Background: an optimization exercise with open tools, aiming at small area and a short achievable clock period. Do not read the settings as production practice. Only simulation tests tie the RTL to the original design; equivalence was not proved. Some runs may be left out. An edit can pass the tests and still lose a function that they never use. No activity file was given, so power comes from the tool's default toggle rates.

File: run.sh
#!/bin/bash
# synth_recipe.tcl (not shown) runs the flow's synth.tcl, then flattens the netlist and writes it again
# the make line also repeats each setting of config.mk as NAME=value (left out here)
make -C /OpenROAD-flow-scripts/flow DESIGN_CONFIG=/design/flow/config.mk WORK_HOME=/design/flow/orfs CLKGATE_MAP_FILE= SYNTH_SCRIPT=/design/flow/synth_recipe.tcl finish
File: config.mk
export PLATFORM = sky130hd
export DESIGN_NAME = PEarray
export DESIGN_NICKNAME = PEarray
export VERILOG_FILES = /design/flow/design.v
export SDC_FILE = /design/flow/constraint.sdc
export NUM_CORES = 4
export LEC_CHECK = 0
export CAP_MARGIN = 20
export CORE_MARGIN = 2
export CORE_UTILIZATION = 40
export SLEW_MARGIN = 20
File: constraint.sdc
create_clock -name core_clock -period 8.0 [get_ports {clk}]
set_input_delay 1.6000 -clock core_clock [delete_from_list [all_inputs] [get_ports {clk}]]
set_output_delay 1.6000 -clock core_clock [all_outputs]
set_load 0.01 [all_outputs]
File: design.v
module DffNegRst #(
    parameter DATA_WIDTH = 1,
    parameter RST_VALUE = 1'b0
) (
    input clk,
    input rst_n,
    input  [DATA_WIDTH - 1 : 0] d,
    output [DATA_WIDTH - 1 : 0] q
);
  reg [DATA_WIDTH - 1 : 0] q_reg;
  always @(posedge clk or negedge rst_n) begin
    if (~rst_n) q_reg <= {DATA_WIDTH{RST_VALUE}};
    else q_reg <= d;
  end
  assign q = q_reg;
endmodule
module DffNegRstEn #(
    parameter DATA_WIDTH = 1,
    parameter RST_VALUE = 1'b0
) (
    input clk,
    input rst_n,
    input en,
    input  [DATA_WIDTH - 1 : 0] d,
    output [DATA_WIDTH - 1 : 0] q
);
  reg [DATA_WIDTH - 1 : 0] q_reg;
  always @(posedge clk or negedge rst_n) begin
    if (~rst_n) q_reg <= {DATA_WIDTH{RST_VALUE}};
    else if (en) q_reg <= d;
  end
  assign q = q_reg;
endmodule
module DffNegRstEnClr #(
    parameter DATA_WIDTH = 1,
    parameter RST_VALUE = 1'b0
) ( 
    input clk,
    input rst_n,
    input en,
    input clr,
    input  [DATA_WIDTH - 1 : 0] d,
    output [DATA_WIDTH - 1 : 0] q
);
  reg [DATA_WIDTH - 1 : 0] q_reg;
  always @(posedge clk or negedge rst_n) begin
    if (~rst_n) q_reg <= {DATA_WIDTH{RST_VALUE}};
    else if (clr) q_reg <= {DATA_WIDTH{1'b0}};
    else if (en) q_reg <= d;
  end
  assign q = q_reg;
endmodule
module DffPosRst #(
    parameter DATA_WIDTH = 1,
    parameter RST_VALUE = 1'b0
) (
    input clk,
    input rst,
    input  [DATA_WIDTH - 1 : 0] d,
    output [DATA_WIDTH - 1 : 0] q
);
  reg [DATA_WIDTH - 1 : 0] q_reg;
  always @(posedge clk or posedge rst) begin
    if (rst) q_reg <= {DATA_WIDTH{RST_VALUE}};
    else q_reg <= d;
  end
  assign q = q_reg;
endmodule
module DffnoRst #(
    parameter DATA_WIDTH = 1
) (
    input clk,
    input  [DATA_WIDTH - 1 : 0] d,
    output [DATA_WIDTH - 1 : 0] q
);
  reg [DATA_WIDTH - 1 : 0] q_reg;
  always @(posedge clk) begin
    q_reg <= d;
  end
  assign q = q_reg;
endmodule
module Round#(
    parameter INPUT_DATA_WIDTH = 16,
    parameter OUTPUT_DATA_WIDTH = 8
)(
    input [INPUT_DATA_WIDTH - 1 : 0] data_in,
    output [OUTPUT_DATA_WIDTH - 1 : 0] data_out
);
assign data_out = (|data_in[INPUT_DATA_WIDTH - 1 : OUTPUT_DATA_WIDTH]) ? {OUTPUT_DATA_WIDTH{1'b1}} : data_in;
endmodule
module Mac#(
    parameter INPUT_DATA_WIDTH = 8,
    parameter OUTPUT_DATA_WIDTH = 8
)(
    input [INPUT_DATA_WIDTH-1:0] data_in,
    input [INPUT_DATA_WIDTH-1:0] weight_in,
    input [INPUT_DATA_WIDTH-1:0] bias_in,
    output [OUTPUT_DATA_WIDTH-1:0] res_out
);
    wire [INPUT_DATA_WIDTH * 2 + 1 - 1 : 0] mac_res;  
    assign mac_res = data_in * weight_in + bias_in;
    Round#(
        .INPUT_DATA_WIDTH(INPUT_DATA_WIDTH * 2 + 1),
        .OUTPUT_DATA_WIDTH(OUTPUT_DATA_WIDTH)
    ) RoundUnit(
        .data_in(mac_res),
        .data_out(res_out)
    );
endmodule
module PE#(
    parameter DATA_WIDTH = 8
)(
    input clk,
    input rst_n,
    input [2 : 0] mode_ctrl, 
    input weight_clr,
    input [DATA_WIDTH - 1 : 0] data_in,
    input [DATA_WIDTH - 1 : 0] weight_sum_in,
    output [DATA_WIDTH - 1 : 0] data_out,  
    output [DATA_WIDTH - 1 : 0] weight_sum_out  
);
    localparam integer OS_COMPUTE = 3'b110;
    localparam integer OS_OUTPUT = 3'b111;
    localparam integer WS_COMPUTE = 3'b101;
    localparam integer WS_LOAD = 3'b100;
    localparam integer IDLE = 3'b000;
    wire [DATA_WIDTH - 1 : 0] weight_sum_reg_in;
    wire [DATA_WIDTH - 1 : 0] weight_sum_reg_out;
    wire [DATA_WIDTH - 1 : 0] mac_data_in;
    wire [DATA_WIDTH - 1 : 0] mac_weight_in;
    wire [DATA_WIDTH - 1 : 0] mac_bias_in;
    wire [DATA_WIDTH - 1 : 0] mac_res_out;
    assign weight_sum_reg_in = (mode_ctrl == OS_COMPUTE) ? mac_res_out : weight_sum_in;
   DffNegRstEnClr #(
        .DATA_WIDTH(DATA_WIDTH),
        .RST_VALUE({DATA_WIDTH{1'b0}})
   ) weight_acc_reg (
        .clk(clk),
        .rst_n(rst_n),
        .en(mode_ctrl == WS_LOAD || mode_ctrl == OS_COMPUTE || mode_ctrl == OS_OUTPUT),
        .clr(weight_clr),
        .d(weight_sum_reg_in),
        .q(weight_sum_reg_out)
   );
    assign mac_data_in = data_in;
    assign mac_weight_in = (mode_ctrl == OS_COMPUTE) ? weight_sum_in : weight_sum_reg_out;
    assign mac_bias_in = (mode_ctrl == OS_COMPUTE) ? weight_sum_reg_out : weight_sum_in;
    Mac #(
        .INPUT_DATA_WIDTH(DATA_WIDTH),
        .OUTPUT_DATA_WIDTH(DATA_WIDTH)
    ) mac_unit(
        .data_in(mac_data_in),
        .weight_in(mac_weight_in),
        .bias_in(mac_bias_in),
        .res_out(mac_res_out)
    );
    DffNegRstEn #(
        .DATA_WIDTH(DATA_WIDTH),
        .RST_VALUE({DATA_WIDTH{1'b0}})
    ) horizontal_reg (
        .clk(clk),
        .rst_n(rst_n),
        .en(mode_ctrl == WS_COMPUTE || mode_ctrl == OS_COMPUTE),
        .d(data_in),
        .q(data_out)
    );
    wire [DATA_WIDTH - 1 : 0] vertical_reg_in;
    wire [DATA_WIDTH - 1 : 0] vertical_reg_out;
    assign vertical_reg_in = (mode_ctrl == OS_COMPUTE) ? weight_sum_in : mac_res_out;
    DffNegRstEn #(
        .DATA_WIDTH(DATA_WIDTH),
        .RST_VALUE({DATA_WIDTH{1'b0}})
    ) vertical_reg (
        .clk(clk),
        .rst_n(rst_n),
        .en(mode_ctrl == WS_COMPUTE || mode_ctrl == OS_COMPUTE),
        .d(vertical_reg_in),
        .q(vertical_reg_out)
    );
   assign weight_sum_out = (mode_ctrl == WS_LOAD || mode_ctrl == OS_COMPUTE) ? weight_sum_reg_out : vertical_reg_out;
endmodule
module PEarray#(
    parameter integer DATA_WIDTH = 8,
    parameter integer PE_CHANNEL = 8,
    parameter integer PE_DIM = 8
)(
    input clk,
    input rst_n,
    input [2 : 0] mode_ctrl,
    input weight_clr,
    input [DATA_WIDTH * PE_DIM - 1:0] data_in,
    input [DATA_WIDTH * PE_CHANNEL - 1:0] weight_in,
    output [DATA_WIDTH * PE_CHANNEL - 1:0] res_out
);
wire [DATA_WIDTH - 1 : 0] data_path[0 : PE_DIM - 1][0 : PE_CHANNEL];
wire [DATA_WIDTH - 1 : 0] weight_sum_path[0 : PE_DIM][0 : PE_CHANNEL - 1];
genvar i, j;
generate
    for (i = 0; i < PE_DIM; i = i + 1) begin : gen_PE_INPUT_horizonal
       assign data_path[i][0] = data_in[DATA_WIDTH * (i + 1) - 1 : DATA_WIDTH * i];
    end
    for (i = 0; i < PE_CHANNEL; i = i + 1) begin : gen_PE_INPUT_vertical
       assign weight_sum_path[0][i] = weight_in[DATA_WIDTH * (i + 1) - 1 : DATA_WIDTH * i];
    end
    for (i = 0; i < PE_CHANNEL; i = i + 1) begin : gen_PE_OUTPUT_vertical
       assign res_out[DATA_WIDTH * (i + 1) - 1 : DATA_WIDTH * i] = weight_sum_path[PE_DIM][i];
    end
endgenerate
generate
    for (i = 0; i < PE_DIM; i = i + 1) begin : gen_PE_DIM_horizonal
        for (j = 0; j < PE_CHANNEL; j = j + 1) begin : gen_PE_CHANNEL_vertical
            PE #(
                .DATA_WIDTH(DATA_WIDTH)
            ) pe (
                .clk(clk),
                .rst_n(rst_n),
                .mode_ctrl(mode_ctrl),
                .weight_clr(weight_clr),
                .data_in(data_path[i][j]),
                .weight_sum_in(weight_sum_path[i][j]),
                .data_out(data_path[i][j+1]),
                .weight_sum_out(weight_sum_path[i+1][j])
            );
        end
    end
endgenerate
endmodule
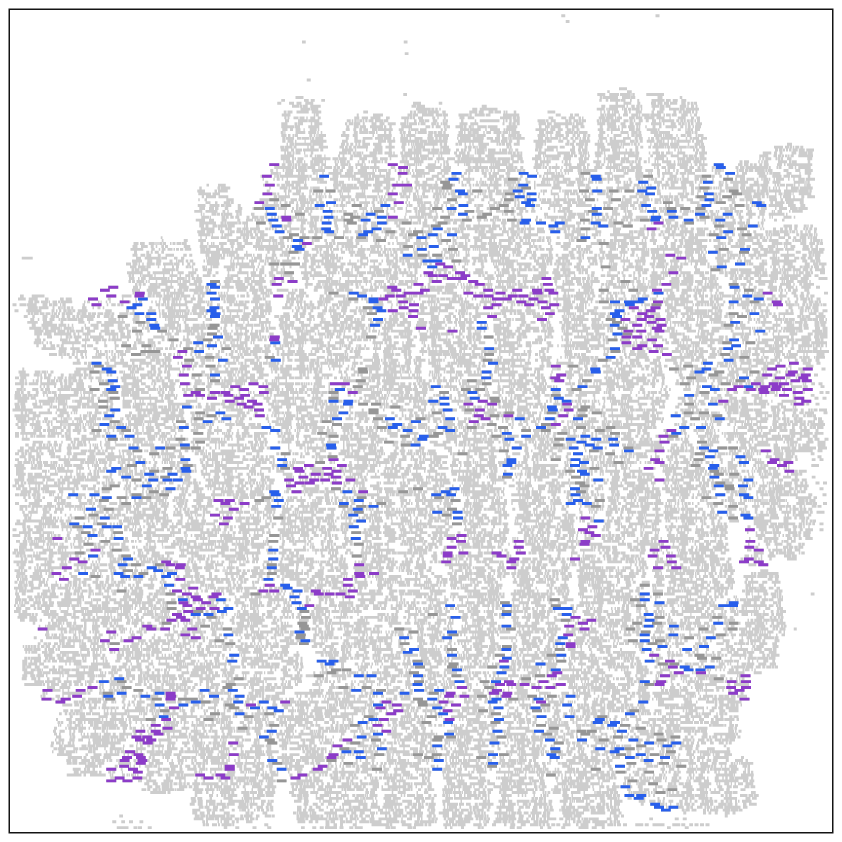
**Above:** run 1 (register map, names as in the netlist).
Key: purple = gen_PE_DIM_horizonal.gen_PE_CHANNEL_vertical.pe.horizontal_reg.q_reg [sequential cells 448]; blue = gen_PE_DIM_horizonal.gen_PE_CHANNEL_vertical.pe.vertical_reg.q_reg [sequential cells 512, where all over the die]
Another 512 sequential cells are not colored.
Seq power: 15.4 mW
Storage cell area: 36800 sq um
Seq area share: 13.7%
post-layout util: 46.6%

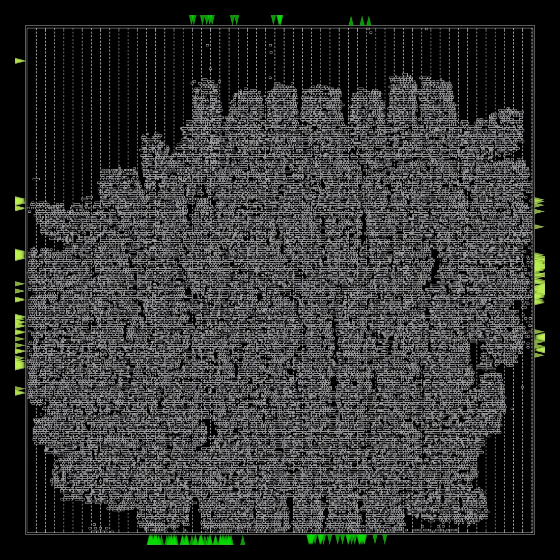
**Above:** run 1 (placed standard cells).
final sequential cell count: 1472
Filler cells: 56543
# rows: 279
Non-Filler Instances: 38346
Tapcells: 7727

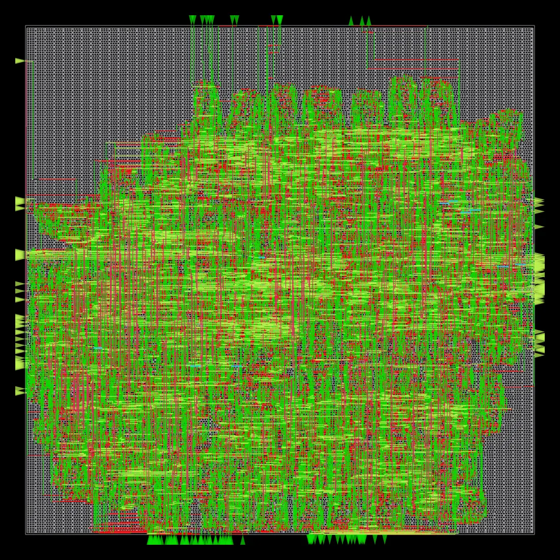
**Above:** run 1 (wires after detailed routing).
via count: 210425
highest metal used: met5
Routed met3 length: 60900 microns
M1 WL: 329000 microns

==> results.ini, run 1 <==
[logic_synthesis]
synthXorXnorAreaFrac_pct = 1.15
ys_seq_area_share_pct = 15.9
synth.top_cell.area_share_pct = 24.3
synth_compound_area_share_pct = 13.7
async_flop_share_pct = 100
synth_commonest_cells = nand2_1, inv_1, fa_1, ha_1, and2_1
synth_top_family_by_area = adder cells
yosysMostFrequentCell = nand2_1
synthCells = 28469
avgSynthCellArea_sq_um = 8.15
synth_cell_types = 94
syn_nets = 33979
synthMuxAreaShare_pct = 2.11
ys.flop_type = dfrtp_1
synth-edff-count = 0
synthSimpleGateAreaFrac_pct = 21.1
yosys.area.top_type = fa_1
synth_seq_cells = 1472
synth_area_sq_um = 232000
yosysWarnings = 3
synthTopCellsByArea = fa_1, dfrtp_1, ha_1
synthAdderAreaFrac_pct = 38.1

[power]
internal-power_mw = 36.8
p_clk_share_pct = 12.9
comb_cell_power_mw = 47.8
combinationalPowerShare_pct = 65.8
p_per_area_nw_per_um2 = 270
p_sw_mw = 35.8
seqPwrFrac_pct = 21.2
switching_share_pct = 49.3
peakVddDrop_uv = 231
leakage_nw = 139
p_clk_mw = 9.40
finalPower_mw = 72.6
top_power_group = combinational logic

[timing]
finalSetupViolCount = 0
period_needed_ns = 7.72
skew_ns = 0.101
fin_crit_sh_pct = 96.5
timing.hold.ws_ns = 0.476
worstMarginPinSlew_ns = 1.21
relSlewSlack_pct = 19.1
finalWorstSetupSlack_ns = 0.278
hold_viol = 0
drv_slew = 0
finalSetupTns_ns = 0
clock.fmax_mhz = 129

[global_routing]
track_usage_pct = 26.5
antenna_found_initial = 41
grt_start_max_net_pins = 174
grt_pass1_vias = 214063
grt_overflow = 0
grt_pass1_wl_microns = 1240000

[cells_and_area]
final_common_cell = nand2_1
layout_common_cells = nand2_1, inv_1, buf_4
nets = 35955
final_area_sq_um = 269000
drive_above_1_share_pct = 11.6
syn_to_final_growth_pct = 15.9

[route]
drt_wl_total_microns = 785000
final_antenna_net_count = 0
viasPerCell = 5.49
drc = 0
firstDrtPassIters = 7
drt_iter0_drc = 17668
wl_per_cell_microns = 20.5

[worst_setup_path]
worstPathRequired_ns = 8.75
slowest_delay_ns = 0.63
crit_slowest_cell = or4b_2
startpoint = mode_ctrl[2]
end_kind = flip-flop
cp_max_fo = 21
worst-path-stages = 27
crit_family = adder cells
arrival_ns = 8.47
reg2reg_slack_ns = 1.56
ff2ff_path_depth = 22
path_class = in -> reg
cp.buffers_inverters = 9
startpoint_type = input port

[worst_hold_path]
worstHoldPathCells = 1
hp-class = reg -> reg

[cts]
cts_buffers = 189
hold_buffers = 0
clock-root-buffer = clkbuf_16
cts_tree = built
htreeDepth = 4
clk_latency_ns = 0.98
clockBufferDepth = 4
clock-sinks = 1472
path_clk_slew_ns = 0.06

[floorplan]
die_x_microns = 766
boundaryPins = 198
fp.dieH_microns = 766
die-area_sq_um = 586000
core_sq_um = 577000
start_util_pct = 40.2

[placement]
io_buffer_count = 197
pre_cts_slack_ns = -0.793
place_inst = 37977
post_dp_cell_area_sq_um = 262000
gp_congestion = 0.937
dp_hpwl_microns = 627000

[flow_run]
maxCapViolations = 0

[status]
outcome = no timing/DRC/antenna violations

run 1: layout make-up:
| cell class | instances | area (sq um) |
|---|---|---|
| antenna | 30 | 75.1 |
| clock buffer | 243 | 5280 |
| clock inverter | 92 | 1300 |
| fill | 56543 | 308000 |
| inverter | 3304 | 12400 |
| multi-input combinational | 22233 | 177000 |
| sequential | 1472 | 36800 |
| tap | 7727 | 9670 |
| timing repair buffer | 3245 | 26400 |
run 1: per-layer routing:
metal | global-route usage, % | wire length [microns] | up-vias
li1 | - | - | 97496
met1 | 35.0 | 329000 | 104072
met2 | 43.3 | 357000 | 7449
met3 | 4.43 | 60900 | 1388
met4 | 10.9 | 37400 | 20
met5 | 0 | 124 | -
run 1: worst register-to-register path: cells and delay by family, from the launching register on:
kind                     cells  cell delay (ns)
adder cells (fa/ha/maj)      5             2.17
AND/OR/NAND/NOR              4             1.07
AO/OA/AOI/OAI                8             1.90
buffers and inverters        5             0.55
flip-flops                   1             0.64
run 1: timing repair:
item,CTS,global route
setup endpoints to repair,0,155
resized for setup,0,56
buffers inserted,0,2
**Run 1: cell area per tile**

The bar under the picture is 200 microns long. 38 x 38 tiles, from white (low) to dark blue (high), 0 to 100% covered.
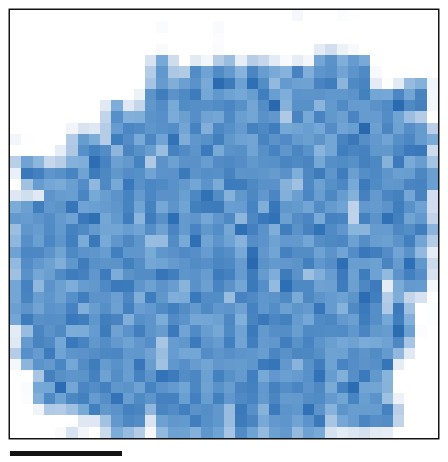

==> run 2: a larger rewrite; changed files in full <==
==> design.v <==
module Mac (
    input  [7:0] a,
    input  [7:0] b,
    input  [7:0] c,
    output [7:0] res
);
  wire pp0_0 = a[0] & b[0];
  wire pp0_1 = a[0] & b[1];
  wire pp0_2 = a[0] & b[2];
  wire pp0_3 = a[0] & b[3];
  wire pp0_4 = a[0] & b[4];
  wire pp0_5 = a[0] & b[5];
  wire pp0_6 = a[0] & b[6];
  wire pp0_7 = a[0] & b[7];
  wire pp1_0 = a[1] & b[0];
  wire pp1_1 = a[1] & b[1];
  wire pp1_2 = a[1] & b[2];
  wire pp1_3 = a[1] & b[3];
  wire pp1_4 = a[1] & b[4];
  wire pp1_5 = a[1] & b[5];
  wire pp1_6 = a[1] & b[6];
  wire pp2_0 = a[2] & b[0];
  wire pp2_1 = a[2] & b[1];
  wire pp2_2 = a[2] & b[2];
  wire pp2_3 = a[2] & b[3];
  wire pp2_4 = a[2] & b[4];
  wire pp2_5 = a[2] & b[5];
  wire pp3_0 = a[3] & b[0];
  wire pp3_1 = a[3] & b[1];
  wire pp3_2 = a[3] & b[2];
  wire pp3_3 = a[3] & b[3];
  wire pp3_4 = a[3] & b[4];
  wire pp4_0 = a[4] & b[0];
  wire pp4_1 = a[4] & b[1];
  wire pp4_2 = a[4] & b[2];
  wire pp4_3 = a[4] & b[3];
  wire pp5_0 = a[5] & b[0];
  wire pp5_1 = a[5] & b[1];
  wire pp5_2 = a[5] & b[2];
  wire pp6_0 = a[6] & b[0];
  wire pp6_1 = a[6] & b[1];
  wire pp7_0 = a[7] & b[0];
  wire fs0, fc0;
  wire fs1, fc1;
  wire fs2, fc2;
  wire fs3, fc3;
  wire fs4, fc4;
  wire fs5, fc5;
  wire fs6, fc6;
  wire fs7, fc7;
  wire fs8, fc8;
  wire fs9, fc9;
  wire fs10, fc10;
  wire fs11, fc11;
  wire fs12, fc12;
  wire fs13, fc13;
  wire fs14, fc14;
  wire fs15, fc15;
  wire fs16, fc16;
  wire fs17, fc17;
  wire fs18, fc18;
  wire fs19, fc19;
  wire fs20, fc20;
  wire fs21, fc21;
  wire fs22, fc22;
  wire fs23, fc23;
  wire fs24, fc24;
  wire fs25, fc25;
  wire fs26, fc26;
  wire fs27, fc27;
  assign fs0 = c[1] ^ pp0_1 ^ pp1_0;
  assign fc0 = (c[1] & pp0_1) | (c[1] & pp1_0) | (pp0_1 & pp1_0);
  assign fs1 = c[2] ^ pp0_2 ^ pp1_1;
  assign fc1 = (c[2] & pp0_2) | (c[2] & pp1_1) | (pp0_2 & pp1_1);
  assign fs2 = pp2_0 ^ fc0 ^ fs1;
  assign fc2 = (pp2_0 & fc0) | (pp2_0 & fs1) | (fc0 & fs1);
  assign fs3 = c[3] ^ pp0_3 ^ pp1_2;
  assign fc3 = (c[3] & pp0_3) | (c[3] & pp1_2) | (pp0_3 & pp1_2);
  assign fs4 = pp2_1 ^ pp3_0 ^ fc1;
  assign fc4 = (pp2_1 & pp3_0) | (pp2_1 & fc1) | (pp3_0 & fc1);
  assign fs5 = fs3 ^ fc2 ^ fs4;
  assign fc5 = (fs3 & fc2) | (fs3 & fs4) | (fc2 & fs4);
  assign fs6 = c[4] ^ pp0_4 ^ pp1_3;
  assign fc6 = (c[4] & pp0_4) | (c[4] & pp1_3) | (pp0_4 & pp1_3);
  assign fs7 = pp2_2 ^ pp3_1 ^ pp4_0;
  assign fc7 = (pp2_2 & pp3_1) | (pp2_2 & pp4_0) | (pp3_1 & pp4_0);
  assign fs8 = fc3 ^ fs6 ^ fs7;
  assign fc8 = (fc3 & fs6) | (fc3 & fs7) | (fs6 & fs7);
  assign fs9 = fc4 ^ fs8 ^ fc5;
  assign fc9 = (fc4 & fs8) | (fc4 & fc5) | (fs8 & fc5);
  assign fs10 = c[5] ^ pp0_5 ^ pp1_4;
  assign fc10 = (c[5] & pp0_5) | (c[5] & pp1_4) | (pp0_5 & pp1_4);
  assign fs11 = pp2_3 ^ pp3_2 ^ pp4_1;
  assign fc11 = (pp2_3 & pp3_2) | (pp2_3 & pp4_1) | (pp3_2 & pp4_1);
  assign fs12 = pp5_0 ^ fc6 ^ fc7;
  assign fc12 = (pp5_0 & fc6) | (pp5_0 & fc7) | (fc6 & fc7);
  assign fs13 = fs10 ^ fs11 ^ fc8;
  assign fc13 = (fs10 & fs11) | (fs10 & fc8) | (fs11 & fc8);
  assign fs14 = fs12 ^ fs13 ^ fc9;
  assign fc14 = (fs12 & fs13) | (fs12 & fc9) | (fs13 & fc9);
  assign fs15 = c[6] ^ pp0_6 ^ pp1_5;
  assign fc15 = (c[6] & pp0_6) | (c[6] & pp1_5) | (pp0_6 & pp1_5);
  assign fs16 = pp2_4 ^ pp3_3 ^ pp4_2;
  assign fc16 = (pp2_4 & pp3_3) | (pp2_4 & pp4_2) | (pp3_3 & pp4_2);
  assign fs17 = pp5_1 ^ pp6_0 ^ fc10;
  assign fc17 = (pp5_1 & pp6_0) | (pp5_1 & fc10) | (pp6_0 & fc10);
  assign fs18 = fc11 ^ fs15 ^ fs16;
  assign fc18 = (fc11 & fs15) | (fc11 & fs16) | (fs15 & fs16);
  assign fs19 = fc12 ^ fs17 ^ fs18;
  assign fc19 = (fc12 & fs17) | (fc12 & fs18) | (fs17 & fs18);
  assign fs20 = fc13 ^ fs19 ^ fc14;
  assign fc20 = (fc13 & fs19) | (fc13 & fc14) | (fs19 & fc14);
  assign fs21 = c[7] ^ pp0_7 ^ pp1_6;
  assign fc21 = (c[7] & pp0_7) | (c[7] & pp1_6) | (pp0_7 & pp1_6);
  assign fs22 = pp2_5 ^ pp3_4 ^ pp4_3;
  assign fc22 = (pp2_5 & pp3_4) | (pp2_5 & pp4_3) | (pp3_4 & pp4_3);
  assign fs23 = pp5_2 ^ pp6_1 ^ pp7_0;
  assign fc23 = (pp5_2 & pp6_1) | (pp5_2 & pp7_0) | (pp6_1 & pp7_0);
  assign fs24 = fc15 ^ fc16 ^ fs21;
  assign fc24 = (fc15 & fc16) | (fc15 & fs21) | (fc16 & fs21);
  assign fs25 = fs22 ^ fs23 ^ fc17;
  assign fc25 = (fs22 & fs23) | (fs22 & fc17) | (fs23 & fc17);
  assign fs26 = fc18 ^ fs24 ^ fs25;
  assign fc26 = (fc18 & fs24) | (fc18 & fs25) | (fs24 & fs25);
  assign fs27 = fc19 ^ fs26 ^ fc20;
  assign fc27 = (fc19 & fs26) | (fc19 & fc20) | (fs26 & fc20);
  wire [7:0] r0 = {fs27, fs20, fs14, fs9, fs5, fs2, fs0, c[0]};
  wire [7:0] r1 = {1'b0, 1'b0, 1'b0, 1'b0, 1'b0, 1'b0, 1'b0, pp0_0};
  wire [8:0] s = r0 + r1;
  wire hi = (a[1] & (|b[7:7])) | (a[2] & (|b[7:6])) | (a[3] & (|b[7:5])) | (a[4] & (|b[7:4])) | (a[5] & (|b[7:3])) | (a[6] & (|b[7:2])) | (a[7] & (|b[7:1]));
  wire ovf = hi | fc21 | fc22 | fc23 | fc24 | fc25 | fc26 | fc27 | s[8];
  assign res = s[7:0] | {8{ovf}};
endmodule
module PE (
    input clk,
    input rst_n,
    input [2:0] mode_ctrl,
    input weight_clr,
    input [7:0] din,    
    input [7:0] wa,     
    input [7:0] va,     
    output reg [7:0] w_q,
    output reg [7:0] v_q,
    output reg [7:0] h_q
);
  wire m2 = mode_ctrl[2];
  wire m1 = mode_ctrl[1];
  wire m0 = mode_ctrl[0];
  wire [7:0] mac_b = m1 ? wa : w_q;
  wire [7:0] mac_c = m1 ? w_q : va;
  wire [7:0] mac;
  Mac mac_unit (
      .a(din),
      .b(mac_b),
      .c(mac_c),
      .res(mac)
  );
  wire hv_en = m1 ^ m0;                
  wire w_en = m2 & (m1 | ~m0);         
  wire [7:0] w_d = ~m1 ? wa : (m0 ? va : mac);
  wire [7:0] v_d = m1 ? wa : mac;
  always @(posedge clk or negedge rst_n) begin
    if (~rst_n) w_q <= 8'd0;
    else if (weight_clr) w_q <= 8'd0;
    else if (w_en) w_q <= w_d;
  end
  always @(posedge clk or negedge rst_n) begin
    if (~rst_n) begin
      v_q <= 8'd0;
      h_q <= 8'd0;
    end else if (hv_en) begin
      v_q <= v_d;
      h_q <= din;
    end
  end
endmodule
module PEarray #(
    parameter integer DATA_WIDTH = 8,
    parameter integer PE_CHANNEL = 8,
    parameter integer PE_DIM = 8
) (
    input clk,
    input rst_n,
    input [2 : 0] mode_ctrl,
    input weight_clr,
    input [DATA_WIDTH * PE_DIM - 1:0] data_in,
    input [DATA_WIDTH * PE_CHANNEL - 1:0] weight_in,
    output [DATA_WIDTH * PE_CHANNEL - 1:0] res_out
);
  wire [7:0] h[0:7][0:7];
  wire [7:0] w[0:7][0:7];
  wire [7:0] v[0:7][0:7];
  wire wso_w = mode_ctrl[2] & ~mode_ctrl[0];
  genvar i, j;
  generate
    for (i = 0; i < 8; i = i + 1) begin : gen_row
      for (j = 0; j < 8; j = j + 1) begin : gen_col
        wire [7:0] din = (j == 0) ? data_in[8*i+7:8*i] : h[i][(j==0)?0:j-1];
        wire [7:0] wa = (i == 0) ? weight_in[8*j+7:8*j] : w[(i==0)?0:i-1][j];
        wire [7:0] va = (i == 0) ? weight_in[8*j+7:8*j] : v[(i==0)?0:i-1][j];
        PE pe (
            .clk(clk),
            .rst_n(rst_n),
            .mode_ctrl(mode_ctrl),
            .weight_clr(weight_clr),
            .din(din),
            .wa(wa),
            .va(va),
            .w_q(w[i][j]),
            .v_q(v[i][j]),
            .h_q(h[i][j])
        );
      end
    end
    for (j = 0; j < 8; j = j + 1) begin : gen_out
      assign res_out[8*j+7:8*j] = wso_w ? w[7][j] : v[7][j];
    end
  endgenerate
endmodule
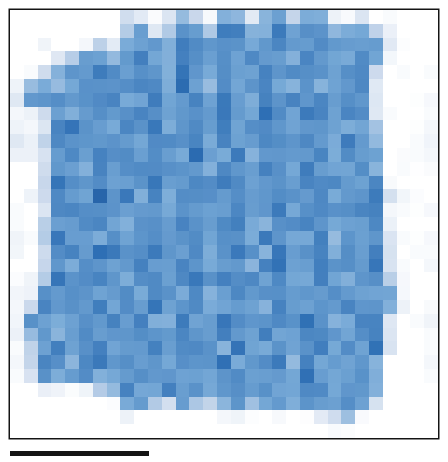
**Above:** run 2 (cell area per tile).
The bar under the picture is 200 microns long. 31 x 31 tiles, from white (low) to dark blue (high), 0 to 100% covered.
The mean over all tiles is 42%. 17% of the tiles are nearly empty. The fullest tile reaches 79%.
Initial Util: 40.2%
post-layout util: 44.0%

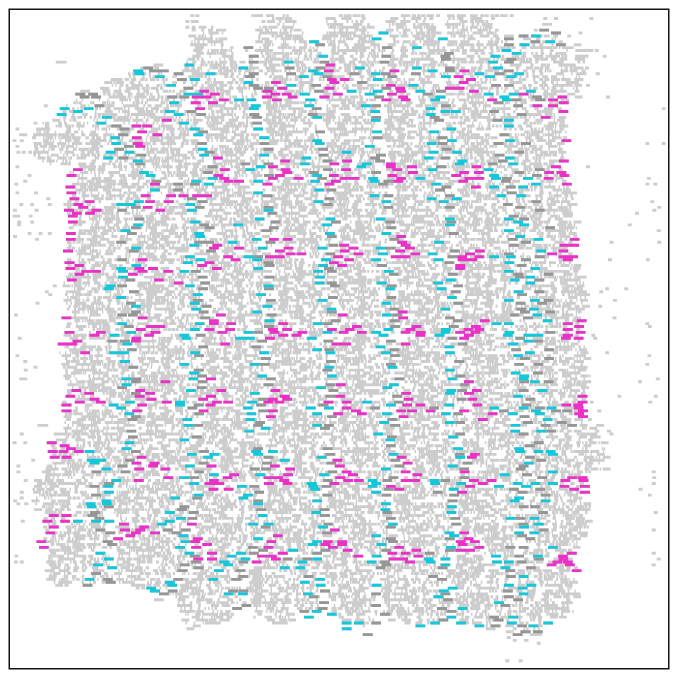
**Above:** run 2 (register map, names as in the netlist).
Key: cyan = gen_row.gen_col.pe.w_q [sequential cells 512]; magenta = gen_row.gen_col.pe.h_q [sequential cells 448, where all over the die]
Another 512 sequential cells are not colored.

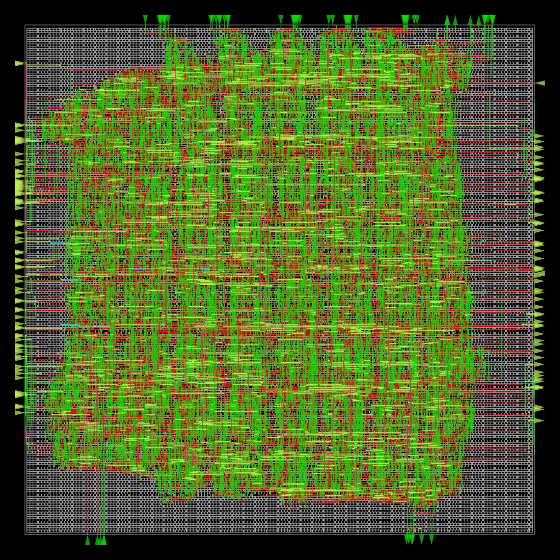
**Above:** run 2 (wires after detailed routing).
total global-route track usage: 24.3%
final wirelength: 460000 microns

==> run 2 against run 1 <==
Against the previous run: critical path type unchanged; synthesized cell count down 45%; still clean on timing, DRC and antenna; clock power decreased by 2.4%; highest routed layer unchanged; sequential power fell by 12%; cell count fell by 46%.
==> results.ini, run 2 <==
[global_routing]
busiest_layer = met2
grt_start_max_net_pins = 181  ; +4.0%
antenna_found_initial = 21  ; -49%
grt_use_met2_pct = 37.9  ; -5.4 points
grt_overflow = 0  ; unchanged
grt_pass1_vias = 123005  ; -43%
grt_pass1_wl_microns = 741000  ; -40%

[timing]
finalWorstSetupSlack_ns = 1.20  ; +0.927 ns
relSlewSlack_pct = 24.9  ; +5.9 points
timing.hold.ws_ns = 0.477  ; +0.00127 ns
skew_ns = 0.0588  ; -0.0427 ns
worstMarginPinSlew_ns = 1.13  ; -0.0882 ns
drv_slew = 0  ; unchanged
clock.fmax_mhz = 147  ; +14%

[route]
final_antenna_net_count = 0  ; unchanged
top_layer_used = met5
vias = 119765  ; -43%
firstDrtPassIters = 8  ; +1
drt_iter0_drc = 10168  ; -42%
wl_met3_microns = 29600  ; -51%
drc = 0  ; unchanged
viasPerCell = 5.78  ; +5.3%

[cells_and_area]
stdcell_count = 20720  ; -46%
final_area_sq_um = 164000  ; -39%
final_common_cell = fa_1
syn_to_final_growth_pct = 9.37
nets = 17643  ; -51%

[cts]
clock-root-buffer = clkbuf_16
htreeDepth = 4  ; unchanged
clockBufferDepth = 4  ; unchanged
postCtsResizedCells = 0  ; unchanged
cts_buffers = 193  ; +2.1%
cts_tree = built
clk_latency_ns = 0.91  ; -0.07 ns

[floorplan]
die-area_sq_um = 379000  ; -35%
core_sq_um = 372000  ; -35%
boundaryPins = 198  ; unchanged
die_x_microns = 616  ; -20%
fp.dieH_microns = 616  ; -20%

[logic_synthesis]
synthMuxAreaShare_pct = 10.0  ; +7.9 points
synth.top_cell.area_share_pct = 24.6  ; +0.29 points
avgSynthCellArea_sq_um = 9.51  ; +17%
ys.flop_type = dfrtp_1
synth_compound_area_share_pct = 13.6  ; -0.070 points
synthAdderAreaFrac_pct = 25.0  ; -13 points
synth-edff-count = 0  ; unchanged
syn_nets = 17806  ; -48%
synth_cell_types = 107  ; +14%
ys_seq_area_share_pct = 24.6  ; +8.7 points
yosys.area.top_type = dfrtp_1
synthSimpleGateAreaFrac_pct = 18.3  ; -2.9 points
synth_seq_cells = 1472  ; unchanged
yosysWarnings = 2  ; -1
synthCells = 15751  ; -45%
synth_commonest_cells = fa_1, inv_1, nand2_1, dfrtp_1, mux2_2

[worst_hold_path]
worstHoldPathCells = 2  ; +1

[worst_setup_path]
worst-path-stages = 18  ; -33%
crit_family = adder cells
crit_slowest_cell = mux2i_1
worstPathRequired_ns = 8.71  ; -0.04 ns
cp.buffers_inverters = 5  ; -4
path_class = in -> reg
ff2ff_path_depth = 15  ; -32%

[power]
p_per_area_nw_per_um2 = 302  ; +12%
finalPower_mw = 49.5  ; -32%

[placement]
io_buffer_count = 197  ; unchanged
post_dp_cell_area_sq_um = 157000  ; -40%

[status]
outcome = no timing/DRC/antenna violations

[run 2: cell type report]
type                       count  area (sq um)  area share (%)
clock inverter                76           961           0.587
inverter                    1506          5680            3.46
antenna                       13          32.5          0.0199
multi-input combinational  11902        104000            63.2
clock buffer                 266          5590            3.41
sequential                  1472         36800            22.5
tap                         4972          6220            3.80
timing repair buffer         513          4980            3.04
[run 2: worst max-delay path by stage]
stage	startpoint	endpoint	slack (ns)
3_5_place_dp	mode_ctrl[1]	gen_row[6].gen_col[0].pe.v_q[7]	0.39
6_report	mode_ctrl[1]	gen_row[6].gen_col[0].pe.v_q[7]	1.20
2_1_floorplan	mode_ctrl[1]	gen_row[0].gen_col[6].pe.v_q[5]	0.03
4_1_cts	mode_ctrl[1]	gen_row[6].gen_col[0].pe.v_q[6]	1.33
5_1_grt	mode_ctrl[1]	gen_row[1].gen_col[0].pe.v_q[5]	0.84
3_3_place_gp	mode_ctrl[1]	gen_row[7].gen_col[5].pe.v_q[6]	0.47
[run 2: report_power, final]
part / switching, mW / internal (mW)
Clock: 3.67 / 5.51
Combinational: 15.2 / 11.6
Sequential: 4.03 / 9.51
**Run 2: placed standard cells**

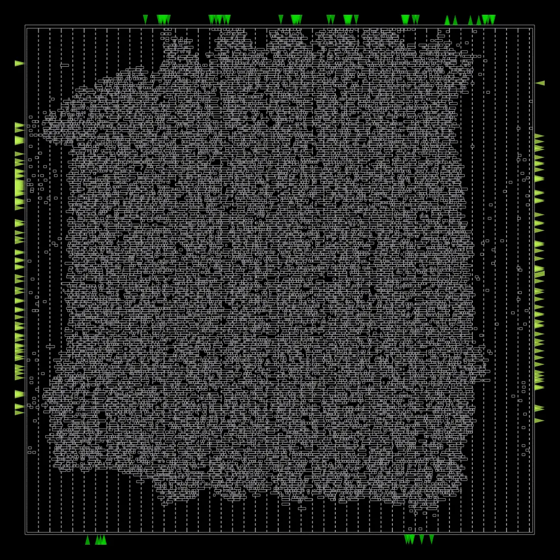

==> inputs of run 3 (changes only) <==
--- a/config.mk
+++ b/config.mk
@@ -10,2 +10,3 @@
 export CORE_UTILIZATION = 40
+export SETUP_SLACK_MARGIN = 2
 export SLEW_MARGIN = 20
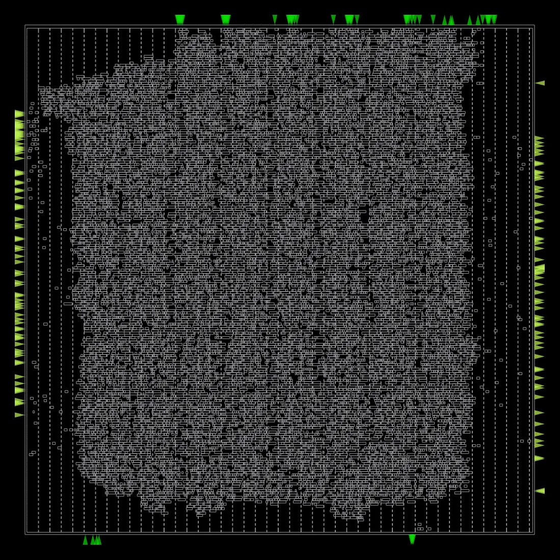
**Above:** run 3 (placed standard cells).
# rows: 224
Seq area share: 21.6%
Filler cells: 35204

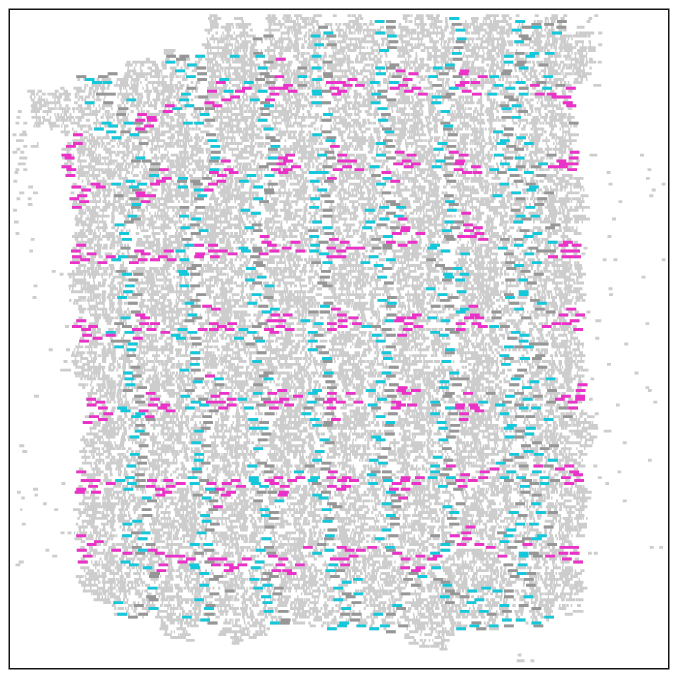
**Above:** run 3 (register map, names as in the netlist).
Key: cyan = gen_row.gen_col.pe.w_q [sequential cells 512]; magenta = gen_row.gen_col.pe.h_q [sequential cells 448, where all over the die]
post-layout util: 45.9%
Seq power: 13.6 mW

==> run 3 against run 2 <==
Against the previous run: global-route usage up 0.50 points; critical path type unchanged; largest cell class unchanged; highest routed layer unchanged; register-to-register slack gained 0.55 ns; design area is 4.3% higher; critical endpoint is now gen_row[0].gen_col[7].pe.v_q[2]; sequential share of layout area down 0.93 points.
==> results.ini, run 3 <==
[timing]
finalWorstSetupSlack_ns = 2.03  ; +0.821 ns
skew_ns = 0.0333  ; -0.0255 ns
rsz0062_at_grt = yes
drv_slew = 0  ; unchanged
fin_crit_sh_pct = 74.7
hold_viol = 0
finalSetupTns_ns = 0
worstMarginPinSlew_ns = 1.22  ; +0.0937 ns
clock.fmax_mhz = 167  ; +14%
finalSetupViolCount = 0
period_needed_ns = 5.97
relSlewSlack_pct = 18.7  ; -6.2 points

[route]
viasPerCell = 5.80  ; +0.42%
firstDrtPassIters = 9  ; +1
drt_wl_total_microns = 481000  ; +4.6%
drt_iter0_drc = 10423  ; +2.5%
vias = 121668  ; +1.6%
final_antenna_net_count = 0  ; unchanged
drc = 0  ; unchanged
wl_per_cell_microns = 22.9

[power]
top_power_group = combinational logic
leakage_nw = 69.3
combinationalPowerShare_pct = 56.0  ; +1.9 points
internal-power_mw = 28.1  ; +5.6%
p_clk_share_pct = 17.9  ; -0.6 points
peakVddDrop_uv = 195
comb_cell_power_mw = 29.1  ; +8.6%
switching_share_pct = 46.0  ; -0.33 points
seqPwrFrac_pct = 26.1  ; -1.2 points
p_clk_mw = 9.29  ; +1%
p_sw_mw = 23.9  ; +4.2%
p_per_area_nw_per_um2 = 304  ; +0.66%
finalPower_mw = 52.0  ; +5.0%

[cells_and_area]
reg.largest.list = gen_row.gen_col.pe.v_q (512), gen_row.gen_col.pe.w_q (512), gen_row.gen_col.pe.h_q (448)
final_common_cell = fa_1
stdcell_count = 20961  ; +1.2%
nets = 17895  ; +1.4%
final_area_sq_um = 171000  ; +4.3%
layout_common_cells = fa_1, inv_1, dfrtp_1
syn_to_final_growth_pct = 14.1
drive_above_1_share_pct = 16.3

[placement]
dp_hpwl_microns = 334000
gp_congestion = 0.892
io_buffer_count = 197  ; unchanged
post_dp_cell_area_sq_um = 158000  ; +0.26%
place_inst = 20287
pre_cts_slack_ns = 0.449

[logic_synthesis]
syn_nets = 17806  ; unchanged
synthTopCellsByArea = dfrtp_1, fa_1, mux2_2
synth_compound_area_share_pct = 13.6  ; unchanged
synth-edff-count = 0  ; unchanged
ys.flop_type = dfrtp_1
yosys.area.top_type = dfrtp_1
synthSimpleGateAreaFrac_pct = 18.3  ; unchanged
synthMuxAreaShare_pct = 10.0  ; unchanged
synth_commonest_cells = fa_1, inv_1, nand2_1, dfrtp_1, mux2_2
avgSynthCellArea_sq_um = 9.51  ; unchanged
synth_area_sq_um = 150000
synth_seq_cells = 1472  ; unchanged
synthCells = 15751  ; unchanged
yosysMostFrequentCell = fa_1
synth_cell_types = 107  ; unchanged
synth.top_cell.area_share_pct = 24.6  ; unchanged
synthAdderAreaFrac_pct = 25.0  ; unchanged
yosysWarnings = 2  ; unchanged
async_flop_share_pct = 100
ys_seq_area_share_pct = 24.6  ; unchanged
synthXorXnorAreaFrac_pct = 2.15
synth_top_family_by_area = adder cells

[worst_hold_path]
hp-class = reg -> reg
worstHoldPathCells = 2  ; unchanged
worstHoldEndpoint = gen_row[7].gen_col[0].pe.v_q[0]
min_from = gen_row[7].gen_col[0].pe.v_q[0]

[flow_run]
maxCapViolations = 0

[cts]
cts_tree = built
clock-root-buffer = clkbuf_16
cts_buffers = 190  ; -1.6%
path_clk_slew_ns = 0.06
hold_buffers = 0
clockBufferDepth = 4  ; unchanged
clock-sinks = 1472
clk_latency_ns = 0.88  ; -0.03 ns
htreeDepth = 4  ; unchanged

[worst_setup_path]
startpoint_type = input port
worst-path-stages = 19  ; +1
arrival_ns = 6.68
r2r_start = gen_row[4].gen_col[7].pe.w_q[1]
crit_path_end = gen_row[0].gen_col[7].pe.v_q[2]
worstPathRequired_ns = 8.71  ; about the same
end_kind = flip-flop
crit_family = adder cells
worstReg2RegEnd = gen_row[4].gen_col[7].pe.v_q[6]
cpMostUsedCell = fa_2
startpoint = mode_ctrl[1]
crit_chain = buf_16 -> buf_12 -> mux2_4 -> and2_4 -> fa_1 -> fa_2 -> fa_2 -> fa_2 -> inv_2 -> fa_2 -> inv_2 -> fa_2 -> fa_2 -> nand4b_1 -> a2111o_1 -> buf_4 -> or4b_4 -> nor4_1 -> o31ai_1
reg2reg_slack_ns = 2.59
cp.buffers_inverters = 5  ; unchanged
crit_slowest_cell = or4b_4
path_class = in -> reg
slowest_delay_ns = 0.55
cp_max_fo = 9
ff2ff_path_depth = 16  ; +1

[global_routing]
use_met3_pct = 3.23
grt_overflow = 0  ; unchanged
met1_usage_pct = 36.3
grt_pass1_wl_microns = 752000  ; +1.4%
grt_use_met2_pct = 38.9  ; +1.0 points
grt_pass1_vias = 122469  ; -0.44%
antenna_found_initial = 26  ; +24%
busiest_layer = met2
track_usage_pct = 24.8  ; +0.50 points
grt_start_max_net_pins = 192  ; +6.1%

[status]
outcome = no timing/DRC/antenna violations

[floorplan]
die_x_microns = 616  ; unchanged
start_util_pct = 40.2  ; unchanged
die-area_sq_um = 379000  ; unchanged
boundaryPins = 198  ; unchanged
fp.dieH_microns = 616  ; unchanged

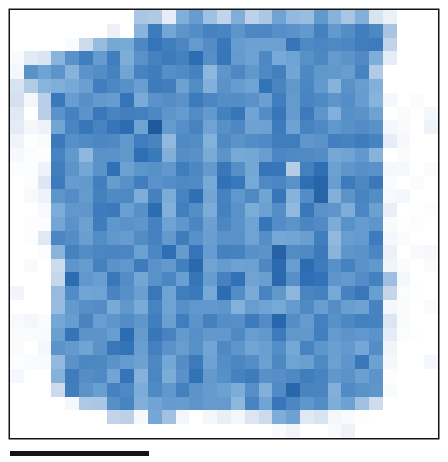
**Above:** run 3 (cell area per tile).
The bar under the picture is 200 microns long. 31 x 31 tiles, from white (low) to dark blue (high), 0 to 100% covered.
2.0% of the tiles are over 75% full. 18% of the tiles are nearly empty. The fullest tile reaches 83%. The mean over all tiles is 43%.
core area: 372000 sq um

[run 3: metal layers]
layer | share of wire, % | wire length, microns | vias to the layer above
met5 | 0.026 | 126 | -
met2 | 46 | 219000 | 4265
met3 | 6.7 | 32000 | 591
met4 | 2.1 | 9890 | 20
li1 | - | - | 54301
met1 | 46 | 219000 | 62491
[run 3: what timing repair did]
item,4_1_cts,5_1_grt
cloned,33,38
endpoints found under the setup margin,1019,998
pin swaps,63,214
buffers inserted,98,163
gates resized for setup,170,541
hold endpoints to repair,0,0
[run 3: final cells by class]
type / count / area (sq um)
Multi-Input combinational cell: 11905 / 106000
Antenna cell: 7 / 17.5
Inverter: 1506 / 5680
Clock inverter: 81 / 1150
Fill cell: 35204 / 202000
Tap cell: 4972 / 6220
Sequential cell: 1472 / 36800
Timing Repair Buffer: 765 / 9030
Clock buffer: 253 / 5410
[run 3: per-stage QoR]
step | util [%] | hold slack [ns]
after floorplan | - | 0.444
after global placement | 42.3 | 0.458
after detailed placement | 42.3 | 0.465
after CTS | 44.7 | 0.480
after global routing | 45.9 | 0.502
final | 45.9 | 0.480
**Run 3: wires after detailed routing**

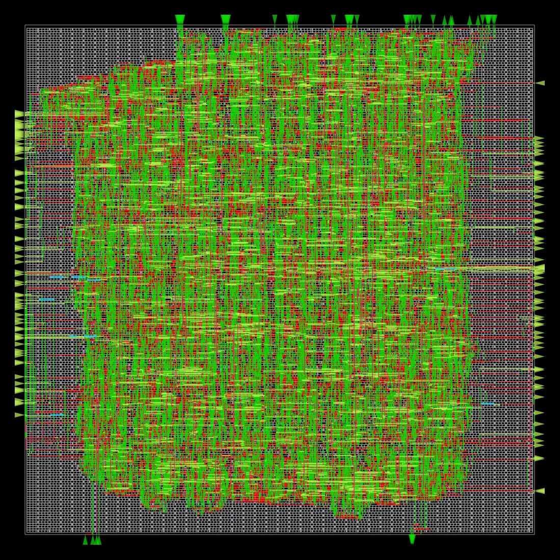

--- run 4 (changed files replaced; the others as in run 3) ---
removed: run.sh
==> design.v <==
module Mac (
    input  [7:0] a,
    input  [7:0] b,
    input  [7:0] c,
    input  fb,
    input  fc,
    output [7:0] s,
    output fe,
    output fl
);
  wire pp0_0 = a[0] & b[0];
  wire pp0_1 = a[0] & b[1];
  wire pp0_2 = a[0] & b[2];
  wire pp0_3 = a[0] & b[3];
  wire pp0_4 = a[0] & b[4];
  wire pp0_5 = a[0] & b[5];
  wire pp0_6 = a[0] & b[6];
  wire pp0_7 = a[0] & b[7];
  wire pp1_0 = a[1] & b[0];
  wire pp1_1 = a[1] & b[1];
  wire pp1_2 = a[1] & b[2];
  wire pp1_3 = a[1] & b[3];
  wire pp1_4 = a[1] & b[4];
  wire pp1_5 = a[1] & b[5];
  wire pp1_6 = a[1] & b[6];
  wire pp2_0 = a[2] & b[0];
  wire pp2_1 = a[2] & b[1];
  wire pp2_2 = a[2] & b[2];
  wire pp2_3 = a[2] & b[3];
  wire pp2_4 = a[2] & b[4];
  wire pp2_5 = a[2] & b[5];
  wire pp3_0 = a[3] & b[0];
  wire pp3_1 = a[3] & b[1];
  wire pp3_2 = a[3] & b[2];
  wire pp3_3 = a[3] & b[3];
  wire pp3_4 = a[3] & b[4];
  wire pp4_0 = a[4] & b[0];
  wire pp4_1 = a[4] & b[1];
  wire pp4_2 = a[4] & b[2];
  wire pp4_3 = a[4] & b[3];
  wire pp5_0 = a[5] & b[0];
  wire pp5_1 = a[5] & b[1];
  wire pp5_2 = a[5] & b[2];
  wire pp6_0 = a[6] & b[0];
  wire pp6_1 = a[6] & b[1];
  wire pp7_0 = a[7] & b[0];
  wire [7:0] cc = c;
  wire fs0, fc0;
  wire fs1, fc1;
  wire fs2, fc2;
  wire fs3, fc3;
  wire fs4, fc4;
  wire fs5, fc5;
  wire fs6, fc6;
  wire fs7, fc7;
  wire fs8, fc8;
  wire fs9, fc9;
  wire fs10, fc10;
  wire fs11, fc11;
  wire fs12, fc12;
  wire fs13, fc13;
  wire fs14, fc14;
  wire fs15, fc15;
  wire fs16, fc16;
  wire fs17, fc17;
  wire fs18, fc18;
  wire fs19, fc19;
  wire fs20, fc20;
  wire fs21, fc21;
  wire fs22, fc22;
  wire fs23, fc23;
  wire fs24, fc24;
  wire fs25, fc25;
  wire fs26, fc26;
  wire fs27, fc27;
  assign fs0 = cc[1] ^ pp0_1 ^ pp1_0;
  assign fc0 = (cc[1] & pp0_1) | (cc[1] & pp1_0) | (pp0_1 & pp1_0);
  assign fs1 = cc[2] ^ pp0_2 ^ pp1_1;
  assign fc1 = (cc[2] & pp0_2) | (cc[2] & pp1_1) | (pp0_2 & pp1_1);
  assign fs2 = pp2_0 ^ fc0 ^ fs1;
  assign fc2 = (pp2_0 & fc0) | (pp2_0 & fs1) | (fc0 & fs1);
  assign fs3 = cc[3] ^ pp0_3 ^ pp1_2;
  assign fc3 = (cc[3] & pp0_3) | (cc[3] & pp1_2) | (pp0_3 & pp1_2);
  assign fs4 = pp2_1 ^ pp3_0 ^ fc1;
  assign fc4 = (pp2_1 & pp3_0) | (pp2_1 & fc1) | (pp3_0 & fc1);
  assign fs5 = fs3 ^ fc2 ^ fs4;
  assign fc5 = (fs3 & fc2) | (fs3 & fs4) | (fc2 & fs4);
  assign fs6 = cc[4] ^ pp0_4 ^ pp1_3;
  assign fc6 = (cc[4] & pp0_4) | (cc[4] & pp1_3) | (pp0_4 & pp1_3);
  assign fs7 = pp2_2 ^ pp3_1 ^ pp4_0;
  assign fc7 = (pp2_2 & pp3_1) | (pp2_2 & pp4_0) | (pp3_1 & pp4_0);
  assign fs8 = fc3 ^ fs6 ^ fs7;
  assign fc8 = (fc3 & fs6) | (fc3 & fs7) | (fs6 & fs7);
  assign fs9 = fc4 ^ fs8 ^ fc5;
  assign fc9 = (fc4 & fs8) | (fc4 & fc5) | (fs8 & fc5);
  assign fs10 = cc[5] ^ pp0_5 ^ pp1_4;
  assign fc10 = (cc[5] & pp0_5) | (cc[5] & pp1_4) | (pp0_5 & pp1_4);
  assign fs11 = pp2_3 ^ pp3_2 ^ pp4_1;
  assign fc11 = (pp2_3 & pp3_2) | (pp2_3 & pp4_1) | (pp3_2 & pp4_1);
  assign fs12 = pp5_0 ^ fc6 ^ fc7;
  assign fc12 = (pp5_0 & fc6) | (pp5_0 & fc7) | (fc6 & fc7);
  assign fs13 = fs10 ^ fs11 ^ fc8;
  assign fc13 = (fs10 & fs11) | (fs10 & fc8) | (fs11 & fc8);
  assign fs14 = fs12 ^ fs13 ^ fc9;
  assign fc14 = (fs12 & fs13) | (fs12 & fc9) | (fs13 & fc9);
  assign fs15 = cc[6] ^ pp0_6 ^ pp1_5;
  assign fc15 = (cc[6] & pp0_6) | (cc[6] & pp1_5) | (pp0_6 & pp1_5);
  assign fs16 = pp2_4 ^ pp3_3 ^ pp4_2;
  assign fc16 = (pp2_4 & pp3_3) | (pp2_4 & pp4_2) | (pp3_3 & pp4_2);
  assign fs17 = pp5_1 ^ pp6_0 ^ fc10;
  assign fc17 = (pp5_1 & pp6_0) | (pp5_1 & fc10) | (pp6_0 & fc10);
  assign fs18 = fc11 ^ fs15 ^ fs16;
  assign fc18 = (fc11 & fs15) | (fc11 & fs16) | (fs15 & fs16);
  assign fs19 = fc12 ^ fs17 ^ fs18;
  assign fc19 = (fc12 & fs17) | (fc12 & fs18) | (fs17 & fs18);
  assign fs20 = fc13 ^ fs19 ^ fc14;
  assign fc20 = (fc13 & fs19) | (fc13 & fc14) | (fs19 & fc14);
  assign fs21 = cc[7] ^ pp0_7 ^ pp1_6;
  assign fc21 = (cc[7] & pp0_7) | (cc[7] & pp1_6) | (pp0_7 & pp1_6);
  assign fs22 = pp2_5 ^ pp3_4 ^ pp4_3;
  assign fc22 = (pp2_5 & pp3_4) | (pp2_5 & pp4_3) | (pp3_4 & pp4_3);
  assign fs23 = pp5_2 ^ pp6_1 ^ pp7_0;
  assign fc23 = (pp5_2 & pp6_1) | (pp5_2 & pp7_0) | (pp6_1 & pp7_0);
  assign fs24 = fc15 ^ fc16 ^ fs21;
  assign fc24 = (fc15 & fc16) | (fc15 & fs21) | (fc16 & fs21);
  assign fs25 = fs22 ^ fs23 ^ fc17;
  assign fc25 = (fs22 & fs23) | (fs22 & fc17) | (fs23 & fc17);
  assign fs26 = fc18 ^ fs24 ^ fs25;
  assign fc26 = (fc18 & fs24) | (fc18 & fs25) | (fs24 & fs25);
  assign fs27 = fc19 ^ fs26 ^ fc20;
  assign fc27 = (fc19 & fs26) | (fc19 & fc20) | (fs26 & fc20);
  wire [7:0] r0 = {fs27, fs20, fs14, fs9, fs5, fs2, fs0, cc[0]};
  wire [7:0] r1 = {1'b0, 1'b0, 1'b0, 1'b0, 1'b0, 1'b0, 1'b0, pp0_0};
  wire [8:0] sum = r0 + r1;
  assign s = sum[7:0];
  wire hi = (a[1] & (|b[7:7])) | (a[2] & (|b[7:6])) | (a[3] & (|b[7:5])) | (a[4] & (|b[7:4])) | (a[5] & (|b[7:3])) | (a[6] & (|b[7:2])) | (a[7] & (|b[7:1]));
  assign fe = hi | (fb & (|a)) | fc | fc21 | fc22 | fc23 | fc24 | fc25 | fc26;
  assign fl = fc27 | sum[8];
endmodule
module PE (
    input clk,
    input rst_n,
    input [2:0] mode_ctrl,
    input weight_clr,
    input [7:0] din,    
    input [7:0] wa,     
    input [1:0] wa_f,   
    input [7:0] va,     
    input [1:0] va_f,
    output reg [7:0] w_q,
    output reg [1:0] w_f,
    output reg [7:0] v_q,
    output reg [1:0] v_f,
    output reg [7:0] h_q
);
  wire m2 = mode_ctrl[2];
  wire m1 = mode_ctrl[1];
  wire m0 = mode_ctrl[0];
  wire [7:0] mac_b = m1 ? wa : w_q;
  wire mac_bf = m1 ? |wa_f : |w_f;
  wire [7:0] mac_c = m1 ? w_q : va;
  wire mac_cf = m1 ? |w_f : |va_f;
  wire [7:0] mac_s;
  wire [1:0] mac_f;
  Mac mac_unit (
      .a(din),
      .b(mac_b),
      .c(mac_c),
      .fb(mac_bf),
      .fc(mac_cf),
      .s(mac_s),
      .fe(mac_f[0]),
      .fl(mac_f[1])
  );
  wire hv_en = m1 ^ m0;                
  wire w_en = m2 & (m1 | ~m0);         
  wire [7:0] w_d = ~m1 ? wa : (m0 ? va : mac_s);
  wire [1:0] w_df = ~m1 ? wa_f : (m0 ? va_f : mac_f);
  wire [7:0] v_d = m1 ? wa : mac_s;
  wire [1:0] v_df = m1 ? wa_f : mac_f;
  always @(posedge clk or negedge rst_n) begin
    if (~rst_n) begin
      w_q <= 8'd0;
      w_f <= 2'd0;
    end else if (weight_clr) begin
      w_q <= 8'd0;
      w_f <= 2'd0;
    end else if (w_en) begin
      w_q <= w_d;
      w_f <= w_df;
    end
  end
  always @(posedge clk or negedge rst_n) begin
    if (~rst_n) begin
      v_q <= 8'd0;
      v_f <= 2'd0;
      h_q <= 8'd0;
    end else if (hv_en) begin
      v_q <= v_d;
      v_f <= v_df;
      h_q <= din;
    end
  end
endmodule
module PEarray #(
    parameter integer DATA_WIDTH = 8,
    parameter integer PE_CHANNEL = 8,
    parameter integer PE_DIM = 8
) (
    input clk,
    input rst_n,
    input [2 : 0] mode_ctrl,
    input weight_clr,
    input [DATA_WIDTH * PE_DIM - 1:0] data_in,
    input [DATA_WIDTH * PE_CHANNEL - 1:0] weight_in,
    output [DATA_WIDTH * PE_CHANNEL - 1:0] res_out
);
  wire [7:0] h[0:7][0:7];
  wire [7:0] w[0:7][0:7];
  wire [7:0] v[0:7][0:7];
  wire [1:0] wf[0:7][0:7];
  wire [1:0] vf[0:7][0:7];
  wire wso_w = mode_ctrl[2] & ~mode_ctrl[0];
  genvar i, j;
  generate
    for (i = 0; i < 8; i = i + 1) begin : gen_row
      for (j = 0; j < 8; j = j + 1) begin : gen_col
        wire [7:0] din = (j == 0) ? data_in[8*i+7:8*i] : h[i][(j==0)?0:j-1];
        wire [7:0] wa = (i == 0) ? weight_in[8*j+7:8*j] : w[(i==0)?0:i-1][j];
        wire [7:0] va = (i == 0) ? weight_in[8*j+7:8*j] : v[(i==0)?0:i-1][j];
        wire [1:0] wa_f = (i == 0) ? 2'b0 : wf[(i==0)?0:i-1][j];
        wire [1:0] va_f = (i == 0) ? 2'b0 : vf[(i==0)?0:i-1][j];
        PE pe (
            .clk(clk),
            .rst_n(rst_n),
            .mode_ctrl(mode_ctrl),
            .weight_clr(weight_clr),
            .din(din),
            .wa(wa),
            .wa_f(wa_f),
            .va(va),
            .va_f(va_f),
            .w_q(w[i][j]),
            .w_f(wf[i][j]),
            .v_q(v[i][j]),
            .v_f(vf[i][j]),
            .h_q(h[i][j])
        );
      end
    end
    for (j = 0; j < 8; j = j + 1) begin : gen_out
      assign res_out[8*j+7:8*j] = wso_w ? (w[7][j] | {8{|wf[7][j]}}) : (v[7][j] | {8{|vf[7][j]}});
    end
  endgenerate
endmodule
==> flow/run.sh <==
#!/bin/bash
# Layout flow: the standard flow (standard.sh, unchanged synthesis and steps), except that
# the port buffers that global placement inserts on every input and output are
# sky130_fd_sc_hd__buf_4 cells instead of the default cell chosen by buffer_ports, so that the
# timing repair can resize them (sky130hd only resizes a cell within its own footprint).
set -euo pipefail
export BUFFER_PORTS_ARGS="-buffer_cell sky130_fd_sc_hd__buf_4"
bash standard.sh finish > standard.log 2>&1
==> standard.sh <==
#!/bin/bash
# synth_recipe.tcl (not shown) runs the flow's synth.tcl, then flattens the netlist and writes it again
# the make line also repeats each setting of config.mk as NAME=value (left out here)
make -C /OpenROAD-flow-scripts/flow DESIGN_CONFIG=/design/flow/config.mk WORK_HOME=/design/flow/orfs CLKGATE_MAP_FILE= SYNTH_SCRIPT=/design/flow/synth_recipe.tcl "${@:-finish}"
==> config.mk <==
export PLATFORM = sky130hd
export DESIGN_NAME = PEarray
export DESIGN_NICKNAME = PEarray
export VERILOG_FILES = /design/flow/design.v
export SDC_FILE = /design/flow/constraint.sdc
export NUM_CORES = 4
export LEC_CHECK = 0
export CAP_MARGIN = 20
export CORE_MARGIN = 2
export CORE_UTILIZATION = 40
export SETUP_SLACK_MARGIN = 3.0
export SLEW_MARGIN = 20
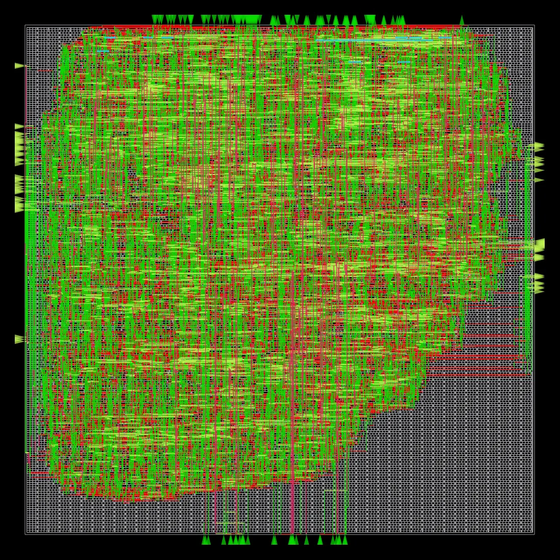
**Above:** run 4 (wires after detailed routing).
final wirelength: 612000 microns
total global-route track usage: 29.0%

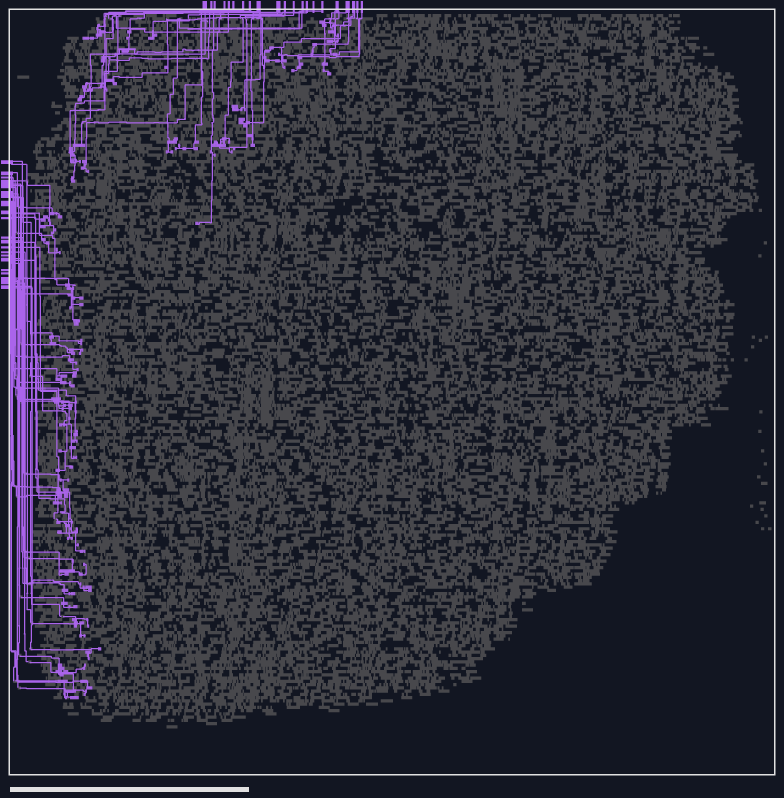
**Above:** run 4 (port wiring).
The bar under the picture is 200 microns long.
Key: purple = weight_in [direction input, end cells 248, buffers 64, wire 14600 microns]
Ports: 198
Port Buffers: 197

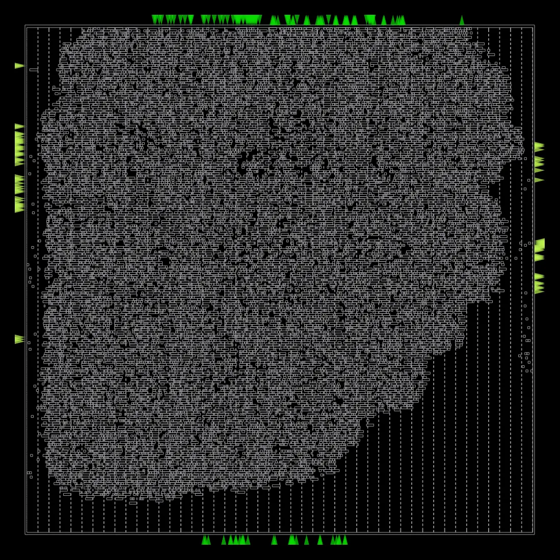
**Above:** run 4 (placed standard cells).
post-layout util: 47.2%
final sequential cell count: 1728
Non-Filler Instances: 23045
core area: 403000 sq um
Tapcells: 5405

==> run 4 against run 3 <==
Against the previous run: clock power up 15%; synthesized area rose by 7.9%; sequential power is 7% higher; utilization grew 1.3 points.
==> results.ini, run 4 <==
[timing]
period_needed_ns = 5.20  ; -0.775 ns
worstMarginPinSlew_ns = 1.30  ; +0.0798 ns
fin_crit_sh_pct = 65.0  ; -9.7 points
finalSetupTns_ns = 0  ; unchanged
drv_slew = 0  ; unchanged
finalSetupViolCount = 0  ; unchanged
rsz0062_at_grt = yes
finalWorstSetupSlack_ns = 2.80  ; +0.775 ns
hold_viol = 0  ; unchanged
relSlewSlack_pct = 13.4  ; -5.3 points
timing.hold.ws_ns = 0.472  ; -0.00749 ns
clock.fmax_mhz = 192  ; +15%
skew_ns = 0.0702  ; +0.0369 ns

[logic_synthesis]
yosysWarnings = 2  ; unchanged
synthTopCellsByArea = dfrtp_1, fa_1, mux2_2
avgSynthCellArea_sq_um = 9.32  ; -2.0%
ys.flop_type = dfrtp_1
synth_commonest_cells = nand2_1, fa_1, dfrtp_1, inv_1, o21ai_0
synthAdderAreaFrac_pct = 23.2  ; -1.8 points
synth-edff-count = 0  ; unchanged
synthXorXnorAreaFrac_pct = 2.08  ; -0.066 points
synth_top_family_by_area = adder cells
synth_cell_types = 89  ; -17%
synth_compound_area_share_pct = 14.1  ; +0.54 points
yosys.area.top_type = dfrtp_1
synth.top_cell.area_share_pct = 26.7  ; +2.2 points
yosysMostFrequentCell = nand2_1
synthMuxAreaShare_pct = 10.8  ; +0.78 points
async_flop_share_pct = 100  ; unchanged
syn_nets = 19396  ; +8.9%
synthCells = 17341  ; +10%
synth_seq_cells = 1728  ; +17%
synth_area_sq_um = 162000  ; +7.9%
ys_seq_area_share_pct = 26.7  ; +2.2 points
synthSimpleGateAreaFrac_pct = 16.5  ; -1.8 points

[placement]
place_inst = 22119  ; +9.0%
pre_cts_slack_ns = 1.26  ; +0.815 ns
post_dp_cell_area_sq_um = 171000  ; +8.8%
gp_congestion = 0.942  ; +5.6%
dp_hpwl_microns = 430000  ; +29%

[worst_hold_path]
hp-class = in -> async

[cells_and_area]
antenna_cells = 44  ; +37
buf_share_pct = 6.13  ; +0.84 points
multi_input_area_share_pct = 60.2  ; -2.1 points
nets = 19470  ; +8.8%
clockBufferCount = 296  ; +17%
reg.largest.list = gen_row.gen_col.pe.v_q (512), gen_row.gen_col.pe.w_q (512), gen_row.gen_col.pe.h_q (448)
nMultiInputCombCells = 12920  ; +8.5%
layout_common_cells = nand2_1, dfrtp_1, inv_1
clk_share_pct = 4.00  ; +0.16 points
multi_input_area_sq_um = 114000  ; +7.5%
final_area_sq_um = 190000  ; +11%
syn_to_final_growth_pct = 17.5
drive_above_1_share_pct = 21.0  ; +4.7 points
inverters = 1650  ; +9.6%
seq_share_pct = 22.8  ; +1.2 points
largest_class = multi-input combinational cells
final_common_cell = nand2_1
nFillCells = 38019  ; +8.0%
regArea_sq_um = 43200  ; +17%
signal_buffers = 899  ; +18%

[worst_setup_path]
slowest_delay_ns = 0.48  ; -0.07 ns
crit_family = adder cells
end_kind = flip-flop
cp.buffers_inverters = 6  ; +1
startpoint_type = input port
worst-path-stages = 18  ; -1
startpoint = mode_ctrl[1]
crit_chain = buf_16 -> buf_16 -> buf_16 -> buf_4 -> mux2_4 -> and2_4 -> fa_2 -> fa_2 -> fa_2 -> fa_2 -> inv_2 -> fa_2 -> inv_1 -> fa_2 -> fa_1 -> xnor2_1 -> a221oi_1 -> o21ai_1
worstReg2RegEnd = gen_row[6].gen_col[0].pe.w_q[7]
worstPathRequired_ns = 8.83  ; +0.12 ns
r2r_start = gen_row[5].gen_col[0].pe.w_q[1]
reg2reg_slack_ns = 3.38  ; +0.79 ns
crit_slowest_cell = fa_1
path_class = in -> reg
crit_path_end = gen_row[3].gen_col[3].pe.w_q[7]
cpMostUsedCell = fa_2
arrival_ns = 6.02  ; -0.66 ns
cp_max_fo = 8  ; -1
ff2ff_path_depth = 17  ; +1

[floorplan]
start_util_pct = 40.2  ; -0.055 points
die-area_sq_um = 409000  ; +7.9%
rows = 233  ; +4.0%
fp.dieH_microns = 640  ; +3.9%
die_x_microns = 640  ; +3.9%

[cts]
cts_tree = built
cts_buffers = 216  ; +14%
clock-root-buffer = clkbuf_16
path_clk_slew_ns = 0.06  ; about the same
clk_latency_ns = 0.97  ; +0.09 ns
clock-sinks = 1728  ; +17%
clockBufferDepth = 4  ; unchanged
htreeDepth = 4  ; unchanged

[power]
leakage_nw = 80.6  ; +16%
finalPower_mw = 42.0  ; -19%
peakVddDrop_uv = 211  ; +8.4%
p_per_area_nw_per_um2 = 221  ; -27%

[route]
wl_per_cell_microns = 26.5  ; +16%
viasPerCell = 5.81  ; about the same
drt_iter0_drc = 12822  ; +23%
drc = 0  ; unchanged
vias = 133889  ; +10%
firstDrtPassIters = 9  ; unchanged
final_antenna_net_count = 0  ; unchanged

[global_routing]
grt_overflow = 0  ; unchanged
grt_pass1_wl_microns = 899000  ; +20%
grt_pass1_vias = 131833  ; +7.6%
grt_start_max_net_pins = 152  ; -21%
antenna_found_initial = 89  ; +240%

[status]
outcome = no timing/DRC/antenna violations

[flow_run]
maxCapViolations = 0  ; unchanged

-- run 4: cell types whose count changed after synthesis, moves of 156 or more --
| cell | delta |
|---|---|
| o21ai_0 | +545 |
| mux2i_1 | +489 |
| nand2_1 | +861 |
| a21oi_1 | -177 |
| a22oi_1 | -248 |
| dfrtp_1 | +256 |
| clkbuf_1 | +158 |
| nand3_1 | -156 |
| mux2_2 | -216 |
| a21o_1 | +187 |
| a31oi_1 | -313 |
| or3_1 | -250 |
| and2_1 | -176 |
-- run 4: per-layer routing --
metal  part of all wire (%)  GRT usage [%]  vias up
met4                    4.7           11.7       20
met2                     44           43.5     5535
met3                    8.1           5.52     1081
met1                     44           41.3    68540
met5                  0.043          0.260        -
li1                       -              -    58713
-- run 4: what timing repair did --
action | 4_1_cts | 5_1_grt
resized for setup | 454 | 674
setup buffers | 91 | 283
cloned | 68 | 41
pin swaps | 42 | 266
setup endpoints to repair | 533 | 303
hold buffers | 0 | 0
-- run 4: power by group --
part	internal (mW)	total (mW)	switching (mW)
Clock	6.27	10.7	4.41
Sequential	10.5	14.5	4.02
Combinational	7.75	16.9	9.11
**Run 4: cell area per tile**

The bar under the picture is 200 microns long. 32 x 32 tiles, from white (low) to dark blue (high), 0 to 100% covered.
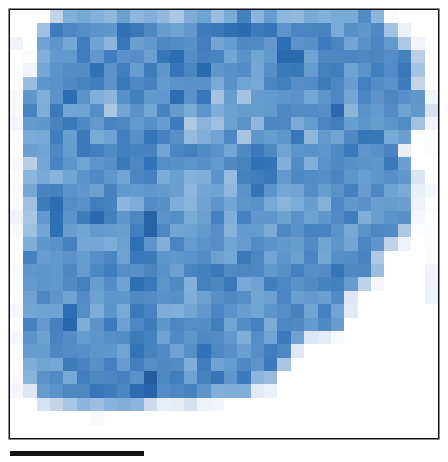

==> inputs of run 5 (changes only) <==
--- a/config.mk
+++ b/config.mk
@@ -9,3 +9,3 @@
 export CORE_MARGIN = 2
-export CORE_UTILIZATION = 40
+export CORE_UTILIZATION = 55
 export SETUP_SLACK_MARGIN = 3.0
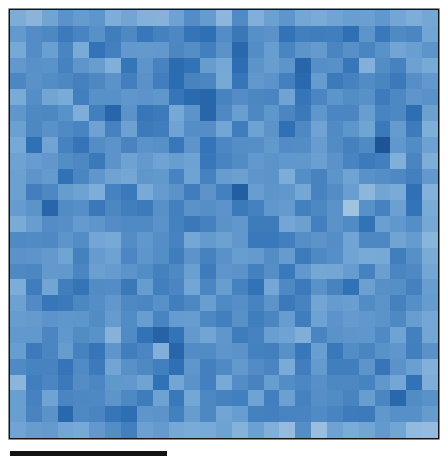
**Above:** run 5 (cell area per tile).
The bar under the picture is 200 microns long. 27 x 27 tiles, from white (low) to dark blue (high), 0 to 100% covered.
The fullest tile reaches 85%. 2.3% of the tiles are over 75% full. The mean over all tiles is 61%.
post-layout util: 63.8%
core area: 293000 sq um
Initial Util: 55.2%

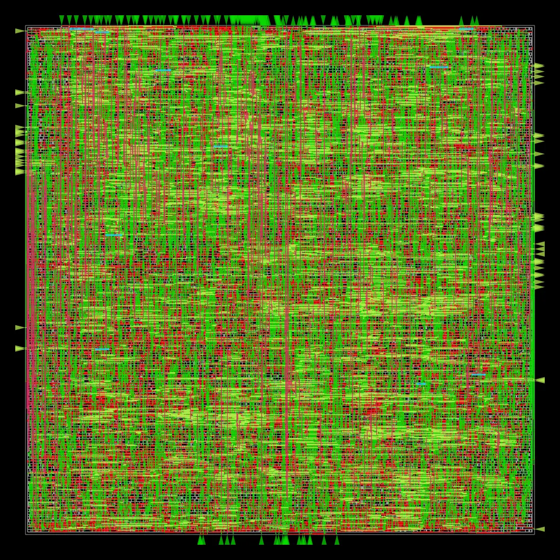
**Above:** run 5 (wires after detailed routing).
M1 WL: 257000 microns
routed wl met2: 256000 microns
via count: 134339
DR WL/cell: 28.1 microns

==> run 5 against run 4 <==
Against the previous run: cell count fell by 6.6%; clock skew fell by 0.020 ns; routed wire length fell by 1.3%; sequential cell count did not move; still clean on timing, DRC and antenna; largest cell class unchanged; synthesized area did not move.
==> results.ini, run 5 <==
[status]
outcome = no timing/DRC/antenna violations

[cells_and_area]
nFillCells = 24897  ; -35%
regArea_sq_um = 43200  ; unchanged
reg.largest.list = gen_row.gen_col.pe.v_q (512), gen_row.gen_col.pe.w_q (512), gen_row.gen_col.pe.h_q (448)
antenna_cells = 70  ; +59%
seq_share_pct = 23.1  ; +0.38 points
design.seq.count = 1728  ; unchanged
nets = 19403  ; -0.34%
largest_class = multi-input combinational cells
multi_input_area_sq_um = 114000  ; -0.41%
buf_share_pct = 5.87  ; -0.25 points
clockBufferCount = 275  ; -7.1%
nMultiInputCombCells = 12920  ; unchanged
signal_buffers = 835  ; -7.1%

[timing]
fin_crit_sh_pct = 64.9  ; -0.13 points
hold_viol = 0  ; unchanged
drv_slew = 0  ; unchanged
period_needed_ns = 5.19  ; -0.0107 ns
worstMarginPinSlew_ns = 1.18  ; -0.118 ns
rsz0062_at_grt = yes
relSlewSlack_pct = 21.3  ; +7.9 points
finalWorstSetupSlack_ns = 2.81  ; +0.0107 ns

[cts]
clockBufferDepth = 4  ; unchanged
clk_latency_ns = 0.95  ; -0.02 ns
postCtsResizedCells = 377  ; -17%
path_clk_slew_ns = 0.06  ; about the same
clock-root-buffer = clkbuf_16
hold_buffers = 0  ; unchanged
clock-sinks = 1728  ; unchanged
cts_tree = built
cts_buffers = 213  ; -1.4%

[logic_synthesis]
synthXorXnorAreaFrac_pct = 2.08  ; unchanged
synth_top_family_by_area = adder cells
yosysMostFrequentCell = nand2_1
synthAdderAreaFrac_pct = 23.2  ; unchanged
synth_area_sq_um = 162000  ; unchanged
synthSimpleGateAreaFrac_pct = 16.5  ; unchanged
yosysWarnings = 2  ; unchanged
synth_cell_types = 89  ; unchanged
ys.flop_type = dfrtp_1
ys_seq_area_share_pct = 26.7  ; unchanged
synth.top_cell.area_share_pct = 26.7  ; unchanged
syn_nets = 19396  ; unchanged
synthMuxAreaShare_pct = 10.8  ; unchanged
synthTopCellsByArea = dfrtp_1, fa_1, mux2_2
async_flop_share_pct = 100  ; unchanged
synth_compound_area_share_pct = 14.1  ; unchanged

[flow_run]
maxCapViolations = 0  ; unchanged

[global_routing]
grt_start_max_net_pins = 153  ; +0.66%
grt_pass1_vias = 130832  ; -0.76%
grt_use_met2_pct = 57.0  ; +14 points
grt_overflow = 0  ; unchanged
antenna_found_initial = 87  ; -2.2%
busiest_layer = met1
track_usage_pct = 39.8  ; +11 points
use_met3_pct = 8.47  ; +3.0 points

[power]
p_per_area_nw_per_um2 = 223  ; +0.77%
seq-power_mw = 14.4  ; about the same
leakage_nw = 80.0  ; -0.65%
combinationalPowerShare_pct = 40.4  ; +0.3 points
switching_share_pct = 41.7  ; about the same
p_sw_mw = 17.4  ; -0.86%
internal-power_mw = 24.3  ; -0.91%

[route]
viasPerCell = 6.24  ; +7.5%
top_layer_used = met5
drc = 0  ; unchanged
firstDrtPassIters = 8  ; -1

[worst_hold_path]
hp-class = reg -> reg

[floorplan]
fp.dieH_microns = 546  ; -15%
die_x_microns = 546  ; -15%

[placement]
dp_hpwl_microns = 429000  ; -0.18%
io_buffer_count = 197  ; unchanged

[worst_setup_path]
cp_max_fo = 8  ; unchanged
r2r_start = gen_row[5].gen_col[3].pe.w_q[1]
startpoint_type = input port
slowest_delay_ns = 0.52  ; +0.04 ns
arrival_ns = 5.95  ; -0.07 ns
ff2ff_path_depth = 16  ; -1
crit_chain = buf_16 -> clkinvlp_4 -> buf_12 -> buf_16 -> buf_6 -> buf_12 -> a21boi_4 -> nor2_2 -> fa_2 -> fa_2 -> fa_2 -> fa_2 -> inv_2 -> fa_2 -> inv_2 -> fa_2 -> fa_1 -> buf_4 -> a31o_2 -> mux2i_1 -> o21ai_1

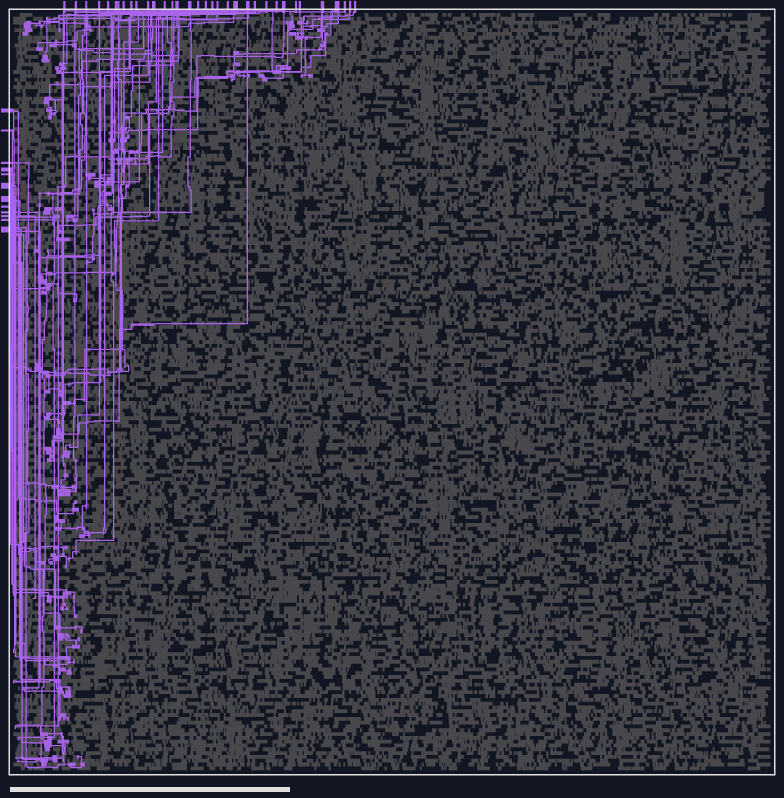
**Above:** run 5 (port wiring).
The bar under the picture is 200 microns long.
Key: purple = weight_in [direction input, end cells 248, buffers 64, wire 18800 microns]

run 5: cell counts after synthesis:
No cell type changed its count.
run 5: how the worst max path moves through the flow:
stage | to | cells past startpoint | slack (ns)
detailed placement | gen_row[1].gen_col[5].pe.w_q[7] | 16 | 0.99
finish | gen_row[6].gen_col[3].pe.w_f[1] | 21 | 2.81
CTS | gen_row[5].gen_col[7].pe.w_q[7] | 16 | 2.92
global route | gen_row[6].gen_col[3].pe.w_f[1] | 21 | 2.72
floorplan | gen_row[0].gen_col[6].pe.v_q[7] | 21 | 1.96
global placement | gen_row[1].gen_col[5].pe.w_q[7] | 15 | 1.12
run 5: stage by stage:
stage / total power [mW] / area, sq um / hold slack (ns) / utilization, % / cells
2_1_floorplan: 24.3 / 166000 / 0.444 / - / 17341
3_3_place_gp: 29.6 / 170000 / 0.458 / 57.9 / 20649
3_5_place_dp: 29.8 / 170000 / 0.466 / 57.9 / 20649
4_1_cts: 40.7 / 182000 / 0.480 / 61.9 / 21175
5_1_grt: 44.0 / 187000 / 0.498 / 63.8 / 21494
6_report: 41.7 / 187000 / 0.477 / 63.8 / 21513
**Run 5: register map, names as in the netlist**

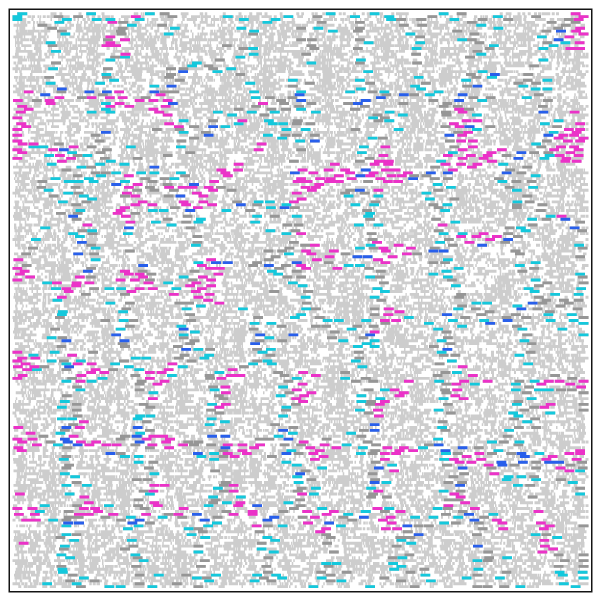

==> inputs of run 6 (changes only) <==
--- a/config.mk
+++ b/config.mk
@@ -9,3 +9,3 @@
 export CORE_MARGIN = 2
-export CORE_UTILIZATION = 55
+export CORE_UTILIZATION = 65
 export SETUP_SLACK_MARGIN = 3.0
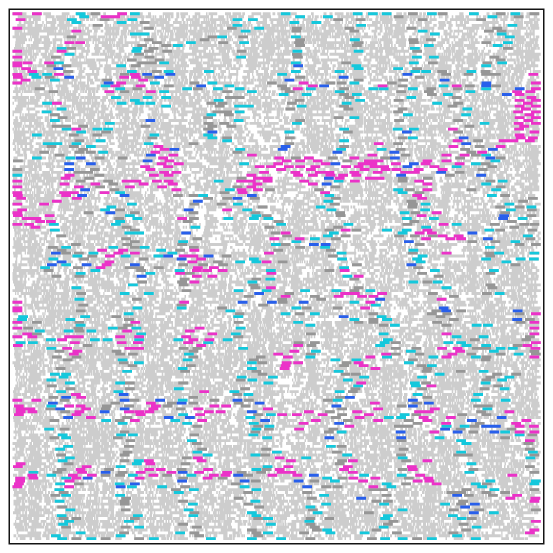
**Above:** run 6 (register map, names as in the netlist).
Key: blue = gen_row.gen_col.pe.v_f [sequential cells 128, where all over the die]; magenta = gen_row.gen_col.pe.h_q [sequential cells 448, where all over the die]; cyan = gen_row.gen_col.pe.w_q [sequential cells 512, where all over the die]
Another 640 sequential cells are not colored.
Seq power: 14.5 mW
Seq area share: 23.4%
Storage cell area: 43200 sq um

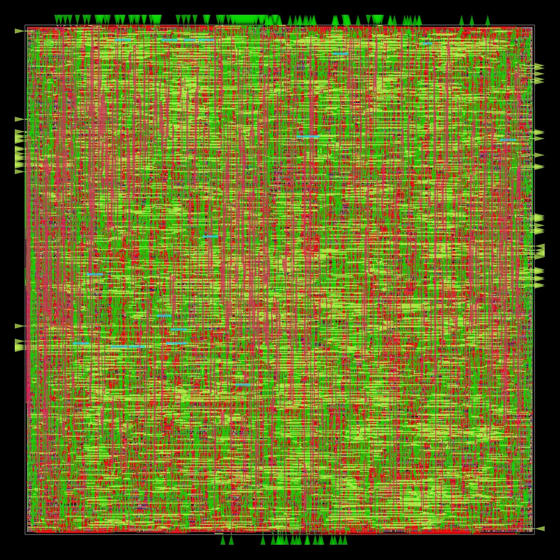
**Above:** run 6 (wires after detailed routing).
DR WL/cell: 28.5 microns
via count: 137873

==> run 6 against run 5 <==
Against the previous run: synthesized cell count stayed put; worst hold slack better by 0.0023 ns; largest power group unchanged; design area is 0.94% lower.
==> results.ini, run 6 <==
[worst_setup_path]
arrival_ns = 5.94  ; about the same
crit_chain = buf_16 -> buf_16 -> bufbuf_16 -> buf_4 -> a21oi_4 -> nor2b_2 -> fa_2 -> fa_2 -> fa_2 -> fa_2 -> inv_2 -> fa_1 -> inv_1 -> fa_2 -> fa_2 -> xnor2_2 -> a222oi_1 -> o21ai_1
cpMostUsedCell = fa_2
cp_max_fo = 10  ; +2
slowest_delay_ns = 0.57  ; +0.05 ns
startpoint_type = input port
path_class = in -> reg
end_kind = flip-flop
worstPathRequired_ns = 8.72
crit_slowest_cell = fa_2

[logic_synthesis]
synthSimpleGateAreaFrac_pct = 16.5  ; unchanged
ys_seq_area_share_pct = 26.7  ; unchanged
yosys.area.top_type = dfrtp_1
async_flop_share_pct = 100  ; unchanged
synth_cell_types = 89  ; unchanged
synthXorXnorAreaFrac_pct = 2.08  ; unchanged
synth-edff-count = 0
avgSynthCellArea_sq_um = 9.32
yosysMostFrequentCell = nand2_1
synth.top_cell.area_share_pct = 26.7  ; unchanged
synthMuxAreaShare_pct = 10.8  ; unchanged
synth_seq_cells = 1728
ys.flop_type = dfrtp_1
synthAdderAreaFrac_pct = 23.2  ; unchanged
synth_compound_area_share_pct = 14.1  ; unchanged
synthTopCellsByArea = dfrtp_1, fa_1, mux2_2
syn_nets = 19396  ; unchanged
synth_area_sq_um = 162000  ; unchanged
yosysWarnings = 2  ; unchanged
synthCells = 17341
synth_top_family_by_area = adder cells

[floorplan]
die_x_microns = 503  ; -8.0%
fp.dieH_microns = 503  ; -8.0%
start_util_pct = 65.2  ; +10 points
die-area_sq_um = 253000

[power]
combinationalPowerShare_pct = 40.4  ; about the same
finalPower_mw = 41.5  ; -0.49%
leakage_nw = 79.4  ; -0.76%
internal-power_mw = 24.1  ; -0.90%
switching_share_pct = 42.0  ; +0.24 points
p_sw_mw = 17.4  ; about the same
seqPwrFrac_pct = 35.0
comb_cell_power_mw = 16.8
top_power_group = combinational logic
p_per_area_nw_per_um2 = 224  ; +0.45%

[global_routing]
grt_pass1_vias = 133769  ; +2.2%
grt_start_max_net_pins = 167  ; +9.2%
grt_overflow = 0  ; unchanged
track_usage_pct = 46.4  ; +6.6 points
antenna_found_initial = 98  ; +13%

[timing]
finalWorstSetupSlack_ns = 2.78  ; -0.0281 ns
hold_viol = 0  ; unchanged
timing.hold.ws_ns = 0.479  ; +0.00226 ns
rsz0062_at_grt = yes
fin_crit_sh_pct = 65.2  ; +0.35 points
period_needed_ns = 5.22  ; +0.0281 ns
worstMarginPinSlew_ns = 1.15  ; -0.0275 ns
drv_slew = 0  ; unchanged
clock.fmax_mhz = 192
relSlewSlack_pct = 23.1  ; +1.8 points

[route]
drt_iter0_drc = 17721
drc = 0  ; unchanged
firstDrtPassIters = 7  ; -1
viasPerCell = 6.62  ; +5.9%

[cts]
clk_latency_ns = 0.91  ; -0.04 ns
hold_buffers = 0  ; unchanged
post_cts_buffers = 95
clock-sinks = 1728  ; unchanged
htreeDepth = 4
cts_buffers = 210  ; -1.4%
clockBufferDepth = 4  ; unchanged
postCtsResizedCells = 444  ; +18%
cts_tree = built
clock-root-buffer = clkbuf_16
path_clk_slew_ns = 0.06  ; about the same

[cells_and_area]
drive_above_1_share_pct = 19.7
utilization_pct = 74.7  ; +11 points
clockBufferCount = 275  ; unchanged
final_area_sq_um = 185000  ; -0.94%
layout_common_cells = nand2_1, dfrtp_1, inv_1
buf_share_pct = 5.48  ; -0.39 points
nets = 19317  ; -0.44%
final_common_cell = nand2_1
antenna_cells = 84  ; +20%
multi_input_area_sq_um = 114000  ; about the same
reg.largest.list = gen_row.gen_col.pe.v_q (512), gen_row.gen_col.pe.w_q (512), gen_row.gen_col.pe.h_q (448)
nMultiInputCombCells = 12920  ; unchanged
design.seq.count = 1728  ; unchanged
signal_buffers = 752  ; -9.9%
stdcell_count = 20841  ; -3.1%
largest_class = multi-input combinational cells

[placement]
place_inst = 20034  ; -3.0%
io_buffer_count = 197  ; unchanged
dp_hpwl_microns = 413000  ; -3.9%
post_dp_cell_area_sq_um = 169000  ; -0.60%

[status]
outcome = no timing/DRC/antenna violations

[flow_run]
maxCapViolations = 0  ; unchanged

[worst_hold_path]
hp-class = reg -> reg

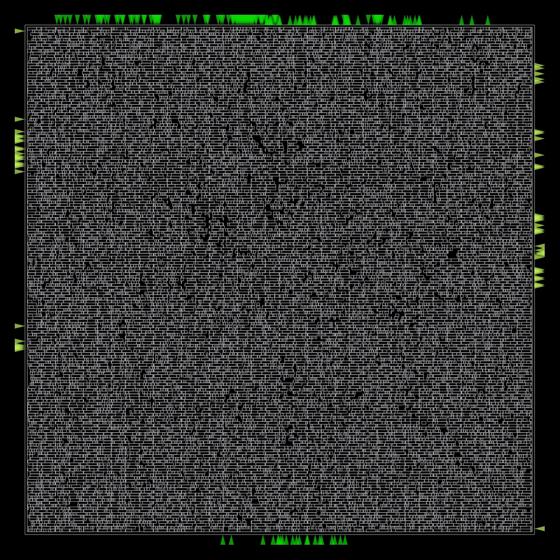
**Above:** run 6 (placed standard cells).
core area: 248000 sq um
Filler cells: 18157

-- run 6: layer usage --
| metal | vias up | routed length, microns | GRT usage (%) |
|---|---|---|---|
| met5 | - | 229 | 0 |
| met4 | 34 | 48700 | 31.6 |
| met3 | 1808 | 72700 | 13.5 |
| met2 | 8500 | 246000 | 64.0 |
| met1 | 69104 | 228000 | 63.1 |
| li1 | 58427 | - | - |
-- run 6: path summary, 6_finish.rpt --
kind / from / endpoint / slack, ns / depth (start not counted)
worst max-delay path: mode_ctrl[1] / gen_row[2].gen_col[2].pe.w_q[7] / 2.78 / 18
worst min-delay path: gen_row[7].gen_col[4].pe.v_f[0] / gen_row[7].gen_col[4].pe.v_f[0] / 0.48 / 2
worst max register to register: gen_row[3].gen_col[4].pe.w_q[1] / gen_row[4].gen_col[4].pe.w_q[7] / 3.37 / 14
worst min register to register: gen_row[7].gen_col[4].pe.v_f[0] / gen_row[7].gen_col[4].pe.v_f[0] / 0.48 / 2
max in group asynchronous: rst_n / gen_row[7].gen_col[2].pe.v_q[0] / 5.33 / 3
min in group asynchronous: rst_n / gen_row[7].gen_col[6].pe.v_q[0] / 0.62 / 1
**Run 6: port wiring**

The bar under the picture is 200 microns long.
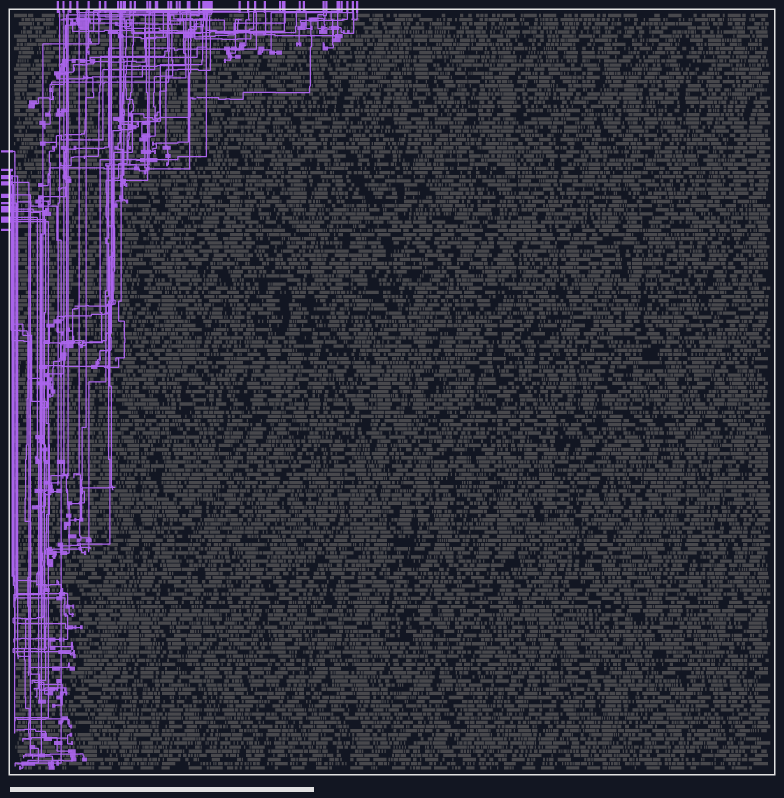

==> inputs of run 7 (changes only) <==
--- a/config.mk
+++ b/config.mk
@@ -9,3 +9,4 @@
 export CORE_MARGIN = 2
-export CORE_UTILIZATION = 65
+export CORE_UTILIZATION = 55
+export CTS_BUF_LIST = sky130_fd_sc_hd__clkbuf_8
 export SETUP_SLACK_MARGIN = 3.0
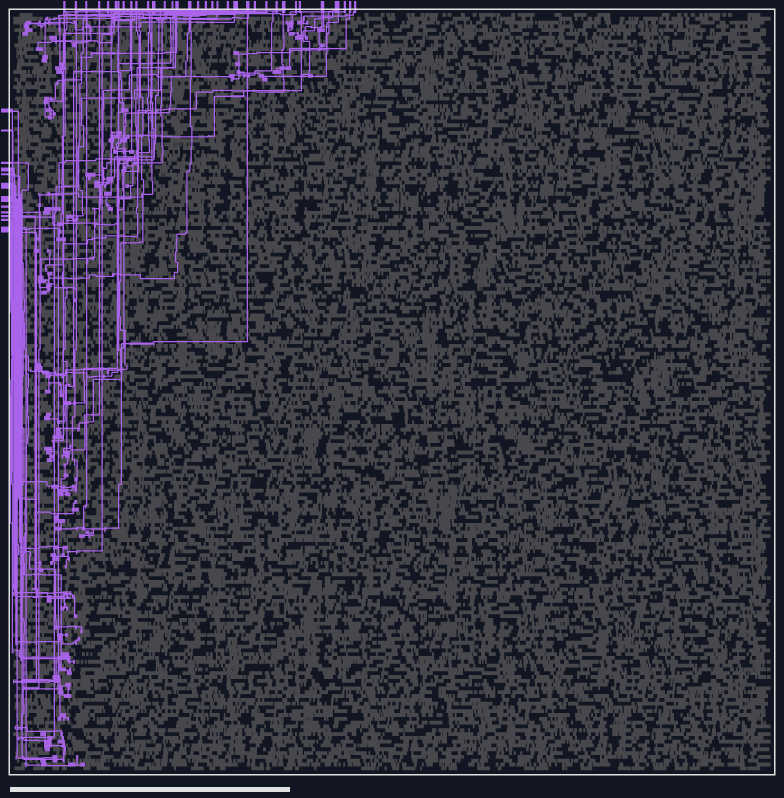
**Above:** run 7 (port wiring).
The bar under the picture is 200 microns long.
Key: purple = weight_in [direction input, end cells 248, buffers 64, wire 18800 microns]

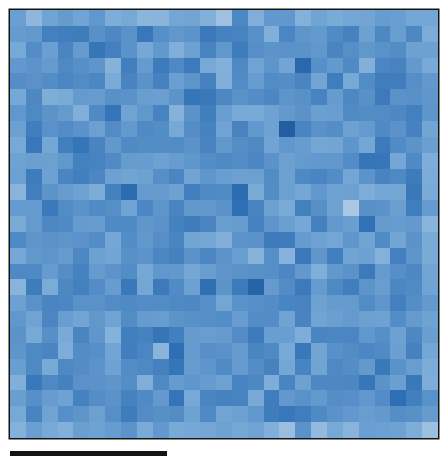
**Above:** run 7 (cell area per tile).
The bar under the picture is 200 microns long. 27 x 27 tiles, from white (low) to dark blue (high), 0 to 100% covered.
1.0% of the tiles are over 75% full. The mean over all tiles is 59%. The fullest tile reaches 81%.
core area: 293000 sq um
post-layout util: 61.9%

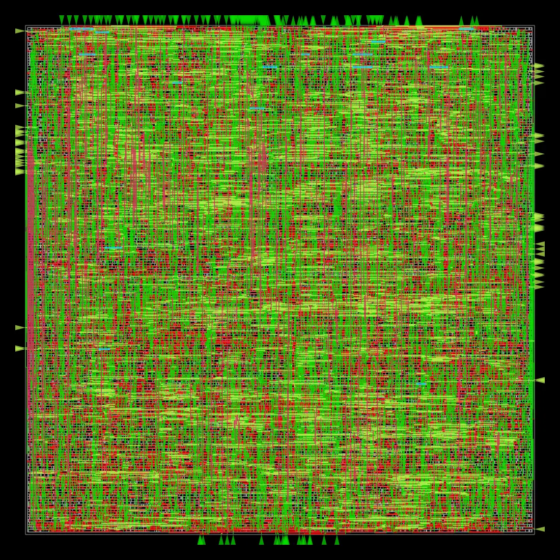
**Above:** run 7 (wires after detailed routing).
routed wl met2: 251000 microns
total global-route track usage: 38.9%
final wirelength: 591000 microns

==> run 7 against run 6 <==
Against the previous run: still clean; clock skew is 0.010 ns higher; die area grew 18%; fmax up 3.0%; critical path type unchanged.
==> results.ini, run 7 <==
[status]
outcome = no timing/DRC/antenna violations

[worst_setup_path]
path_class = in -> reg
end_kind = flip-flop
crit_slowest_cell = fa_2
r2r_start = gen_row[5].gen_col[3].pe.w_q[2]
cp_max_fo = 8  ; -2
ff2ff_path_depth = 15  ; +1
cpMostUsedCell = fa_2
slowest_delay_ns = 0.55  ; -0.02 ns
startpoint = mode_ctrl[1]
crit_path_end = gen_row[7].gen_col[7].pe.w_q[7]
worst-path-stages = 19  ; +1
worstPathRequired_ns = 8.94  ; +0.22 ns
crit_family = adder cells
reg2reg_slack_ns = 3.35  ; -0.02 ns
cp.buffers_inverters = 7
worstReg2RegEnd = gen_row[5].gen_col[3].pe.w_q[7]
crit_chain = buf_16 -> buf_16 -> buf_16 -> buf_12 -> buf_12 -> o21ai_4 -> and2_4 -> fa_1 -> fa_2 -> fa_2 -> inv_2 -> fa_2 -> inv_2 -> fa_2 -> nor2b_4 -> nand4_1 -> xnor2_2 -> a222oi_1 -> o21ai_1
arrival_ns = 6.00  ; +0.06 ns
startpoint_type = input port

[power]
seqPwrFrac_pct = 36.0  ; +1.0 points
leakage_nw = 77.8  ; -2.1%
peakVddDrop_uv = 226
combinationalPowerShare_pct = 40.2  ; -0.2 points
internal-power_mw = 22.9  ; -4.8%
p_clk_share_pct = 23.9
switching_share_pct = 42.7  ; +0.78 points
finalPower_mw = 40.0  ; -3.5%
p_sw_mw = 17.1  ; -1.7%
p_per_area_nw_per_um2 = 221  ; -1.5%

[logic_synthesis]
synth.top_cell.area_share_pct = 26.7  ; unchanged
async_flop_share_pct = 100  ; unchanged
synthCells = 17341  ; unchanged
avgSynthCellArea_sq_um = 9.32  ; unchanged
synth_commonest_cells = nand2_1, fa_1, dfrtp_1, inv_1, o21ai_0
synth_area_sq_um = 162000  ; unchanged
synth-edff-count = 0  ; unchanged
syn_nets = 19396  ; unchanged
synthTopCellsByArea = dfrtp_1, fa_1, mux2_2
yosysWarnings = 2  ; unchanged
ys.flop_type = dfrtp_1
ys_seq_area_share_pct = 26.7  ; unchanged
synth_seq_cells = 1728  ; unchanged
yosysMostFrequentCell = nand2_1
synth_cell_types = 89  ; unchanged
yosys.area.top_type = dfrtp_1

[placement]
place_inst = 20649  ; +3.1%
io_buffer_count = 197  ; unchanged
gp_congestion = 0.959
pre_cts_slack_ns = 0.994
dp_hpwl_microns = 429000  ; +4.1%
post_dp_cell_area_sq_um = 170000  ; +0.60%

[floorplan]
die-area_sq_um = 298000  ; +18%
fp.dieH_microns = 546  ; +8.6%
boundaryPins = 198
rows = 199
start_util_pct = 55.2  ; -10 points
die_x_microns = 546  ; +8.6%

[route]
drt_iter0_drc = 13427  ; -24%
wl_per_cell_microns = 27.5  ; -3.6%
drc = 0  ; unchanged
firstDrtPassIters = 8  ; +1
final_antenna_net_count = 0
vias = 132769  ; -3.7%
viasPerCell = 6.18  ; -6.5%

[cts]
clk_latency_ns = 1.10  ; +0.19 ns
clock-root-buffer = clkbuf_8
hold_buffers = 0  ; unchanged
path_clk_slew_ns = 0.06  ; about the same
clock-sinks = 1728  ; unchanged
cts_buffers = 331  ; +58%
clockBufferDepth = 4  ; unchanged
postCtsResizedCells = 131  ; -70%
post_cts_buffers = 10  ; -89%
htreeDepth = 5  ; +1
cts_tree = built

[timing]
finalWorstSetupSlack_ns = 2.93  ; +0.151 ns
clock.fmax_mhz = 197  ; +3.0%
rsz0062_at_grt = yes
skew_ns = 0.0501
finalSetupViolCount = 0
period_needed_ns = 5.07  ; -0.151 ns
worstMarginPinSlew_ns = 1.17  ; +0.0180 ns
hold_viol = 0  ; unchanged
relSlewSlack_pct = 21.7  ; -1.4 points
drv_slew = 0  ; unchanged
timing.hold.ws_ns = 0.361  ; -0.117 ns
finalSetupTns_ns = 0
fin_crit_sh_pct = 63.3  ; -1.9 points

[global_routing]
grt_overflow = 0  ; unchanged
grt_pass1_vias = 130264  ; -2.6%
antenna_found_initial = 95  ; -3.1%
grt_start_max_net_pins = 153  ; -8.4%
grt_pass1_wl_microns = 878000

[cells_and_area]
syn_to_final_growth_pct = 12.2
layout_common_cells = nand2_1, dfrtp_1, inv_1
stdcell_count = 21468  ; +3.0%
nets = 19287  ; -0.16%
reg.largest.list = gen_row.gen_col.pe.v_q (512), gen_row.gen_col.pe.w_q (512), gen_row.gen_col.pe.h_q (448)
drive_above_1_share_pct = 18.3  ; -1.4 points
final_common_cell = nand2_1
final_area_sq_um = 181000  ; -2.1%

[worst_hold_path]
hp-class = in -> async

[flow_run]
maxCapViolations = 0  ; unchanged

-- run 7: cell type report --
| type | count | area (sq um) |
|---|---|---|
| multi-input cells | 12920 | 112000 |
| well taps | 3919 | 4900 |
| flip-flops and latches | 1728 | 43200 |
| clock buffers | 419 | 5770 |
| diodes | 64 | 160 |
| inverters | 1650 | 6200 |
| repair buffers | 601 | 7410 |
| clock inverters | 167 | 1210 |
| fillers | 25669 | 112000 |
-- run 7: power by group through the flow --
stage               Sequential (mW)  Combinational, mW  Clock (mW)
floorplan                      12.0               12.4           0
CTS                            14.2               15.7        9.70
detailed placement             14.4               15.5           0
global route                   14.5               17.8        10.0
finish                         14.4               16.1        9.56
global placement               14.4               15.2           0
-- run 7: layer usage --
layer,track usage [%],vias up,wire length [microns]
met5,0,-,208
met4,18.5,32,30600
met3,8.17,1093,55300
met2,55.5,6138,251000
met1,56.5,67142,254000
li1,-,58364,-
-- run 7: cell families after synthesis --
logic type	after synthesis	share of synthesized area, %
DFF	1728	26.7
muxes	1635	10.8
xor gates and xnor gates	384	2.08
AOI/OAI and AO/OA	3604	14.1
and+or+nand+nor	5376	16.5
buffers and inverters	2693	6.58
adders and majority gates	1921	23.2
**Run 7: register map, names as in the netlist**

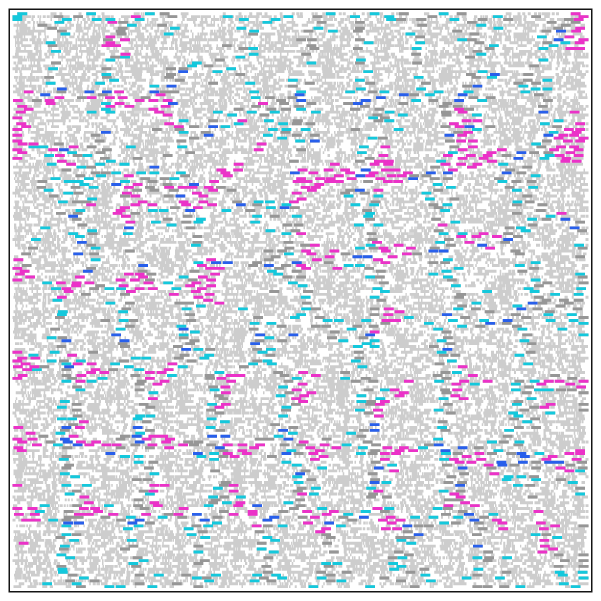

==> inputs of run 8 (changes only) <==
==> run.sh (new file) <==
#!/bin/bash
# synth_recipe.tcl (not shown) runs the flow's synth.tcl, then flattens the netlist and writes it again
# the make line also repeats each setting of config.mk as NAME=value (left out here)
make -C /OpenROAD-flow-scripts/flow DESIGN_CONFIG=/design/flow/config.mk WORK_HOME=/design/flow/orfs CLKGATE_MAP_FILE= SYNTH_SCRIPT=/design/flow/synth_recipe.tcl finish
--- a/config.mk
+++ b/config.mk
@@ -9,4 +9,3 @@
 export CORE_MARGIN = 2
-export CORE_UTILIZATION = 55
-export CTS_BUF_LIST = sky130_fd_sc_hd__clkbuf_8
+export CORE_UTILIZATION = 40
 export SETUP_SLACK_MARGIN = 3.0
removed: flow/run.sh
removed: standard.sh
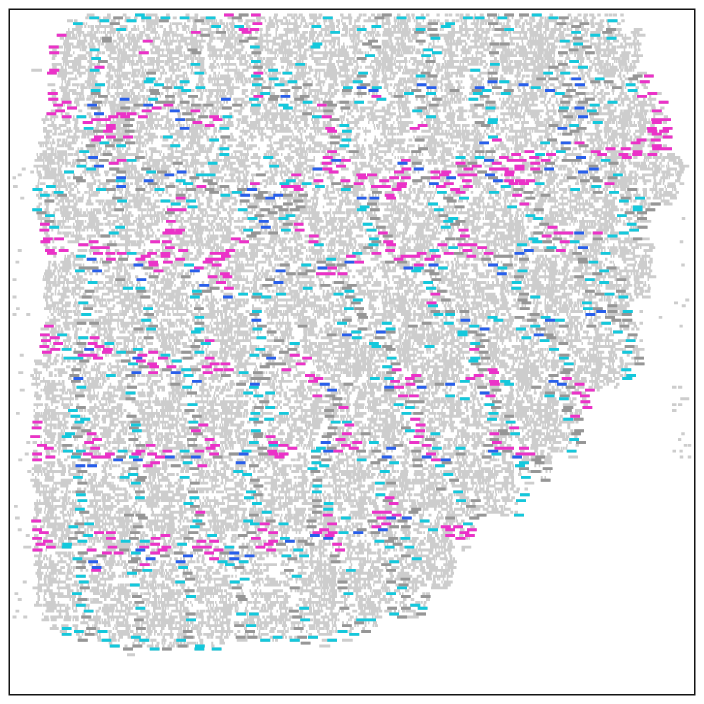
**Above:** run 8 (register map, names as in the netlist).
Key: magenta = gen_row.gen_col.pe.h_q [sequential cells 448]; blue = gen_row.gen_col.pe.v_f [sequential cells 128, where all over the die]; cyan = gen_row.gen_col.pe.w_q [sequential cells 512, where all over the die]
Another 640 sequential cells are not colored.

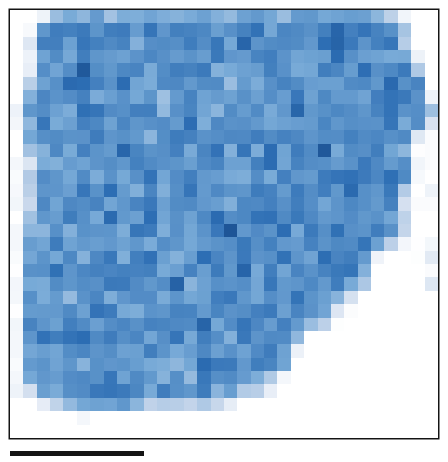
**Above:** run 8 (cell area per tile).
The bar under the picture is 200 microns long. 32 x 32 tiles, from white (low) to dark blue (high), 0 to 100% covered.
The mean over all tiles is 45%. 2.8% of the tiles are over 75% full. 19% of the tiles are nearly empty. The fullest tile reaches 85%. The emptiest ninth of the die: lower right.

==> run 8 against run 7 <==
Against the previous run: sequential power barely moved; clock power rose by 13%; utilization fell by 14 points; still clean; setup slack got worse by 0.23 ns.
==> results.ini, run 8 <==
[status]
outcome = no timing/DRC/antenna violations

[cts]
cts_buffers = 215  ; -35%
clockBufferDepth = 4  ; unchanged
hold_buffers = 0  ; unchanged
htreeDepth = 4  ; -1
path_clk_slew_ns = 0.07  ; about the same
clock-sinks = 1728  ; unchanged
clk_latency_ns = 0.97  ; -0.13 ns
post_cts_buffers = 141  ; +131
postCtsResizedCells = 582  ; +340%
cts_tree = built
clock-root-buffer = clkbuf_16

[logic_synthesis]
synthMuxAreaShare_pct = 10.8  ; unchanged
syn_nets = 19396  ; unchanged
yosysMostFrequentCell = nand2_1
async_flop_share_pct = 100  ; unchanged
synth_commonest_cells = nand2_1, fa_1, dfrtp_1, inv_1, o21ai_0
synth_top_family_by_area = adder cells
synthSimpleGateAreaFrac_pct = 16.5  ; unchanged
synthXorXnorAreaFrac_pct = 2.08  ; unchanged
synth_seq_cells = 1728  ; unchanged
yosysWarnings = 2  ; unchanged
ys_seq_area_share_pct = 26.7  ; unchanged
synth_cell_types = 89  ; unchanged
synthCells = 17341  ; unchanged
synth.top_cell.area_share_pct = 26.7  ; unchanged
avgSynthCellArea_sq_um = 9.32  ; unchanged
synth_compound_area_share_pct = 14.1  ; unchanged
ys.flop_type = dfrtp_1
synth_area_sq_um = 162000  ; unchanged
yosys.area.top_type = dfrtp_1
synth-edff-count = 0  ; unchanged
synthTopCellsByArea = dfrtp_1, fa_1, mux2_2

[timing]
relSlewSlack_pct = 20.5  ; -1.3 points
hold_viol = 0  ; unchanged
worstMarginPinSlew_ns = 1.19  ; +0.0217 ns
finalWorstSetupSlack_ns = 2.70  ; -0.232 ns
finalSetupViolCount = 0  ; unchanged
period_needed_ns = 5.30  ; +0.232 ns
timing.hold.ws_ns = 0.481  ; +0.120 ns
rsz0062_at_grt = yes
clock.fmax_mhz = 189  ; -4.4%
finalSetupTns_ns = 0  ; unchanged
fin_crit_sh_pct = 66.2  ; +2.9 points
skew_ns = 0.0823  ; +0.0323 ns
drv_slew = 0  ; unchanged

[floorplan]
start_util_pct = 40.2  ; -15 points
core_sq_um = 403000  ; +37%
fp.dieH_microns = 640  ; +17%
die-area_sq_um = 409000  ; +37%
boundaryPins = 198  ; unchanged
rows = 233  ; +17%
die_x_microns = 640  ; +17%

[route]
drt_wl_total_microns = 615000  ; +4.1%
viasPerCell = 5.82  ; -5.9%
drc = 0  ; unchanged
final_antenna_net_count = 0  ; unchanged
drt_iter0_drc = 13572  ; +1.1%
wl_met3_microns = 50700  ; -8.2%
wl_met1_microns = 265000  ; +4.4%
vias = 135089  ; +1.7%
firstDrtPassIters = 7  ; -1
wl_per_cell_microns = 26.5  ; -3.7%
wl_met2_microns = 271000  ; +7.9%
top_layer_used = met5

[placement]
pre_cts_slack_ns = 1.07  ; +0.0726 ns
dp_hpwl_microns = 428000  ; -0.27%
gp_congestion = 0.937  ; -2.3%
io_buffer_count = 197  ; unchanged
place_inst = 22115  ; +7.1%

[cells_and_area]
regArea_sq_um = 43200  ; unchanged
multi_input_area_sq_um = 115000  ; +2.5%
drive_above_1_share_pct = 21.1  ; +2.8 points
final_common_cell = nand2_1
reg.largest.list = gen_row.gen_col.pe.v_q (512), gen_row.gen_col.pe.w_q (512), gen_row.gen_col.pe.h_q (448)
nFillCells = 37507  ; +46%
layout_common_cells = nand2_1, dfrtp_1, inv_1
stdcell_count = 23216  ; +8.1%
syn_to_final_growth_pct = 19.0
nets = 19584  ; +1.5%

[worst_setup_path]
worst-path-stages = 18  ; -1
worstReg2RegEnd = gen_row[4].gen_col[3].pe.w_f[1]
ff2ff_path_depth = 17  ; +2
cp_max_fo = 8  ; unchanged
reg2reg_slack_ns = 3.35  ; about the same
cpMostUsedCell = fa_2
crit_family = adder cells
crit_path_end = gen_row[1].gen_col[1].pe.w_f[1]
crit_chain = buf_16 -> buf_16 -> buf_16 -> mux2_4 -> and2_4 -> fa_1 -> fa_2 -> fa_2 -> fa_2 -> inv_2 -> fa_2 -> inv_2 -> fa_2 -> fa_1 -> buf_4 -> a31o_2 -> mux2i_1 -> o21ai_1
end_kind = flip-flop
startpoint = mode_ctrl[1]
arrival_ns = 6.07  ; +0.07 ns
path_class = in -> reg
startpoint_type = input port
slowest_delay_ns = 0.56  ; about the same
cp.buffers_inverters = 6  ; -1
r2r_start = gen_row[4].gen_col[3].pe.w_q[2]
crit_slowest_cell = fa_1

[global_routing]
use_met3_pct = 5.74  ; -2.4 points
busiest_layer = met2
grt_start_max_net_pins = 182  ; +19%
track_usage_pct = 29.1  ; -9.8 points
grt_use_met2_pct = 43.8  ; -12 points
grt_overflow = 0  ; unchanged
grt_pass1_wl_microns = 900000  ; +2.5%
antenna_found_initial = 113  ; +19%
grt_pass1_vias = 131741  ; +1.1%
met1_usage_pct = 41.1  ; -15 points

[worst_hold_path]
hp-class = reg -> reg

[flow_run]
maxCapViolations = 0  ; unchanged

[power]
leakage_nw = 81.5  ; +4.7%
p_per_area_nw_per_um2 = 220  ; -0.16%
peakVddDrop_uv = 208  ; -7.9%

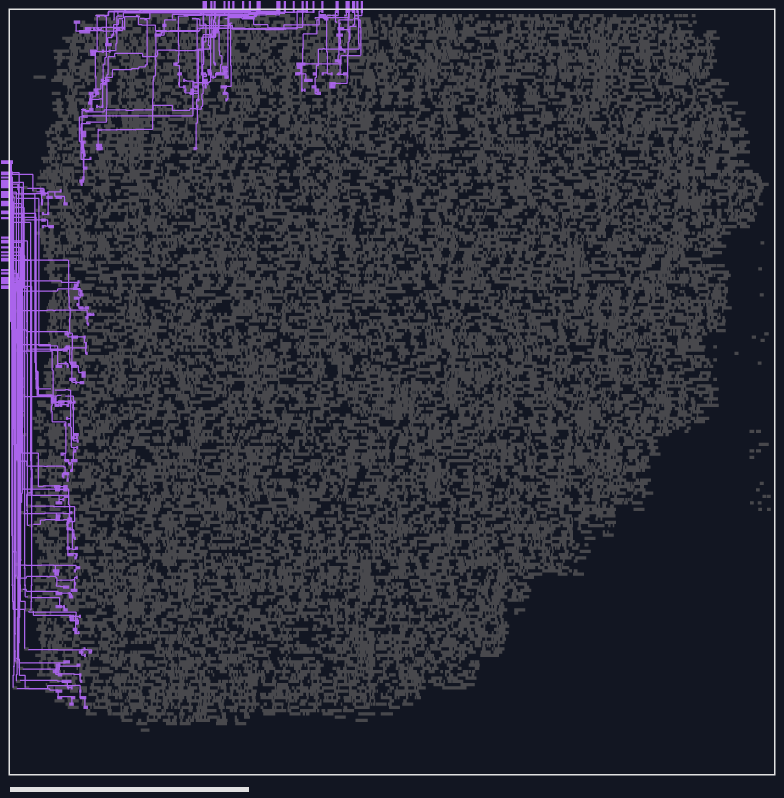
**Above:** run 8 (port wiring).
The bar under the picture is 200 microns long.
Key: purple = weight_in [direction input, end cells 248, buffers 64, wire 14200 microns]

-- run 8: cell counts after synthesis --
Identical to the previous run, type by type.
-- run 8: cell type report --
| type | count | share of cell area (%) |
|---|---|---|
| Multi-Input combinational cell | 12920 | 59.9 |
| Sequential cell | 1728 | 22.5 |
| Timing Repair Buffer | 1014 | 6.84 |
| Tap cell | 5405 | 3.51 |
| Inverter | 1650 | 3.22 |
| Clock buffer | 287 | 3.15 |
| Clock inverter | 110 | 0.805 |
| Antenna cell | 102 | 0.133 |
-- run 8: report_power, final --
part           switching, mW  total (mW)  internal [mW]
Clock                   4.40        10.8           6.37
Sequential              4.04        14.5           10.5
Combinational           9.21        17.1           7.90
Total                   17.6        42.4           24.8
-- run 8: metrics by stage --
step           utilization (%)  power [mW]  instance area (sq um)
2_1_floorplan                -        24.3                 166000
3_3_place_gp              42.7        29.6                 172000
3_5_place_dp              42.7        29.9                 172000
4_1_cts                   46.0        41.2                 185000
5_1_grt                   47.8        44.8                 192000
6_report                  47.8        42.4                 192000

## Gallery

Placed standard cells.
(a)
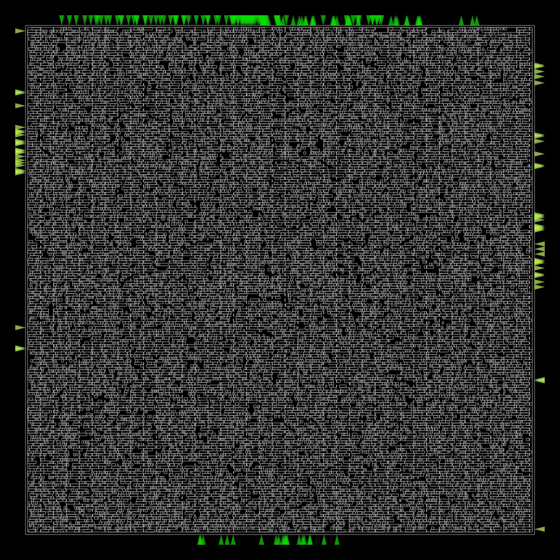
(b)
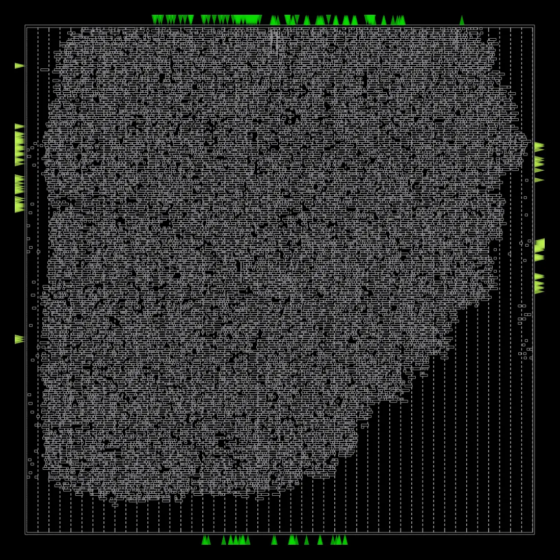
- highest utilization: (a)
run 8: (b)
run 7: (a)


==> screenshots <==
Port wiring.
The bar under the picture is 200 microns long.
Plate I
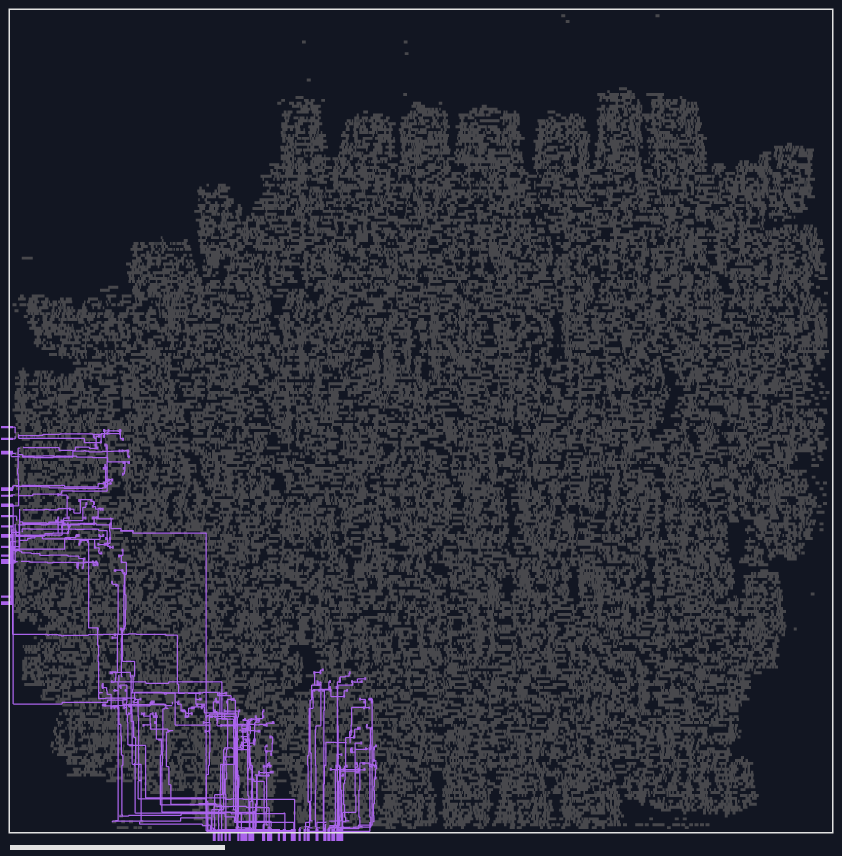
Plate II
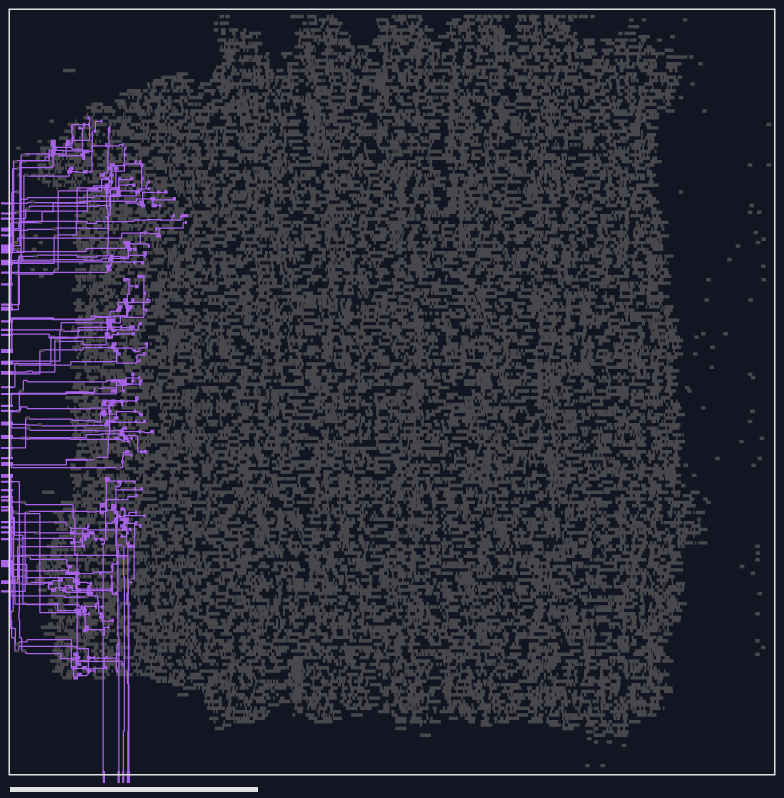
Plate III
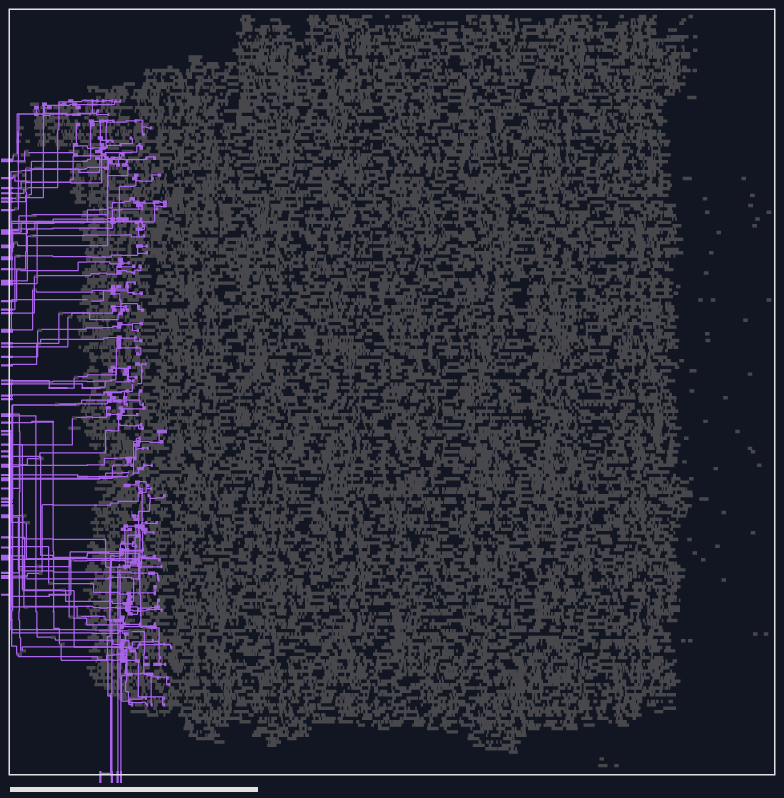
- run 2 = Plate II
- run 3 = Plate III
- run 1 = Plate I
The one with the largest die is Plate I.

Key to Plate II:
Key: purple = weight_in [direction input, end cells 259, buffers 64, wire 10300 microns]

what the ideal ports hide:
How much do the figures lean on ideal ports? The routed layouts below were timed once more, with nothing changed but the port constraints.
Step 1, drivers: a clkbuf_16 drives clk and a buf_2 each remaining input, both assumed.
Step 2 moves the port delays by t, midway between the first and last clock arrival at a register: inputs arrive t later, outputs are due t later. That takes back most of the time a late clock gives input paths.
Slacks: no drivers / after step 1 / after step 2; pairs: no drivers / after step 1.
| run | t (ns) | slack for setup (ns) | pins driven straight from the clock port |
|---|---|---|---|
| run 1 | 1.065 | 0.278 / 0.333 / -0.732 | 1 |
| run 2 | 0.980 | 1.205 / 1.218 / 0.238 | 1 |
| run 3 | 0.980 | 2.025 / 1.380 / 0.400 | 1 |
| run 4 | 1.051 | 2.801 / 2.235 / 1.184 | 1 |
| run 5 | 1.043 | 2.811 / 2.200 / 1.157 | 1 |
| run 6 | 1.008 | 2.783 / 2.148 / 1.140 | 1 |
| run 7 | 1.193 | 2.934 / 2.224 / 1.031 | 1 |
| run 8 | 1.055 | 2.702 / 2.325 / 1.270 | 1 |
Met with ideal ports but missed after step 2: setup timing in run 1. For run 7, which loses most, drivers alone change the setup slack by -0.710 ns; drivers and shift together by -1.903 ns.
